What follows belongs to an exercise in optimizing a design on an open flow for small area and a short achievable clock period; a production flow would make more cautious choices. Only simulation tests tie the RTL to the original design; equivalence was not proved. The series may have gaps, and a smaller design here may also do less where the tests do not look. Power and IR drop assume default switching activity.

==> flow/design.v <==
module Clkdiv (
    input CP,
    input clr,
    output pix_en,    
    output reg s,     
    output key_en,    
    output beat       
);
    reg[1:0] p;
    always @(posedge CP, posedge clr)
        if (clr) p <= 0;
        else p <= p + 1'b1;
    assign pix_en = (p == 2'b01);
    reg[10:0] kq;
    assign key_en = (kq == 11'h4ff);
    always @(posedge CP, posedge clr)
        if (clr) kq <= 11'h0ff;
        else kq <= {kq[9:0], kq[10] ^ kq[8] ^ key_en};
    reg[11:0] bq;
    assign beat = (bq == 12'hf55);
    always @(posedge CP, posedge clr)
        if (clr) bq <= 12'h755;
        else bq <= {bq[10:0], bq[11] ^ bq[10] ^ bq[9] ^ bq[3] ^ beat};
    reg[18:0] sq;
    wire s_flip = (sq == 19'h555fe);
    always @(posedge CP, posedge clr)
        if (clr) sq <= 19'h003e6;
        else sq <= {sq[17:0], sq[18] ^ sq[17] ^ sq[16] ^ sq[13] ^ s_flip};
    always @(posedge CP, posedge clr)
        if (clr) s <= 0;
        else if (s_flip) s <= ~s;
endmodule
module Key_dejitter (
    input CP,
    input clr,
    input key_en,
    input[4:0] Button,
    output reg[2:0] k
);
    wire[2:0] nkeys = Button[4] + Button[3] + Button[2] + Button[1] + Button[0];
    always @(posedge CP, posedge clr)
        if (clr) k <= 0;
        else if (key_en) begin
            if (nkeys > 1) k <= 0;
            else k <= {Button[1] | Button[0], Button[3] | Button[2] | Button[0],
                       Button[4] | Button[2] | Button[1]};
        end
endmodule
module Free_play (
    input[2:0] sw,
    input[2:0] k,
    output[1:0] o,
    output[2:0] t
);
    wire up = sw[0] & ~(sw[2] & sw[1]);
    assign o = {sw[2] & ~sw[1], sw[1] & ~sw[2]};
    assign t = (up && (k == 3'd3)) ? 3'd4 : (up && (k == 3'd6)) ? 3'd7 : k;
endmodule
module Auto_play (
    input CP,
    input clr,
    input beat,
    input[1:0] sw,
    output reg[4:0] auto_note,
    output reg[10:0] rc,
    output reg rm
);
    wire auto_sw = sw[1] ^ sw[0];
    wire[10:0] base = (auto_sw == rm) ? rc : 11'd0;
    always @(posedge CP, posedge clr)
        if (clr) begin
            rc <= 0;
            rm <= 0;
        end else if (beat) begin
            rc <= (sw == 2'b00) ? 11'd0 : base + 1'b1;
            rm <= auto_sw;
        end
    reg song1_set, song2_set;
    reg[4:0] song1_note, song2_note;
    reg song1_hit;
    always @(*) begin
        song1_hit = 1'b1;
        case (rc[7:0])
            8'd0: ;
            8'd1: ;
            8'd3: ;
            8'd6: ;
            8'd7: ;
            8'd8: ;
            8'd9: ;
            8'd12: ;
            8'd13: ;
            8'd14: ;
            8'd15: ;
            8'd18: ;
            8'd19: ;
            8'd20: ;
            8'd21: ;
            8'd23: ;
            8'd26: ;
            8'd27: ;
            8'd30: ;
            8'd31: ;
            8'd32: ;
            8'd33: ;
            8'd35: ;
            8'd38: ;
            8'd39: ;
            8'd41: ;
            8'd48: ;
            8'd49: ;
            8'd51: ;
            8'd54: ;
            8'd55: ;
            8'd56: ;
            8'd57: ;
            8'd60: ;
            8'd61: ;
            8'd62: ;
            8'd63: ;
            8'd66: ;
            8'd67: ;
            8'd68: ;
            8'd69: ;
            8'd71: ;
            8'd74: ;
            8'd75: ;
            8'd78: ;
            8'd79: ;
            8'd80: ;
            8'd81: ;
            8'd83: ;
            8'd86: ;
            8'd87: ;
            8'd96: ;
            8'd97: ;
            8'd98: ;
            8'd99: ;
            8'd102: ;
            8'd103: ;
            8'd104: ;
            8'd105: ;
            8'd107: ;
            8'd109: ;
            8'd111: ;
            8'd114: ;
            8'd115: ;
            8'd117: ;
            8'd119: ;
            8'd122: ;
            8'd123: ;
            8'd127: ;
            8'd128: ;
            8'd129: ;
            8'd133: ;
            8'd134: ;
            8'd135: ;
            8'd137: ;
            8'd146: ;
            8'd147: ;
            8'd148: ;
            8'd149: ;
            8'd150: ;
            8'd153: ;
            8'd154: ;
            8'd155: ;
            8'd156: ;
            8'd158: ;
            8'd160: ;
            8'd162: ;
            8'd165: ;
            8'd166: ;
            8'd168: ;
            8'd170: ;
            8'd173: ;
            8'd174: ;
            8'd178: ;
            8'd179: ;
            8'd180: ;
            8'd184: ;
            8'd185: ;
            8'd186: ;
            8'd196: ;
            default: song1_hit = 1'b0;
        endcase
    end
    always @(*)
        case (rc[7:0])
            8'd0: song1_note = 5'd0;
            8'd1: song1_note = 5'd1;
            8'd2: song1_note = 5'd1;
            8'd3: song1_note = 5'd4;
            8'd4: song1_note = 5'd4;
            8'd5: song1_note = 5'd4;
            8'd6: song1_note = 5'd0;
            8'd7: song1_note = 5'd5;
            8'd8: song1_note = 5'd6;
            8'd9: song1_note = 5'd7;
            8'd10: song1_note = 5'd7;
            8'd11: song1_note = 5'd7;
            8'd12: song1_note = 5'd0;
            8'd13: song1_note = 5'd6;
            8'd14: song1_note = 5'd5;
            8'd15: song1_note = 5'd6;
            8'd16: song1_note = 5'd6;
            8'd17: song1_note = 5'd6;
            8'd18: song1_note = 5'd0;
            8'd19: song1_note = 5'd5;
            8'd20: song1_note = 5'd4;
            8'd21: song1_note = 5'd5;
            8'd22: song1_note = 5'd5;
            8'd23: song1_note = 5'd2;
            8'd24: song1_note = 5'd2;
            8'd25: song1_note = 5'd2;
            8'd26: song1_note = 5'd0;
            8'd27: song1_note = 5'd4;
            8'd28: song1_note = 5'd4;
            8'd29: song1_note = 5'd4;
            8'd30: song1_note = 5'd0;
            8'd31: song1_note = 5'd4;
            8'd32: song1_note = 5'd5;
            8'd33: song1_note = 5'd3;
            8'd34: song1_note = 5'd3;
            8'd35: song1_note = 5'd2;
            8'd36: song1_note = 5'd2;
            8'd37: song1_note = 5'd2;
            8'd38: song1_note = 5'd1;
            8'd39: song1_note = 5'd2;
            8'd40: song1_note = 5'd2;
            8'd41: song1_note = 5'd6;
            8'd42: song1_note = 5'd6;
            8'd43: song1_note = 5'd6;
            8'd44: song1_note = 5'd6;
            8'd45: song1_note = 5'd6;
            8'd46: song1_note = 5'd6;
            8'd47: song1_note = 5'd6;
            8'd48: song1_note = 5'd0;
            8'd49: song1_note = 5'd1;
            8'd50: song1_note = 5'd1;
            8'd51: song1_note = 5'd4;
            8'd52: song1_note = 5'd4;
            8'd53: song1_note = 5'd4;
            8'd54: song1_note = 5'd0;
            8'd55: song1_note = 5'd5;
            8'd56: song1_note = 5'd6;
            8'd57: song1_note = 5'd7;
            8'd58: song1_note = 5'd7;
            8'd59: song1_note = 5'd7;
            8'd60: song1_note = 5'd0;
            8'd61: song1_note = 5'd6;
            8'd62: song1_note = 5'd5;
            8'd63: song1_note = 5'd6;
            8'd64: song1_note = 5'd6;
            8'd65: song1_note = 5'd6;
            8'd66: song1_note = 5'd0;
            8'd67: song1_note = 5'd5;
            8'd68: song1_note = 5'd4;
            8'd69: song1_note = 5'd5;
            8'd70: song1_note = 5'd5;
            8'd71: song1_note = 5'd2;
            8'd72: song1_note = 5'd2;
            8'd73: song1_note = 5'd2;
            8'd74: song1_note = 5'd0;
            8'd75: song1_note = 5'd4;
            8'd76: song1_note = 5'd4;
            8'd77: song1_note = 5'd4;
            8'd78: song1_note = 5'd0;
            8'd79: song1_note = 5'd4;
            8'd80: song1_note = 5'd5;
            8'd81: song1_note = 5'd3;
            8'd82: song1_note = 5'd3;
            8'd83: song1_note = 5'd2;
            8'd84: song1_note = 5'd2;
            8'd85: song1_note = 5'd2;
            8'd86: song1_note = 5'd1;
            8'd87: song1_note = 5'd2;
            8'd88: song1_note = 5'd2;
            8'd89: song1_note = 5'd2;
            8'd90: song1_note = 5'd2;
            8'd91: song1_note = 5'd2;
            8'd92: song1_note = 5'd2;
            8'd93: song1_note = 5'd2;
            8'd94: song1_note = 5'd2;
            8'd95: song1_note = 5'd2;
            8'd96: song1_note = 5'd0;
            8'd97: song1_note = 5'd6;
            8'd98: song1_note = 5'd7;
            8'd99: song1_note = 5'd9;
            8'd100: song1_note = 5'd9;
            8'd101: song1_note = 5'd9;
            8'd102: song1_note = 5'd0;
            8'd103: song1_note = 5'd9;
            8'd104: song1_note = 5'd10;
            8'd105: song1_note = 5'd7;
            8'd106: song1_note = 5'd7;
            8'd107: song1_note = 5'd6;
            8'd108: song1_note = 5'd6;
            8'd109: song1_note = 5'd5;
            8'd110: song1_note = 5'd5;
            8'd111: song1_note = 5'd6;
            8'd112: song1_note = 5'd6;
            8'd113: song1_note = 5'd6;
            8'd114: song1_note = 5'd0;
            8'd115: song1_note = 5'd11;
            8'd116: song1_note = 5'd11;
            8'd117: song1_note = 5'd7;
            8'd118: song1_note = 5'd7;
            8'd119: song1_note = 5'd6;
            8'd120: song1_note = 5'd6;
            8'd121: song1_note = 5'd6;
            8'd122: song1_note = 5'd5;
            8'd123: song1_note = 5'd6;
            8'd124: song1_note = 5'd6;
            8'd125: song1_note = 5'd6;
            8'd126: song1_note = 5'd6;
            8'd127: song1_note = 5'd5;
            8'd128: song1_note = 5'd4;
            8'd129: song1_note = 5'd3;
            8'd130: song1_note = 5'd3;
            8'd131: song1_note = 5'd3;
            8'd132: song1_note = 5'd3;
            8'd133: song1_note = 5'd2;
            8'd134: song1_note = 5'd1;
            8'd135: song1_note = 5'd2;
            8'd136: song1_note = 5'd2;
            8'd137: song1_note = 5'd6;
            8'd138: song1_note = 5'd6;
            8'd139: song1_note = 5'd6;
            8'd140: song1_note = 5'd6;
            8'd141: song1_note = 5'd6;
            8'd142: song1_note = 5'd6;
            8'd143: song1_note = 5'd6;
            8'd144: song1_note = 5'd6;
            8'd145: song1_note = 5'd6;
            8'd146: song1_note = 5'd0;
            8'd147: song1_note = 5'd0;
            8'd148: song1_note = 5'd6;
            8'd149: song1_note = 5'd7;
            8'd150: song1_note = 5'd9;
            8'd151: song1_note = 5'd9;
            8'd152: song1_note = 5'd9;
            8'd153: song1_note = 5'd0;
            8'd154: song1_note = 5'd9;
            8'd155: song1_note = 5'd10;
            8'd156: song1_note = 5'd7;
            8'd157: song1_note = 5'd7;
            8'd158: song1_note = 5'd6;
            8'd159: song1_note = 5'd6;
            8'd160: song1_note = 5'd5;
            8'd161: song1_note = 5'd5;
            8'd162: song1_note = 5'd6;
            8'd163: song1_note = 5'd6;
            8'd164: song1_note = 5'd6;
            8'd165: song1_note = 5'd0;
            8'd166: song1_note = 5'd11;
            8'd167: song1_note = 5'd11;
            8'd168: song1_note = 5'd7;
            8'd169: song1_note = 5'd7;
            8'd170: song1_note = 5'd6;
            8'd171: song1_note = 5'd6;
            8'd172: song1_note = 5'd6;
            8'd173: song1_note = 5'd5;
            8'd174: song1_note = 5'd6;
            8'd175: song1_note = 5'd6;
            8'd176: song1_note = 5'd6;
            8'd177: song1_note = 5'd6;
            8'd178: song1_note = 5'd5;
            8'd179: song1_note = 5'd4;
            8'd180: song1_note = 5'd3;
            8'd181: song1_note = 5'd3;
            8'd182: song1_note = 5'd3;
            8'd183: song1_note = 5'd3;
            8'd184: song1_note = 5'd2;
            8'd185: song1_note = 5'd1;
            8'd186: song1_note = 5'd2;
            8'd187: song1_note = 5'd2;
            8'd188: song1_note = 5'd2;
            8'd189: song1_note = 5'd2;
            8'd190: song1_note = 5'd2;
            8'd191: song1_note = 5'd2;
            8'd192: song1_note = 5'd2;
            8'd193: song1_note = 5'd2;
            8'd194: song1_note = 5'd2;
            8'd195: song1_note = 5'd2;
            8'd196: song1_note = 5'd0;
            8'd197: song1_note = 5'd0;
            8'd198: song1_note = 5'd0;
            8'd199: song1_note = 5'd0;
            8'd200: song1_note = 5'd0;
            8'd201: song1_note = 5'd0;
            8'd202: song1_note = 5'd0;
            8'd203: song1_note = 5'd0;
            8'd204: song1_note = 5'd0;
            8'd205: song1_note = 5'd0;
            8'd206: song1_note = 5'd0;
            8'd207: song1_note = 5'd0;
            8'd208: song1_note = 5'd0;
            8'd209: song1_note = 5'd0;
            8'd210: song1_note = 5'd0;
            8'd211: song1_note = 5'd0;
            8'd212: song1_note = 5'd0;
            8'd213: song1_note = 5'd0;
            8'd214: song1_note = 5'd0;
            8'd215: song1_note = 5'd0;
            8'd216: song1_note = 5'd0;
            8'd217: song1_note = 5'd0;
            8'd218: song1_note = 5'd0;
            8'd219: song1_note = 5'd0;
            8'd220: song1_note = 5'd0;
            8'd221: song1_note = 5'd0;
            8'd222: song1_note = 5'd0;
            8'd223: song1_note = 5'd0;
            8'd224: song1_note = 5'd0;
            8'd225: song1_note = 5'd0;
            8'd226: song1_note = 5'd0;
            8'd227: song1_note = 5'd0;
            8'd228: song1_note = 5'd0;
            8'd229: song1_note = 5'd0;
            8'd230: song1_note = 5'd0;
            8'd231: song1_note = 5'd0;
            8'd232: song1_note = 5'd0;
            8'd233: song1_note = 5'd0;
            8'd234: song1_note = 5'd0;
            8'd235: song1_note = 5'd0;
            8'd236: song1_note = 5'd0;
            8'd237: song1_note = 5'd0;
            8'd238: song1_note = 5'd0;
            8'd239: song1_note = 5'd0;
            8'd240: song1_note = 5'd0;
            8'd241: song1_note = 5'd0;
            8'd242: song1_note = 5'd0;
            8'd243: song1_note = 5'd0;
            8'd244: song1_note = 5'd0;
            8'd245: song1_note = 5'd0;
            8'd246: song1_note = 5'd0;
            8'd247: song1_note = 5'd0;
            8'd248: song1_note = 5'd0;
            8'd249: song1_note = 5'd0;
            8'd250: song1_note = 5'd0;
            8'd251: song1_note = 5'd0;
            8'd252: song1_note = 5'd0;
            8'd253: song1_note = 5'd0;
            8'd254: song1_note = 5'd0;
            8'd255: song1_note = 5'd0;
        endcase
    always @(*) song1_set = song1_hit && rc[10:8] == 0;
    reg song2_hit;
    always @(*) begin
        song2_hit = 1'b1;
        case (rc[5:0])
            6'd0: ;
            6'd2: ;
            6'd4: ;
            6'd5: ;
            6'd7: ;
            6'd8: ;
            6'd10: ;
            6'd11: ;
            6'd13: ;
            6'd14: ;
            6'd15: ;
            6'd16: ;
            6'd17: ;
            6'd19: ;
            6'd20: ;
            6'd22: ;
            6'd23: ;
            6'd25: ;
            6'd26: ;
            6'd27: ;
            6'd28: ;
            6'd29: ;
            6'd31: ;
            6'd32: ;
            6'd34: ;
            6'd35: ;
            6'd37: ;
            6'd38: ;
            6'd40: ;
            6'd41: ;
            6'd43: ;
            6'd44: ;
            6'd46: ;
            6'd47: ;
            6'd49: ;
            default: song2_hit = 1'b0;
        endcase
    end
    always @(*)
        case (rc[5:0])
            6'd0: song2_note = 5'd0;
            6'd1: song2_note = 5'd0;
            6'd2: song2_note = 5'd3;
            6'd3: song2_note = 5'd3;
            6'd4: song2_note = 5'd2;
            6'd5: song2_note = 5'd1;
            6'd6: song2_note = 5'd1;
            6'd7: song2_note = 5'd2;
            6'd8: song2_note = 5'd3;
            6'd9: song2_note = 5'd3;
            6'd10: song2_note = 5'd4;
            6'd11: song2_note = 5'd5;
            6'd12: song2_note = 5'd5;
            6'd13: song2_note = 5'd0;
            6'd14: song2_note = 5'd3;
            6'd15: song2_note = 5'd2;
            6'd16: song2_note = 5'd1;
            6'd17: song2_note = 5'd23;
            6'd18: song2_note = 5'd23;
            6'd19: song2_note = 5'd22;
            6'd20: song2_note = 5'd23;
            6'd21: song2_note = 5'd23;
            6'd22: song2_note = 5'd1;
            6'd23: song2_note = 5'd21;
            6'd24: song2_note = 5'd21;
            6'd25: song2_note = 5'd0;
            6'd26: song2_note = 5'd22;
            6'd27: song2_note = 5'd21;
            6'd28: song2_note = 5'd20;
            6'd29: song2_note = 5'd19;
            6'd30: song2_note = 5'd19;
            6'd31: song2_note = 5'd21;
            6'd32: song2_note = 5'd1;
            6'd33: song2_note = 5'd1;
            6'd34: song2_note = 5'd3;
            6'd35: song2_note = 5'd2;
            6'd36: song2_note = 5'd2;
            6'd37: song2_note = 5'd1;
            6'd38: song2_note = 5'd2;
            6'd39: song2_note = 5'd2;
            6'd40: song2_note = 5'd22;
            6'd41: song2_note = 5'd1;
            6'd42: song2_note = 5'd1;
            6'd43: song2_note = 5'd23;
            6'd44: song2_note = 5'd23;
            6'd45: song2_note = 5'd23;
            6'd46: song2_note = 5'd1;
            6'd47: song2_note = 5'd2;
            6'd48: song2_note = 5'd2;
            6'd49: song2_note = 5'd0;
            6'd50: song2_note = 5'd0;
            6'd51: song2_note = 5'd0;
            6'd52: song2_note = 5'd0;
            6'd53: song2_note = 5'd0;
            6'd54: song2_note = 5'd0;
            6'd55: song2_note = 5'd0;
            6'd56: song2_note = 5'd0;
            6'd57: song2_note = 5'd0;
            6'd58: song2_note = 5'd0;
            6'd59: song2_note = 5'd0;
            6'd60: song2_note = 5'd0;
            6'd61: song2_note = 5'd0;
            6'd62: song2_note = 5'd0;
            6'd63: song2_note = 5'd0;
        endcase
    always @(*) song2_set = song2_hit && rc[10:6] == 0;
    always @(posedge CP, posedge clr)
        if (clr) auto_note <= 0;
        else if (beat) begin
            if (sw == 2'b10) begin
                if (!rm) auto_note <= 0;
                else if (song1_set) auto_note <= song1_note;
            end else if (sw == 2'b01) begin
                if (!rm) auto_note <= 0;
                else if (song2_set) auto_note <= song2_note;
            end else
                auto_note <= 5'b11000;
        end
endmodule
module Select_frequency (
    input[1:0] sw,
    input[1:0] free_o,
    input[2:0] free_t,
    input[4:0] auto_note,
    output[1:0] o,
    output[2:0] t,
    output idle       
);
    wire auto_sw = sw[1] ^ sw[0];
    assign o = auto_sw ? auto_note[4:3] : free_o;
    assign t = auto_sw ? auto_note[2:0] : free_t;
    assign idle = auto_sw & (auto_note == 5'b11000);
endmodule
module Generate_melody (
    input CP,
    input clr,
    input[1:0] o,
    input[2:0] t,
    input idle,
    output reg melody
);
    reg[17:0] half;
    always @(*)
        case ({o, t})
            5'b10001: half = 190839;
            5'b10010: half = 170068;
            5'b10011: half = 151515;
            5'b10100: half = 143266;
            5'b10101: half = 127551;
            5'b10110: half = 113636;
            5'b10111: half = 101214;
            5'b00001: half = 95602;
            5'b00010: half = 85178;
            5'b00011: half = 75872;
            5'b00100: half = 71530;
            5'b00101: half = 63775;
            5'b00110: half = 56818;
            5'b00111: half = 50607;
            5'b01001: half = 47801;
            5'b01010: half = 42553;
            5'b01011: half = 37936;
            5'b01100: half = 35765;
            5'b01101: half = 31867;
            5'b01110: half = 28376;
            5'b01111: half = 25290;
            default: half = idle ? 18'd25012 : 18'd1;
        endcase
    reg[17:0] count;
    reg change;
    always @(posedge CP, posedge clr)
        if (clr) begin
            count <= 0;
            change <= 0;
        end else if (count < half) begin
            count <= count + 1'b1;
            change <= 0;
        end else begin
            count <= 0;
            change <= 1;
        end
    always @(posedge CP, posedge clr)
        if (clr) melody <= 0;
        else if (change) melody <= ~melody;
endmodule
module Display_melody (
    input s,
    input[4:0] sw,
    input[2:0] k,            
    input[4:0] auto_note,
    output[6:0] a_to_g,
    output[3:0] an
);
    function [6:0] seg;
        input[3:0] d;
        case (d)
            4'h1: seg = 7'b100_1111;
            4'h2: seg = 7'b001_0010;
            4'h3: seg = 7'b000_0110;
            4'h4: seg = 7'b100_1100;
            4'h5: seg = 7'b010_0100;
            4'h6: seg = 7'b010_0000;
            4'h7: seg = 7'b000_1111;
            4'hA: seg = 7'b111_0111;
            4'hB: seg = 7'b111_1110;
            4'hC: seg = 7'b011_1111;
            default: seg = 7'b000_0001;
        endcase
    endfunction
    function [6:0] mark;
        input[1:0] o;
        mark = (o == 2'b01) ? seg(4'hC) : (o == 2'b10) ? seg(4'hA) : seg(4'hB);
    endfunction
    wire auto_sw = sw[1] ^ sw[0];
    wire up = sw[2] & ~(sw[4] & sw[3]);
    wire[2:0] kup = (k == 3'd3) ? 3'd4 : (k == 3'd6) ? 3'd7 : k;
    wire[6:0] seg_k = seg({1'b0, k});
    wire[6:0] seg_kup = seg({1'b0, kup});
    wire[6:0] seg_auto = seg({1'b0, auto_note[2:0]});
    wire[6:0] mark_auto = mark(auto_note[4:3]);
    wire auto_tone = auto_note[2:0] != 3'd0;
    wire[6:0] mark_sw = mark(sw[4:3]);
    assign a_to_g = s ? ((auto_sw & auto_tone) ? mark_auto : mark_sw)
                      : (auto_sw ? seg_auto : (up ? seg_kup : seg_k));
    assign an = s ? 4'b1101 : 4'b1110;
endmodule
module VGA_640x480 (
    input CP,
    input clr,
    input pix_en,
    output hsync,
    output vsync,
    output reg[9:0] hc,
    output reg[9:0] vc
);
    reg vsenable;
    always @(posedge CP, posedge clr)
        if (clr) begin
            hc <= 0;
            vsenable <= 0;
        end else if (pix_en) begin
            if (hc == 10'd799) begin
                hc <= 0;
                vsenable <= 1;
            end else begin
                hc <= hc + 1'b1;
                vsenable <= 0;
            end
        end
    always @(posedge CP, posedge clr)
        if (clr) vc <= 0;
        else if (pix_en && vsenable) vc <= (vc == 10'd520) ? 10'd0 : vc + 1'b1;
    assign hsync = (hc >= 10'd96);
    assign vsync = (vc >= 10'd2);
endmodule
module Press_signal (
    input[9:0] hc,
    output reg[4:0] pcol
);
    always @(*) begin
        if (hc >= 10'd149 && hc < 10'd169) pcol = 5'd17;
        else if (hc >= 10'd180 && hc < 10'd200) pcol = 5'd18;
        else if (hc >= 10'd210 && hc < 10'd230) pcol = 5'd19;
        else if (hc >= 10'd241 && hc < 10'd261) pcol = 5'd20;
        else if (hc >= 10'd271 && hc < 10'd291) pcol = 5'd21;
        else if (hc >= 10'd301 && hc < 10'd321) pcol = 5'd22;
        else if (hc >= 10'd332 && hc < 10'd352) pcol = 5'd23;
        else if (hc >= 10'd362 && hc < 10'd382) pcol = 5'd1;
        else if (hc >= 10'd395 && hc < 10'd415) pcol = 5'd2;
        else if (hc >= 10'd423 && hc < 10'd443) pcol = 5'd3;
        else if (hc >= 10'd454 && hc < 10'd474) pcol = 5'd4;
        else if (hc >= 10'd484 && hc < 10'd504) pcol = 5'd5;
        else if (hc >= 10'd515 && hc < 10'd535) pcol = 5'd6;
        else if (hc >= 10'd545 && hc < 10'd565) pcol = 5'd7;
        else if (hc >= 10'd575 && hc < 10'd595) pcol = 5'd9;
        else if (hc >= 10'd606 && hc < 10'd626) pcol = 5'd10;
        else if (hc >= 10'd637 && hc < 10'd657) pcol = 5'd11;
        else if (hc >= 10'd667 && hc < 10'd687) pcol = 5'd12;
        else if (hc >= 10'd697 && hc < 10'd717) pcol = 5'd13;
        else if (hc >= 10'd728 && hc < 10'd748) pcol = 5'd14;
        else if (hc >= 10'd758 && hc < 10'd778) pcol = 5'd15;
        else pcol = 5'b11111;
    end
endmodule
module Bar (
    input[10:0] rc,      
    input rm,            
    input[9:0] hc,
    input[4:0] pcol,
    input[9:0] vc,
    output in_bar
);
    reg[3:0] a;
    reg bf;
    always @(*) begin
        if (vc >= 10'd281) a = 11;
        else if (vc >= 10'd256) a = 10;
        else if (vc >= 10'd231) a = 9;
        else if (vc >= 10'd206) a = 8;
        else if (vc >= 10'd181) a = 7;
        else if (vc >= 10'd156) a = 6;
        else if (vc >= 10'd131) a = 5;
        else if (vc >= 10'd106) a = 4;
        else if (vc >= 10'd81) a = 3;
        else if (vc >= 10'd56) a = 2;
        else a = 1;
        bf = !(vc == 10'd31 || vc == 10'd56 || vc == 10'd81 || vc == 10'd106 ||
               vc == 10'd131 || vc == 10'd156 || vc == 10'd181 || vc == 10'd206 ||
               vc == 10'd231 || vc == 10'd256 || vc == 10'd281);
    end
    wire[6:0] tau = rc[6:0] - {3'd0, a};
    wire[6:0] bcol;
    reg[6:0] cov;
    always @(*)
        case (tau[6:0])
            7'd3: cov[0] = 1'b1;
            7'd4: cov[0] = (bf ? 1'b1 : 1'b0);
            7'd35: cov[0] = 1'b1;
            7'd36: cov[0] = (bf ? 1'b1 : 1'b0);
            7'd39: cov[0] = 1'b1;
            7'd40: cov[0] = (bf ? 1'b1 : 1'b0);
            7'd61: cov[0] = (a >= 4'd5);
            7'd62: cov[0] = (a >= 4'd4);
            7'd63: cov[0] = (a >= 4'd3);
            7'd64: cov[0] = (a >= 4'd2);
            7'd65: cov[0] = 1'b1;
            7'd66: cov[0] = (bf ? 1'b1 : 1'b0);
            default: cov[0] = 1'b0;
        endcase
    always @(*)
        case (tau[6:0])
            7'd45: cov[1] = (a >= 4'd2);
            7'd46: cov[1] = 1'b1;
            7'd47: cov[1] = (bf ? 1'b1 : 1'b0);
            7'd59: cov[1] = 1'b1;
            7'd60: cov[1] = (bf ? 1'b1 : 1'b0);
            default: cov[1] = 1'b0;
        endcase
    always @(*)
        case (tau[6:0])
            7'd43: cov[2] = 1'b1;
            7'd44: cov[2] = (bf ? 1'b1 : 1'b0);
            7'd48: cov[2] = (bf ? 1'b1 : 1'b0);
            7'd56: cov[2] = (bf ? 1'b1 : 1'b0);
            default: cov[2] = 1'b0;
        endcase
    always @(*)
        case (tau[6:0])
            7'd17: cov[3] = 1'b1;
            7'd18: cov[3] = (bf ? 1'b1 : 1'b0);
            7'd19: cov[3] = (bf ? 1'b1 : 1'b0);
            7'd20: cov[3] = (bf ? 1'b1 : 1'b0);
            7'd27: cov[3] = 1'b1;
            7'd28: cov[3] = (bf ? 1'b1 : 1'b0);
            7'd37: cov[3] = 1'b1;
            7'd38: cov[3] = (bf ? 1'b1 : 1'b0);
            7'd41: cov[3] = 1'b1;
            7'd42: cov[3] = (bf ? 1'b1 : 1'b0);
            7'd49: cov[3] = 1'b1;
            7'd50: cov[3] = (bf ? 1'b1 : 1'b0);
            7'd57: cov[3] = 1'b1;
            7'd58: cov[3] = (bf ? 1'b1 : 1'b0);
            default: cov[3] = 1'b0;
        endcase
    always @(*)
        case (tau[6:0])
            7'd13: cov[4] = (a >= 4'd3);
            7'd14: cov[4] = (a >= 4'd2);
            7'd15: cov[4] = 1'b1;
            7'd16: cov[4] = (bf ? 1'b1 : 1'b0);
            7'd25: cov[4] = 1'b1;
            7'd26: cov[4] = (bf ? 1'b1 : 1'b0);
            7'd29: cov[4] = (a >= 4'd5);
            7'd30: cov[4] = (a >= 4'd4);
            7'd31: cov[4] = (a >= 4'd3);
            7'd32: cov[4] = (a >= 4'd2);
            7'd33: cov[4] = 1'b1;
            7'd34: cov[4] = (bf ? 1'b1 : 1'b0);
            7'd51: cov[4] = (bf ? 1'b1 : 1'b0);
            7'd52: cov[4] = (bf ? 1'b1 : 1'b0);
            7'd53: cov[4] = (a >= 4'd2);
            7'd54: cov[4] = 1'b1;
            7'd55: cov[4] = (bf ? 1'b1 : 1'b0);
            default: cov[4] = 1'b0;
        endcase
    always @(*)
        case (tau[6:0])
            7'd5: cov[5] = (a >= 4'd2);
            7'd6: cov[5] = 1'b1;
            7'd7: cov[5] = (bf ? 1'b1 : 1'b0);
            7'd8: cov[5] = (bf ? 1'b1 : 1'b0);
            7'd11: cov[5] = 1'b1;
            7'd12: cov[5] = (bf ? 1'b1 : 1'b0);
            7'd23: cov[5] = 1'b1;
            7'd24: cov[5] = (bf ? 1'b1 : 1'b0);
            default: cov[5] = 1'b0;
        endcase
    always @(*)
        case (tau[6:0])
            7'd9: cov[6] = 1'b1;
            7'd10: cov[6] = (bf ? 1'b1 : 1'b0);
            7'd21: cov[6] = 1'b1;
            7'd22: cov[6] = (bf ? 1'b1 : 1'b0);
            default: cov[6] = 1'b0;
        endcase
    assign bcol[0] = (pcol == 5'd5);
    assign bcol[1] = (pcol == 5'd6);
    assign bcol[2] = (pcol == 5'd7);
    assign bcol[3] = (pcol == 5'd9);
    assign bcol[4] = (pcol == 5'd10);
    assign bcol[5] = (pcol == 5'd11);
    assign bcol[6] = (pcol == 5'd12);
    wire first_px = (hc == 10'd484) || (hc == 10'd515) || (hc == 10'd545) || (hc == 10'd575) || (hc == 10'd606) || (hc == 10'd637) || (hc == 10'd667);
    assign in_bar = !rm && (rc[10:7] == 0) && |(cov & bcol) && !first_px;
endmodule
module VGA_picture (
    input CP,
    input pix_en,
    input[9:0] hc,
    input[9:0] vc,
    input[11:0] rom_data,
    output[16:0] rom_addr,
    input[4:0] sw,
    input[2:0] k,
    input[4:0] auto_note,
    input[4:0] pcol,         
    input in_bar,
    output[3:0] red,green,blue
);
    wire[10:0] xpix = {1'b0, hc} - 11'd144;
    assign rom_addr = {vc, 7'd0} + {vc, 9'd0} + {6'd0, xpix} + 17'd81664;
    reg[11:0] M;
    always @(posedge CP)
        if (pix_en) M <= rom_data;
    wire hvis = (hc >= 10'd144) && (hc < 10'd784);
    wire sprite_on = hvis && (vc >= 10'd282) && (vc < 10'd471);
    wire vidon = hvis && (vc >= 10'd31) && (vc < 10'd471);
    wire mark_row = sprite_on && (vc >= 10'd431) && (vc < 10'd451);
    wire[11:0] base = sprite_on ? M : (vidon && in_bar) ? 12'h9ff : 12'h000;
    wire auto_sw = sw[1] ^ sw[0];
    wire up = sw[2] & ~(sw[4] & sw[3]);
    wire[2:0] kup = (k == 3'd3) ? 3'd4 : (k == 3'd6) ? 3'd7 : k;
    wire hit_auto = (auto_note == pcol);
    wire hit_k = (k == pcol[2:0]);
    wire hit_kup = (kup == pcol[2:0]);
    wire oct_ok = (sw[4:3] == 2'b10) ? (pcol[4:3] == 2'b10) :
                  (sw[4:3] == 2'b01) ? (pcol[4:3] == 2'b01) : (pcol[4:3] == 2'b00);
    wire hit = auto_sw ? hit_auto : (oct_ok & (up ? hit_kup : hit_k));
    wire mark = mark_row & hit;
    assign red = base[11:8] | {4{mark}};
    assign green = base[7:4] & ~{4{mark}};
    assign blue = base[3:0] & ~{4{mark}};
endmodule
module piano_top (
    input CP,
    input clr,
    input[4:0] sw,
    input[4:0] Button,
    input[11:0] rom_data,
    output[16:0] rom_addr,
    output melody,
    output[4:0] led,
    output[6:0] a_to_g,
    output[3:0] an,
    output hsync,vsync,
    output[3:0] red,green,blue
);
    wire pix_en, s, key_en, beat;
    wire[2:0] k;
    wire[1:0] free_o, o;
    wire[2:0] free_t, t;
    wire[4:0] auto_note, pcol;
    wire[10:0] rc;
    wire rm;
    wire idle, in_bar;
    wire[9:0] hc, vc;
    assign led = sw;
    Clkdiv U1(.CP(CP), .clr(clr), .pix_en(pix_en), .s(s), .key_en(key_en), .beat(beat));
    Key_dejitter U2(.CP(CP), .clr(clr), .key_en(key_en), .Button(Button), .k(k));
    Free_play U3(.sw(sw[4:2]), .k(k), .o(free_o), .t(free_t));
    Auto_play U4(.CP(CP), .clr(clr), .beat(beat), .sw(sw[1:0]), .auto_note(auto_note), .rc(rc), .rm(rm));
    Select_frequency U5(.sw(sw[1:0]), .free_o(free_o), .free_t(free_t), .auto_note(auto_note),
                        .o(o), .t(t), .idle(idle));
    Generate_melody U6(.CP(CP), .clr(clr), .o(o), .t(t), .idle(idle), .melody(melody));
    Display_melody U7(.s(s), .sw(sw), .k(k), .auto_note(auto_note), .a_to_g(a_to_g), .an(an));
    VGA_640x480 U8(.CP(CP), .clr(clr), .pix_en(pix_en), .hsync(hsync), .vsync(vsync),
                   .hc(hc), .vc(vc));
    Press_signal U9(.hc(hc), .pcol(pcol));
    Bar U10(.rc(rc), .rm(rm), .hc(hc), .pcol(pcol), .vc(vc), .in_bar(in_bar));
    VGA_picture U11(.CP(CP), .pix_en(pix_en), .hc(hc), .vc(vc), .rom_data(rom_data),
                    .rom_addr(rom_addr), .sw(sw), .k(k), .auto_note(auto_note), .pcol(pcol),
                    .in_bar(in_bar), .red(red), .green(green), .blue(blue));
endmodule
==> flow/flow/run.sh <==
#!/bin/bash
# The standard layout (standard.sh), with these changes:
# - synthesis (flow/my_synth.tcl): arithmetic maps to plain gates (no
#   Kogge-Stone carry map, no full-adder cells) and ABC runs an area-oriented
#   script with deep logic resynthesis (flow/area.abc); registers and their
#   names are as in the standard synthesis;
# - port buffers are the smallest buffer cell;
# - the clock tree uses clkbuf_4 cells and no dummy loads;
# - repair_timing works on paths with less than 57.7 ns of slack: the paths
#   from the switch inputs to the outputs, which set the period reached.
# make's output goes to standard.log; each step's log is under orfs/logs.
set -euo pipefail
here=$(pwd)
bash standard.sh SYNTH_SCRIPT=$here/flow/my_synth.tcl ADDER_MAP_FILE= \
  "BUFFER_PORTS_ARGS=-buffer_cell sky130_fd_sc_hd__buf_1" \
  "CTS_ARGS=-sink_clustering_enable -repair_clock_nets -buf_list sky130_fd_sc_hd__clkbuf_4 -sink_clustering_size 20 -sink_clustering_max_diameter 300 -sink_buffer_max_cap_derate 1.0 -dont_use_dummy_load" \
  SETUP_SLACK_MARGIN=57.7 \
  finish > standard.log 2>&1
==> flow/flow/area.abc <==
strash; ifraig; dc2; dc2; dc2; &get -n; &deepsyn -T 300; &put; strash; &get -n; &st; &dch -f; &nf -R 1000; &put; topo
==> flow/flow/my_synth.tcl <==
# The standard flow's synthesis (ORFS synth.tcl, without Yosys's fsm and share passes), with
# ripple arithmetic instead of the Kogge-Stone carry map and an area-oriented
# ABC script (flow/area.abc).
set my_dir [file dirname [file normalize [info script]]]
proc synth {args} {
  set out {}
  set skip 0
  foreach a $args {
    if {$skip} { set skip 0; continue }
    if {$a eq "-extra-map"} { set skip 1; continue }
    lappend out $a
  }
  yosys synth -nofsm -noshare {*}$out
}
proc abc {args} {
  global my_dir
  set out {}
  set skip 0
  foreach a $args {
    if {$skip} { set skip 0; continue }
    if {$a eq "-script"} { set skip 1; continue }
    lappend out $a
  }
  yosys abc -script $my_dir/area.abc {*}$out
}
source $::env(SCRIPTS_DIR)/synth.tcl
# left out here: clear keep_hierarchy, flatten, clean up, hide names made inside functions, write 1_2_yosys.v
==> flow/standard.sh <==
#!/bin/bash
# synth_recipe.tcl (not shown) runs the flow's synth.tcl, then flattens the netlist and writes it again
# the make line also repeats each setting of config.mk as NAME=value (left out here)
make -C /OpenROAD-flow-scripts/flow DESIGN_CONFIG=/design/flow/config.mk WORK_HOME=/design/flow/orfs CLKGATE_MAP_FILE= SYNTH_SCRIPT=/design/flow/synth_recipe.tcl "${@:-finish}"
==> flow/config.mk <==
export PLATFORM = sky130hd
export DESIGN_NAME = piano_top
export DESIGN_NICKNAME = piano_top
export VERILOG_FILES = /design/flow/design.v
export SDC_FILE = /design/flow/constraint.sdc
export NUM_CORES = 4
export LEC_CHECK = 0
export CAP_MARGIN = 20
export CORE_MARGIN = 2
export CORE_UTILIZATION = 65
export PLACE_DENSITY = 0.75
export SLEW_MARGIN = 20
==> flow/constraint.sdc <==
create_clock -name core_clock -period 100.0 [get_ports {CP}]
set_input_delay 20.0000 -clock core_clock [delete_from_list [all_inputs] [get_ports {CP}]]
set_output_delay 20.0000 -clock core_clock [all_outputs]
set_load 0.01 [all_outputs]
Figure 1. Routing congestion (run 1).
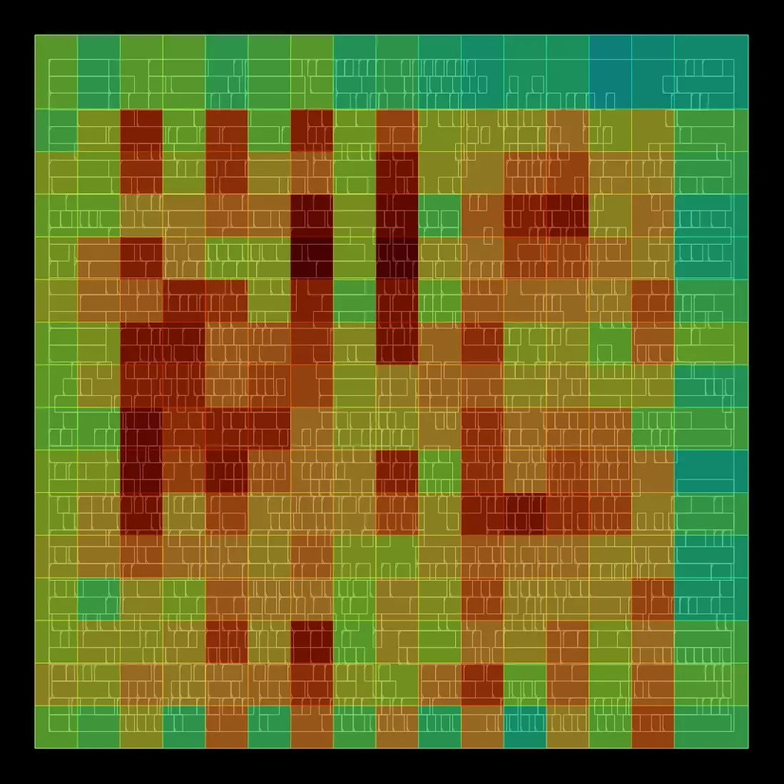
total track usage: 33.8%
most used routing layer: met2
WL/cell: 17.5 um

Figure 2. Ports around the boundary (run 1).
Pins as bars across the die edge, other pins in grey.
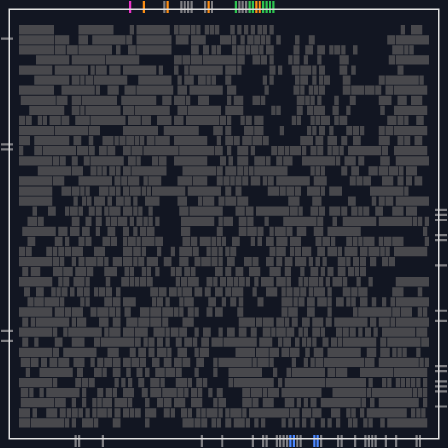
| port | colour | pins | direction | edge |
|---|---|---|---|---|
| clr | magenta | 1 | input | top |
| red | blue | 4 | output | bottom |
| a_to_g | green | 7 | output | top |
| led | orange | 5 | output | top |
Die Span Y: 115 um
buffers added on ports: 69

Figure 3. Sequential cells coloured by netlist name (run 1).
Other sequential cells in the stronger grey, the rest of the logic in the fainter grey.
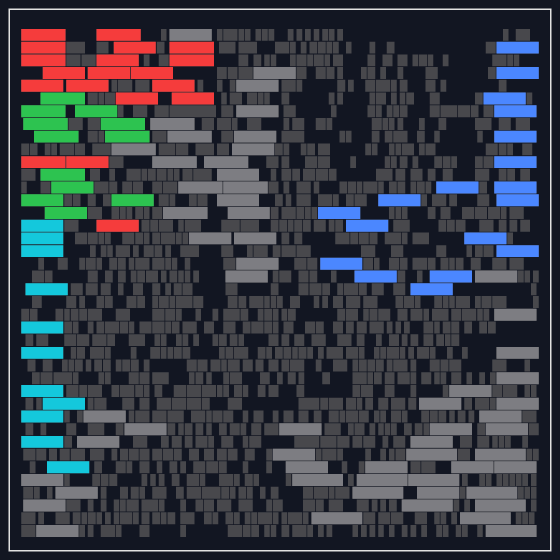
| name in the netlist | colour | placed flops |
|---|---|---|
| U4.rc | cyan | 11 |
| U6.count | blue | 18 |
| U1.bq | green | 12 |
| U1.sq | red | 19 |
not coloured: 58

==> results_dict.tcl, run 1 <==
set metrics [dict create \
    cts_buffers 17 \
    pwr-share-clk_pct 25.1 \
    ant_nets 0 \
    synth_ff_type "dfrtp_1" \
    ys_seq_area_share_pct 37.6 \
    clk_pin_slew_ns 0.11 \
    cap_violations 0 \
    via_per_inst 6.53 \
    n_antenna_cell 0 \
    finalSetupViolCount 0 \
    nFillCells 992 \
    cp_data_arrival_time_ns 22.18 \
    overflow 0 \
    placed_cell_area_um2 8510 \
    mostFrequentLayoutCell "nand2_1" \
    fin_tns_setup_ns 0 \
    ys_ff_latch 118 \
    power_frac_seq_pct 57.7 \
    grt_max_degree 63 \
    cpMostUsedCell "nand2_1" \
    fin_skew_ns 0.0380 \
    p_seq_w 0.0000521 \
    worst-path-max-fanout 8 \
    intPower_w 0.0000639 \
    start_kind "input port" \
    p_sw_share_pct 29.2 \
    clock-sinks 118 \
    grt_first_pass_wirelength_mm 36.3 \
    coreArea_um2 12100 \
    switchingPower_w 0.0000264 \
    timing.hold.ws_ns 0.354 \
    layout-drive-gt1-share_pct 5.11 \
    post-dp-hpwl_mm 16.0 \
    hold_viol_final 0 \
    drtIter0Drc 1028 \
    gp_congestion 1.01 \
    worstPathRequired_ns 80.00 \
    status "timing/DRC/antenna clean" \
    clock.fmax_ghz 0.0237 \
    slew_violations 0 \
    clock_power_w 0.0000227 \
    vias 8247 \
    clk_latency_ns 0.54 \
    cts_root_buf "clkbuf_4" \
    maxPowerGroup "registers" \
    crit_path_end_kind "primary output" \
    yosysWarnings 9 \
    path_cells "buf_1 -> nand2_1 -> a21oi_2 -> mux2i_2 -> and2_1 -> nor3_1 -> a21oi_1 -> nand2_1 -> o21ai_1 -> o21ai_1 -> and2_2 -> nand2_1 -> nand2_1 -> buf_1" \
    worst_path_max_delay_cell "mux2i_2" \
    ctsHoldBuffers 0 \
    drt_pass1_iterations 5 \
    die_x_um 115 \
    syn_area_um2 8080 \
    max_stage_delay_ns 0.31 \
    design_area_um2 8690 \
    p_comb_share_pct 17.2 \
    leakagePower_nw 3.51 \
    relSlewSlack_pct 36.3 \
    first_global_vias 7500 \
    htreeDepth 4 \
    tightest_slew_ns 0.947 \
    ir_drop_uv 9.45 \
    grt_setup_unrepaired "no" \
    cts_buffer_depth 2 \
    async_flop_share_pct 89.8 \
    syn2layout_area_growth_pct 7.56 \
    netlist_top_cells_count "nand2_1 (159), nor2_1 (130), dfrtp_1 (84), a21oi_1 (83), o21ai_0 (67)" \
    synth_cell_types 64 \
    syn_area_per_cell_um2 7.98 \
    cts_tree "done" \
    synth_edf_count 12 \
    path_class "input port to primary output" \
    p_comb_w 0.0000156 \
    synth_largest_area_cell "dfrtp_1" \
    yosysMostFrequentCell "nand2_1" \
    rows 40 \
    die_area_um2 13300 \
    drcViolationCount 0 \
    io_pins 72 \
    start_util_pct 67.0 \
    post-route-min-period_ns 42.18 \
    antenna_found_initial 0 \
    power.density_nw_per_um2 10.4 \
    min_period_over_period_pct 42.2 \
    synth_cells 1013 \
    drt-total-wl_mm 22.1 \
    rrSetupSlack_ns 94.02 \
    min_path_type "flip-flop to flip-flop" \
    synth_top_area_share_pct 26.0 \
    yosys-top-cells-area "dfrtp_1 (26%), nand2_1 (7.4%), dfstp_2 (7.2%), nor2_1 (6.0%), a21oi_1 (5.1%)" \
    nets 1121 \
    final_cell_mix "nand2_1 (159), nor2_1 (130), dfrtp_1 (84), a21oi_1 (81), buf_1 (68)" \
]
[run 1: metrics by stage]
step	total power, W	util (%)	setup slack (ns)	std cells
floorplan	0.0000638	-	58.01	1014
global placement	0.0000678	70.5	57.27	1245
detailed placement	0.0000681	70.5	57.11	1245
CTS	0.0000903	71.8	57.71	1262
global route	0.0000949	72.0	57.71	1263
finish	0.0000903	72.0	57.82	1263
[run 1: final timing paths]
kind                            startpoint     endpoint  cells after the start
worst max-delay path                 sw[2]      blue[2]                     14
worst min-delay path              U1.kq[4]     U1.kq[5]                      0
worst max register to register     U2.k[1]  U6.count[4]                     26
worst min register to register    U1.kq[4]     U1.kq[5]                      0
max in group asynchronous              clr  U6.count[7]                      3
min in group asynchronous              clr     U1.sq[3]                      2
[run 1: cell type report]
class	count	area (um^2)	area share [%]
Clock buffer	17	128	1.47
Multi-Input combinational cell	861	4910	56.5
Sequential cell	118	3040	35.0
Inverter	23	88.8	1.02
Tap cell	168	210	2.42
Timing Repair Buffer	76	313	3.60
[run 1: state kept, by name, summed over array words and instances, names as in the netlist, 2 cells and up]
signal,cells
U8.hc,10
U1.bq,12
U2.k,3
U4.rc,11
U1.p,2
U4.auto_note,5
U6.count,18
U1.sq,19
U8.vc,10
U1.kq,11
U11.M,12
[run 1: cell families (layout without fill, tap and decap cells)]
kind of cell,Yosys count,after routing,synth area share (%)
simple gates,496,496,29.2
flops,118,118,37.6
buf+inv,35,116,2.18
other cells,1,2,0.0464
fa+ha+maj,7,7,0.867
compound gates,286,286,22.3
xor+xnor,63,63,6.83
mux,7,7,0.929
[run 1: critical path: cells and delay by family]
kind,cells,cell delay [ns]
mux,1,0.31
buf+inv,2,0.26
simple gates,7,0.85
compound gates,4,0.76
[run 1: timing repair]
item | 4_1_cts | 5_1_grt
hold endpoints to repair | 0 | 0
setup buffers | 0 | 1
gates resized for setup | 8 | 5
endpoints found under the setup margin | 18 | 15
[run 1: metal layers]
metal / vias to the layer above / wire length, um / part of all wire, % / GRT usage (%)
met3: 71 / 1770 / 8.0 / 5.91
li1: 3879 / - / - / -
met1: 3851 / 9380 / 42 / 46.3
met5: - / 0 / 0 / 0
met2: 446 / 10300 / 47 / 54.2
met4: 0 / 669 / 3.0 / 12.9
Figure 4. Wires at chosen ports, followed through buffers (run 1).
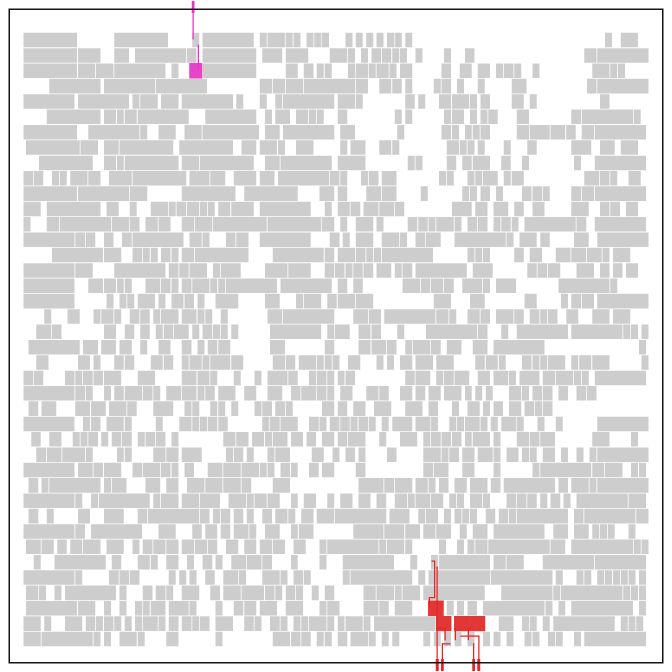

## Run 2: what changed since run 1
--- a/flow/design.v
+++ b/flow/design.v
@@ -757,7 +757,7 @@
                vc == 10'd131 || vc == 10'd156 || vc == 10'd181 || vc == 10'd206 ||
                vc == 10'd231 || vc == 10'd256 || vc == 10'd281);
     end
-    wire[6:0] tau = rc[6:0] - {3'd0, a};
+    wire[10:0] tau = rc - a;
     wire[6:0] bcol;
     reg[6:0] cov;
     always @(*)
@@ -860,7 +860,7 @@
     assign bcol[5] = (pcol == 5'd11);
     assign bcol[6] = (pcol == 5'd12);
     wire first_px = (hc == 10'd484) || (hc == 10'd515) || (hc == 10'd545) || (hc == 10'd575) || (hc == 10'd606) || (hc == 10'd637) || (hc == 10'd667);
-    assign in_bar = !rm && (rc[10:7] == 0) && |(cov & bcol) && !first_px;
+    assign in_bar = !rm && (tau[10:7] == 0) && |(cov & bcol) && !first_px;
 endmodule
 module VGA_picture (
     input CP,
--- a/flow/flow/run.sh
+++ b/flow/flow/run.sh
@@ -2,7 +2,8 @@
 # The standard layout (standard.sh), with these changes:
 # - synthesis (flow/my_synth.tcl): arithmetic maps to plain gates (no
 #   Kogge-Stone carry map, no full-adder cells) and ABC runs an area-oriented
-#   script with deep logic resynthesis (flow/area.abc); registers and their
+#   script with two rounds of deep logic resynthesis (flow/area.abc);
+#   registers and their
 #   names are as in the standard synthesis;
 # - port buffers are the smallest buffer cell;
 # - the clock tree uses clkbuf_4 cells and no dummy loads;
==> flow/flow/area.abc (replaced) <==
strash; ifraig; dc2; dc2; dc2; &get -n; &deepsyn -T 300; &put; strash; dc2; &get -n; &deepsyn -T 200 -S 2; &put; strash; &get -n; &st; &dch -f; &nf -R 1000; &put; topo
Figure 5. Wires at chosen ports, followed through buffers (run 2).
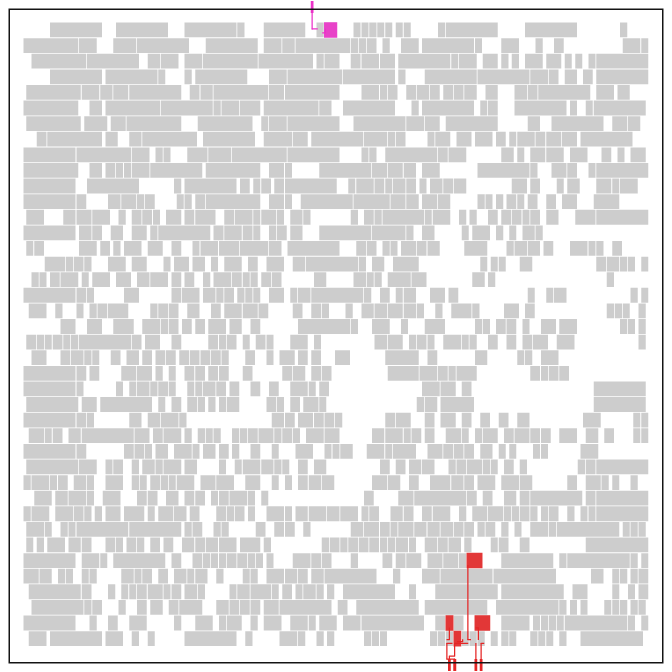
| port | colour | bits | direction | end cells | buffers | wire |
|---|---|---|---|---|---|---|
| clr | magenta | 1 | input | 1 | 1 | 5.00 um |
| red | red | 4 | output | 4 | 4 | 37.2 um |

Figure 6. Gate-type map (run 2).
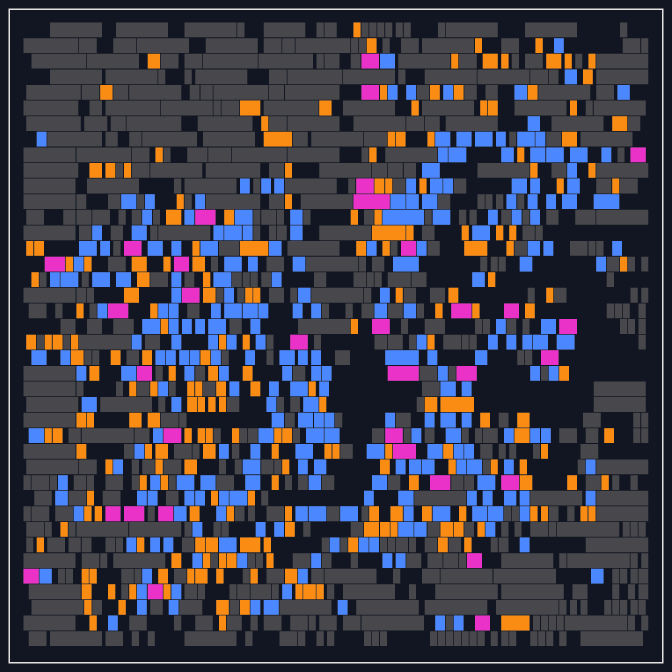
| family | colour | cells | most used |
|---|---|---|---|
| AND-OR and OR-AND gates | magenta | 33 | a21o_1 |
| inverting AOI/OAI gates | blue | 260 | o21ai_0 |
| NOR gates | orange | 218 | nor2_1 |

Figure 7. Sequential cells coloured by netlist name (run 2).
Other sequential cells in the stronger grey, the rest of the logic in the fainter grey.
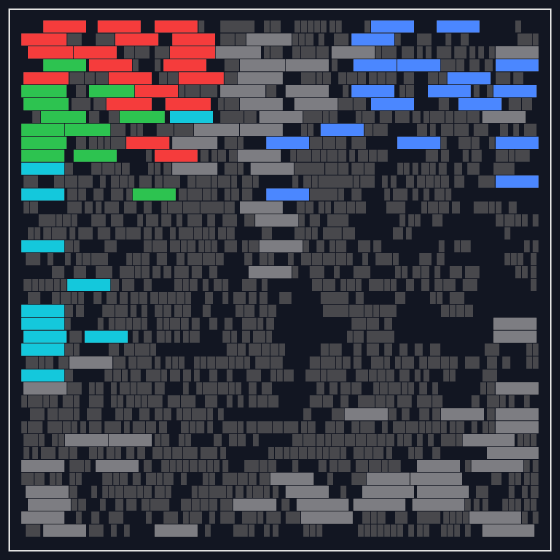
| name in the netlist | colour | placed flops |
|---|---|---|
| U1.bq | green | 12 |
| U1.sq | red | 19 |
| U6.count | blue | 18 |
| U4.rc | cyan | 11 |
final core occ: 72.2%
Register Area: 3040 um^2
sequential power: 0.0000536 W
fraction of area in registers: 35.5%

==> results_dict.tcl, run 2 <==
set metrics [dict create \
    io_buffers 69 \
    tightest_slew_ns 0.936 \
    timing.rr.start "U2.k[1]" \
    hold_viol_final 0 \
    pre_cts_ws_ns 56.89 \
    post-dp-hpwl_mm 15.7 \
    first_global_vias 7390 \
    mostFrequentLayoutCell "nand2_1" \
    yosysMostFrequentCell "nand2_1" \
    start_util_pct 65.9 \
    relSlewSlack_pct 37.6 \
    synth_cell_types 63 \
    io_pins 72 \
    cts_root_buf "clkbuf_4" \
    largest_register_ffs 19 \
    finalSetupViolCount 0 \
    clk_latency_ns 0.56 \
    multi_input_area_um2 4720 \
    ctsHoldBuffers 0 \
    r2r_end "U6.count[7]" \
    ir_drop_uv 10.6 \
    cts_tree "done" \
    synth_cells 982 \
    nets 1098 \
    start_kind "input port" \
    drt_pass1_iterations 7 \
    nFillCells 954 \
    clk_pin_slew_ns 0.11 \
    drt-total-wl_mm 22.3 \
    post-route-min-period_ns 42.20 \
    yosys-top-cells-area "dfrtp_1 (27%), dfstp_2 (7.4%), nand2_1 (7.3%), nor2_1 (6.2%), o21ai_0 (5.3%)" \
    fin_tns_setup_ns 0 \
    via_per_inst 6.77 \
    grt_usage_pct 34.3 \
    layout-drive-gt1-share_pct 7.18 \
    antenna_found_initial 1 \
    clock.fmax_ghz 0.0237 \
    power.density_nw_per_um2 11.1 \
    placed_cell_area_um2 8230 \
    min_period_over_period_pct 42.2 \
    overflow 0 \
    synth_largest_area_cell "dfrtp_1" \
    crit_path_end_kind "primary output" \
    synth_top_area_share_pct 26.9 \
    synth_ff_type "dfrtp_1" \
    cts_buffers 17 \
    grt_max_degree 62 \
    fin_skew_ns 0.0413 \
    final_cells 1220 \
    layout_setup_ws_ns 57.80 \
    grt_setup_unrepaired "yes" \
    vias 8261 \
    rows 40 \
    synth_edf_count 12 \
    worstPathRequired_ns 80.00 \
    startpoint "sw[0]" \
    async_flop_share_pct 89.8 \
    final_cell_mix "nand2_1 (148), nor2_1 (128), dfrtp_1 (84), o21ai_0 (79), a21oi_1 (75)" \
    status "timing/DRC/antenna clean" \
    syn_area_um2 7810 \
    grt_first_pass_wirelength_mm 35.5 \
    wl_per_cell_um 18.3 \
    setup.worst_path.end "blue[1]" \
    drcViolationCount 0 \
    place_inst 1192 \
    gp_congestion 1.01 \
    rr_worst_depth 24 \
    ant_nets 0 \
    die-height_um 114 \
    htreeDepth 4 \
    regMostFlops "U1.sq" \
    min_path_type "flip-flop to flip-flop" \
    yosysWarnings 9 \
    syn_area_per_cell_um2 7.96 \
    cp_data_arrival_time_ns 22.20 \
    design_area_um2 8560 \
    leakagePower_nw 3.39 \
    timing.hold.ws_ns 0.353 \
    ys_seq_area_share_pct 38.9 \
    syn2layout_area_growth_pct 9.58 \
    hold_depth 0 \
    die_area_um2 12900 \
    path_class "input port to primary output" \
    clock-sinks 118 \
    netlist_top_cells_count "nand2_1 (151), nor2_1 (129), dfrtp_1 (84), o21ai_0 (82), a21oi_1 (76)" \
    cap_violations 0 \
    rrSetupSlack_ns 95.30 \
    worst-path-max-fanout 8 \
    reg_top3 "U1.sq: 19 flops, U6.count: 18 flops" \
    slew_violations 0 \
    ys_ff_latch 118 \
    die_x_um 114 \
    cts_buffer_depth 2 \
    drtIter0Drc 1017 \
    coreArea_um2 11900 \
]
## run 2: worst min-delay path by stage
stage                     to  startpoint
finish              U1.sq[9]    U1.sq[8]
floorplan           U1.bq[8]    U1.bq[7]
global placement    U1.bq[8]    U1.bq[7]
detailed placement  U1.sq[2]    U1.sq[1]
CTS                 U1.sq[9]    U1.sq[8]
global route        U1.sq[9]    U1.sq[8]
## run 2: final cells by class
type                            count  area share (%)
Clock buffer                       17            1.49
Antenna cell                        1          0.0292
Timing Repair Buffer               83            4.60
Multi-Input combinational cell    829            55.1
Tap cell                          147            2.15
Inverter                           25            1.13
Sequential cell                   118            35.5
## run 2: power breakdown
group          switching, W  internal, W
logic             0.0000112   0.00000724
clock network     0.0000152   0.00000772
registers        0.00000313    0.0000505
## run 2: timing repair
action	CTS	global route
setup endpoints to repair	19	16
endpoints found under the hold margin	0	0
cloned	0	1
pin swaps	2	10
setup buffers	1	8
gates resized for setup	17	26
## run 2: kinds of logic after synthesis
kind of cell | after synthesis | share of synthesized area, %
adders and majority gates | 1 | 0.128
xor gates and xnor gates | 54 | 6.05
buffers and inverters | 37 | 2.35
muxes | 4 | 0.544
and+or+nand+nor | 474 | 28.4
AOI/OAI and AO/OA | 293 | 23.6
DFF | 118 | 38.9
other | 1 | 0.0480
## run 2: routing by layer
layer	vias to the layer above	global-route usage [%]	part of all wire, %
li1	3791	-	-
met1	3810	47.8	41
met2	573	53.3	45
met3	87	6.48	10
met4	0	14.1	3.3
met5	-	0	0
## run 2: critical path, cell delays in order
cell and delay (ns):
buf_12 0.11, nor2b_4 0.13, or2_4 0.29, buf_6 0.15, nor3_4 0.19, nand2_2 0.13, a22oi_2 0.20, xnor2_1 0.15
o211ai_1 0.15, nor3_4 0.30, nor2b_4 0.11, nand2_1 0.08, nand2_1 0.05, buf_1 0.16
## run 2: through the flow
stage	total power (W)	util, %
after floorplan	0.0000666	-
after global placement	0.0000712	69.3
after detailed placement	0.0000714	69.3
after CTS	0.0000941	71.0
after global routing	0.0000995	72.2
final	0.0000950	72.2
Figure 8. Routing congestion (run 2).
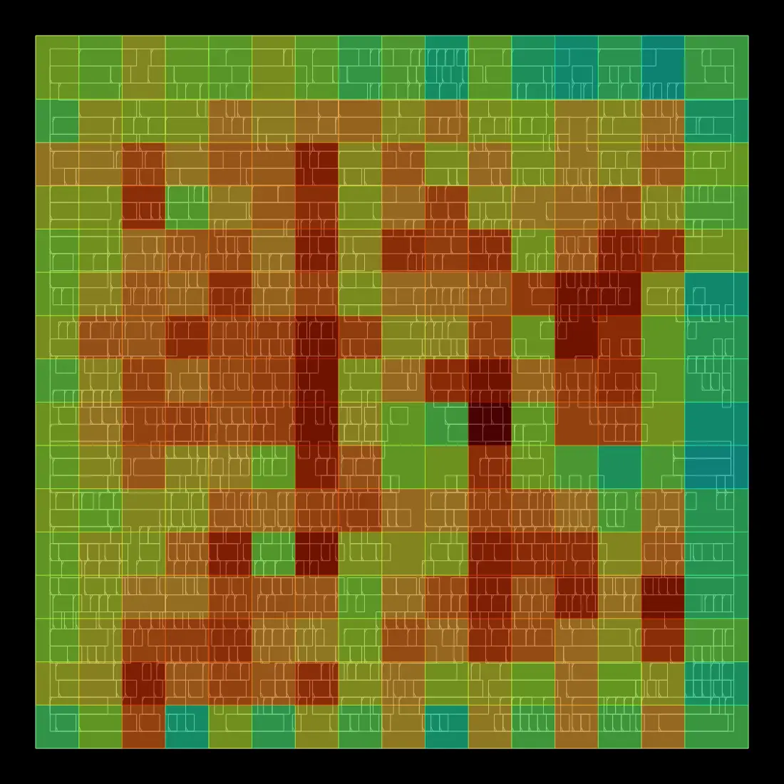

## Run 3: what changed since run 2
==> flow/flow/area.abc (replaced) <==
strash; ifraig; dc2; dc2; dc2; &get -n; &deepsyn -T 300; &put; strash; dc2; &get -n; &deepsyn -T 200 -S 2; &put; strash; dch -f; amap; topo
Figure 9. Routing congestion (run 3).
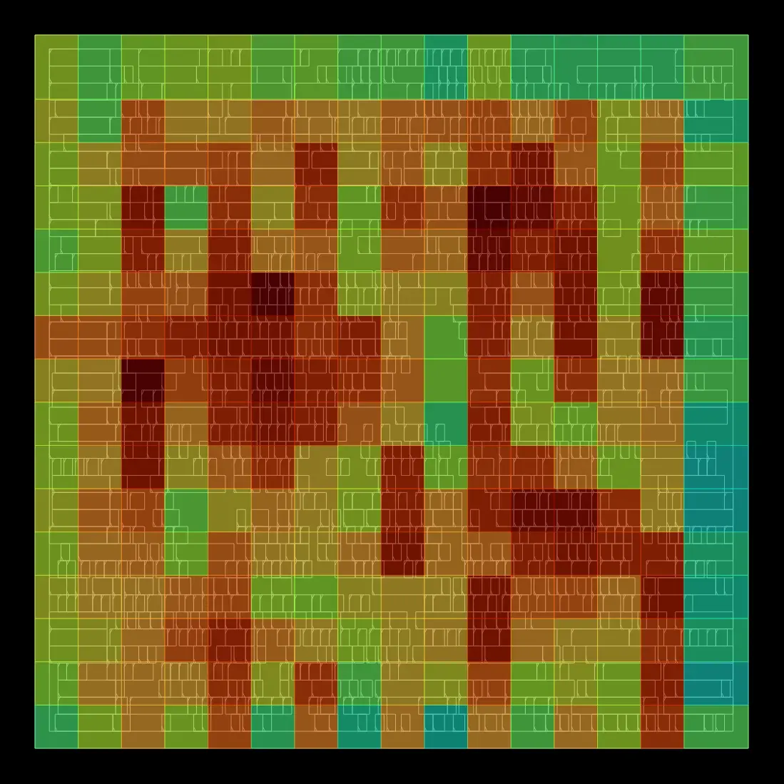
met3 usage: 9.30%
final core occ: 75.0%
met1 Resource Use GR: 48.4%
M2 GR Usage: 56.2%

Figure 10. Sequential cells coloured by netlist name (run 3).
Other sequential cells in the stronger grey, the rest of the logic in the fainter grey.
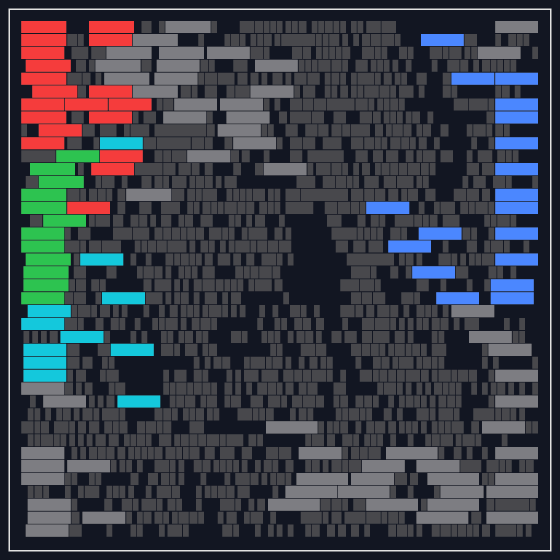
| name in the netlist | colour | placed flops |
|---|---|---|
| U1.bq | green | 12 |
| U6.count | blue | 18 |
| U4.rc | cyan | 11 |
| U1.sq | red | 19 |
not coloured: 58
sequential power: 0.0000525 W
fraction of area in registers: 34.2%

==> results_dict.tcl, run 3 <==
set metrics [dict create \
    drt-total-wl_mm 23.5 \
    reg_top3 "U1.sq: 19 flops, U6.count: 18 flops" \
    antenna_found_initial 0 \
    synth_fa_ha_area_share_pct 0 \
    via_per_inst 6.54 \
    synth-xor-area-share_pct 0.224 \
    syn_area_per_cell_um2 7.24 \
    nets 1214 \
    tightest_slew_ns 1.07 \
    drcViolationCount 0 \
    io_buffers 69 \
    drtIter0Drc 1210 \
    ys_ff_latch 118 \
    clk_pin_slew_ns 0.12 \
    post-route-min-period_ns 42.64 \
    mostFrequentLayoutCell "nor2_1" \
    total_power_w 0.000100 \
    leakagePower_nw 3.41 \
    ant_nets 0 \
    cts_root_buf "clkbuf_4" \
    hold_viol_final 0 \
    synth_top_area_share_pct 26.8 \
    gp_congestion 1.12 \
    clk_latency_ns 0.54 \
    start_util_pct 66.0 \
    ir_drop_uv 12.1 \
    path_class "input port to primary output" \
    rows 40 \
    cts_buffer_depth 2 \
    cts_buffers 17 \
    min_path_type "flip-flop to flip-flop" \
    synth_cell_types 54 \
    vias 8737 \
    ctsHoldBuffers 0 \
    cap_violations 0 \
    finalSetupViolCount 0 \
    relSlewSlack_pct 27.9 \
    syn2layout_area_growth_pct 13.6 \
    final_cell_mix "nor2_1 (244), clkinv_1 (137), o21ai_0 (108), nand2_1 (101), dfrtp_1 (84)" \
    largest_register_ffs 19 \
    yosysMostFrequentCell "nor2_1" \
    syn_area_um2 7830 \
    grt_setup_unrepaired "yes" \
    power.density_nw_per_um2 11.3 \
    min_period_over_period_pct 42.6 \
    netlist_top_cells_count "nor2_1 (260), clkinv_1 (147), o21ai_0 (110), nand2_1 (101), dfrtp_1 (84)" \
    regMostFlops "U1.sq" \
    ys_seq_area_share_pct 38.8 \
    synth_ff_type "dfrtp_1" \
    p_comb_share_pct 24.3 \
    power_frac_seq_pct 52.4 \
    pwr-share-clk_pct 23.3 \
    nFillCells 928 \
    intPower_w 0.0000671 \
    synth_top_family_by_area "compound AO/OA/AOI/OAI gates" \
    grt_max_degree 55 \
    first_global_vias 8075 \
    layout_setup_ws_ns 57.36 \
    die_area_um2 12900 \
    worst-path-max-fanout 8 \
    drt_pass1_iterations 10 \
    synth_largest_area_cell "dfrtp_1" \
    wl_per_cell_um 17.6 \
    io_pins 72 \
    yosys-top-cells-area "dfrtp_1 (27%), nor2_1 (12%), dfstp_2 (7.4%), clkinv_1 (7.0%), o21ai_0 (7.0%)" \
    slew_violations 0 \
    cts_tree "done" \
    synth_edf_count 12 \
    grt_first_pass_wirelength_mm 38.0 \
    grt_usage_pct 36.5 \
    pre_cts_ws_ns 56.45 \
    layout-drive-gt1-share_pct 10.9 \
    synth_cells 1081 \
    switchingPower_w 0.0000331 \
    clock-sinks 118 \
    coreArea_um2 11900 \
    placed_cell_area_um2 8370 \
    cp_data_arrival_time_ns 22.64 \
    p_sw_share_pct 33.1 \
    crit_path_end_kind "primary output" \
    htreeDepth 4 \
    fin_tns_setup_ns 0 \
    fin_skew_ns 0.0444 \
    muxShareOfSynthArea_pct 0 \
    clock.fmax_ghz 0.0235 \
    design_area_um2 8890 \
    yosysWarnings 9 \
    top_usage_layer "met2" \
    status "timing/DRC/antenna clean" \
    n_antenna_cell 0 \
    post-dp-hpwl_mm 16.8 \
    start_kind "input port" \
    worstPathRequired_ns 80.00 \
    overflow 0 \
    synth_compound_area_share_pct 27.8 \
    async_flop_share_pct 89.8 \
    synthSimpleGateAreaFrac_pct 24.9 \
]
Figure 11. Ports around the boundary (run 3).
Pins as bars across the die edge, other pins in grey.
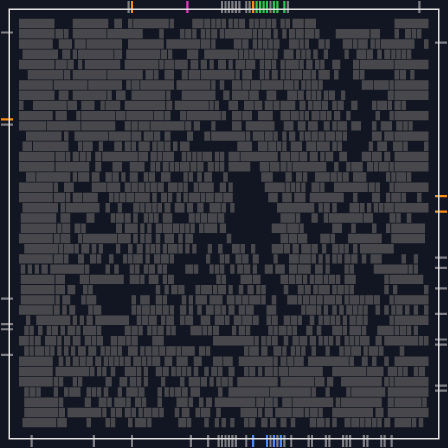
| port | colour | pins | direction | edge |
|---|---|---|---|---|
| clr | magenta | 1 | input | top |
| red | blue | 4 | output | bottom |
| a_to_g | green | 7 | output | top |
| led | orange | 5 | output | 2 top, 2 right, 1 left |
all pins by edge: 32 bottom, 22 top, 11 right, 7 left
Die Span Y: 114 um
Die Span X: 114 um

run 3: cell count changes after synthesis, sizes merged, moves of 14 or more:
cell,previous run,this run
nand2,151,101
xnor2,38,0
o21ai,82,110
o22ai,16,33
nor3,52,38
a21oi,76,56
clkinv,25,147
nor2,129,260
xor2,16,2
and3,17,3
nand3,31,8
run 3: layer usage:
metal / up-vias / part of all wire (%)
met2: 583 / 46
met3: 131 / 10
met4: 0 / 4.4
met5: - / 0
met1: 3969 / 40
li1: 4054 / -
run 3: final timing paths:
check | startpoint | end | slack [ns] | cells past startpoint
hold / removal | U1.sq[7] | U1.sq[8] | 0.35 | 0
setup reg to reg | U2.k[1] | U6.count[4] | 94.77 | 30
min in group asynchronous | clr | U1.sq[0] | 19.51 | 2
max in group asynchronous | clr | U1.p[0] | 79.32 | 3
hold reg to reg | U1.sq[7] | U1.sq[8] | 0.35 | 0
setup / recovery | sw[0] | green[2] | 57.36 | 14
run 3: per-stage QoR:
step,utilization [%],std cells,hold slack (ns)
finish,75.0,1335,0.353
global route,75.0,1335,0.350
CTS,73.7,1323,0.351
detailed placement,70.5,1290,0.356
global placement,70.5,1290,0.356
floorplan,-,1082,0.345
run 3: cell type report:
cell class                 count  area [um^2]  share of cell area (%)
multi-input combinational    805         4370                    49.2
sequential                   118         3040                    34.2
inverter                     147          621                    6.98
timing repair buffer         101          548                    6.16
tap                          147          184                    2.07
clock buffer                  17          128                    1.44
run 3: worst max-delay path, cell delays in order:
cell       delay [ns]
buf_12           0.13
clkinv_16        0.04
nor2_4           0.03
nor2_4           0.20
clkinv_4         0.09
or3_4            0.37
nor2_4           0.16
o32ai_4          0.10
a2111oi_2        0.31
o21ai_1          0.17
a2111oi_4        0.48
or2_4            0.28
o22ai_2          0.09
buf_2            0.19
run 3: cell families after synthesis:
family,Yosys count
DFF,118
AOI/OAI and AO/OA,340
buffers and inverters,159
and+or+nand+nor,461
other,1
xor gates and xnor gates,2
run 3: what timing repair did:
item,4_1_cts,5_1_grt
pin swaps,12,14
setup buffers,16,12
resized for setup,38,24
endpoints found under the setup margin,19,18
run 3: power groups by stage:
stage               Combinational, W  Clock (W)  Sequential [W]
floorplan                  0.0000164          0       0.0000528
global placement           0.0000213          0       0.0000533
detailed placement         0.0000215          0       0.0000533
CTS                        0.0000225  0.0000236       0.0000524
global route               0.0000268  0.0000254       0.0000527
finish                     0.0000244  0.0000234       0.0000525

separate check: timing with driven ports:
Ports are ideal in the flow. The routed layouts listed here were re-timed in OpenROAD.
Step 1 sets driving cells, clkbuf_16 on the clock port and buf_2 on the other inputs (assumed; they add their load-dependent delay and slew).
Step 2 times the ports against the registers' clock, not the clock port: input delays grow and output delays shrink by t, the midpoint of the rising clock arrivals with the driver on.
Three values: ideal, step 1, step 2; two values: the first two.
run | shift t [ns] | slack for setup (ns) | slew at the worst register clock pin (ns) | worst data-port slew with drivers (ns) | pins driven straight from the clock port
run 1 | 0.557 | 57.816 / 57.793 / 57.793 | 0.12 / 0.12 | 0.04 | 1
run 2 | 0.570 | 57.796 / 57.748 / 57.748 | 0.12 / 0.12 | 0.06 | 1
run 3 | 0.559 | 57.359 / 57.299 / 57.299 | 0.12 / 0.12 | 0.08 | 1
After both steps every run listed still meets setup and hold. For run 3, which loses most, drivers alone change the setup slack by -0.060 ns; drivers and shift together by -0.060 ns.
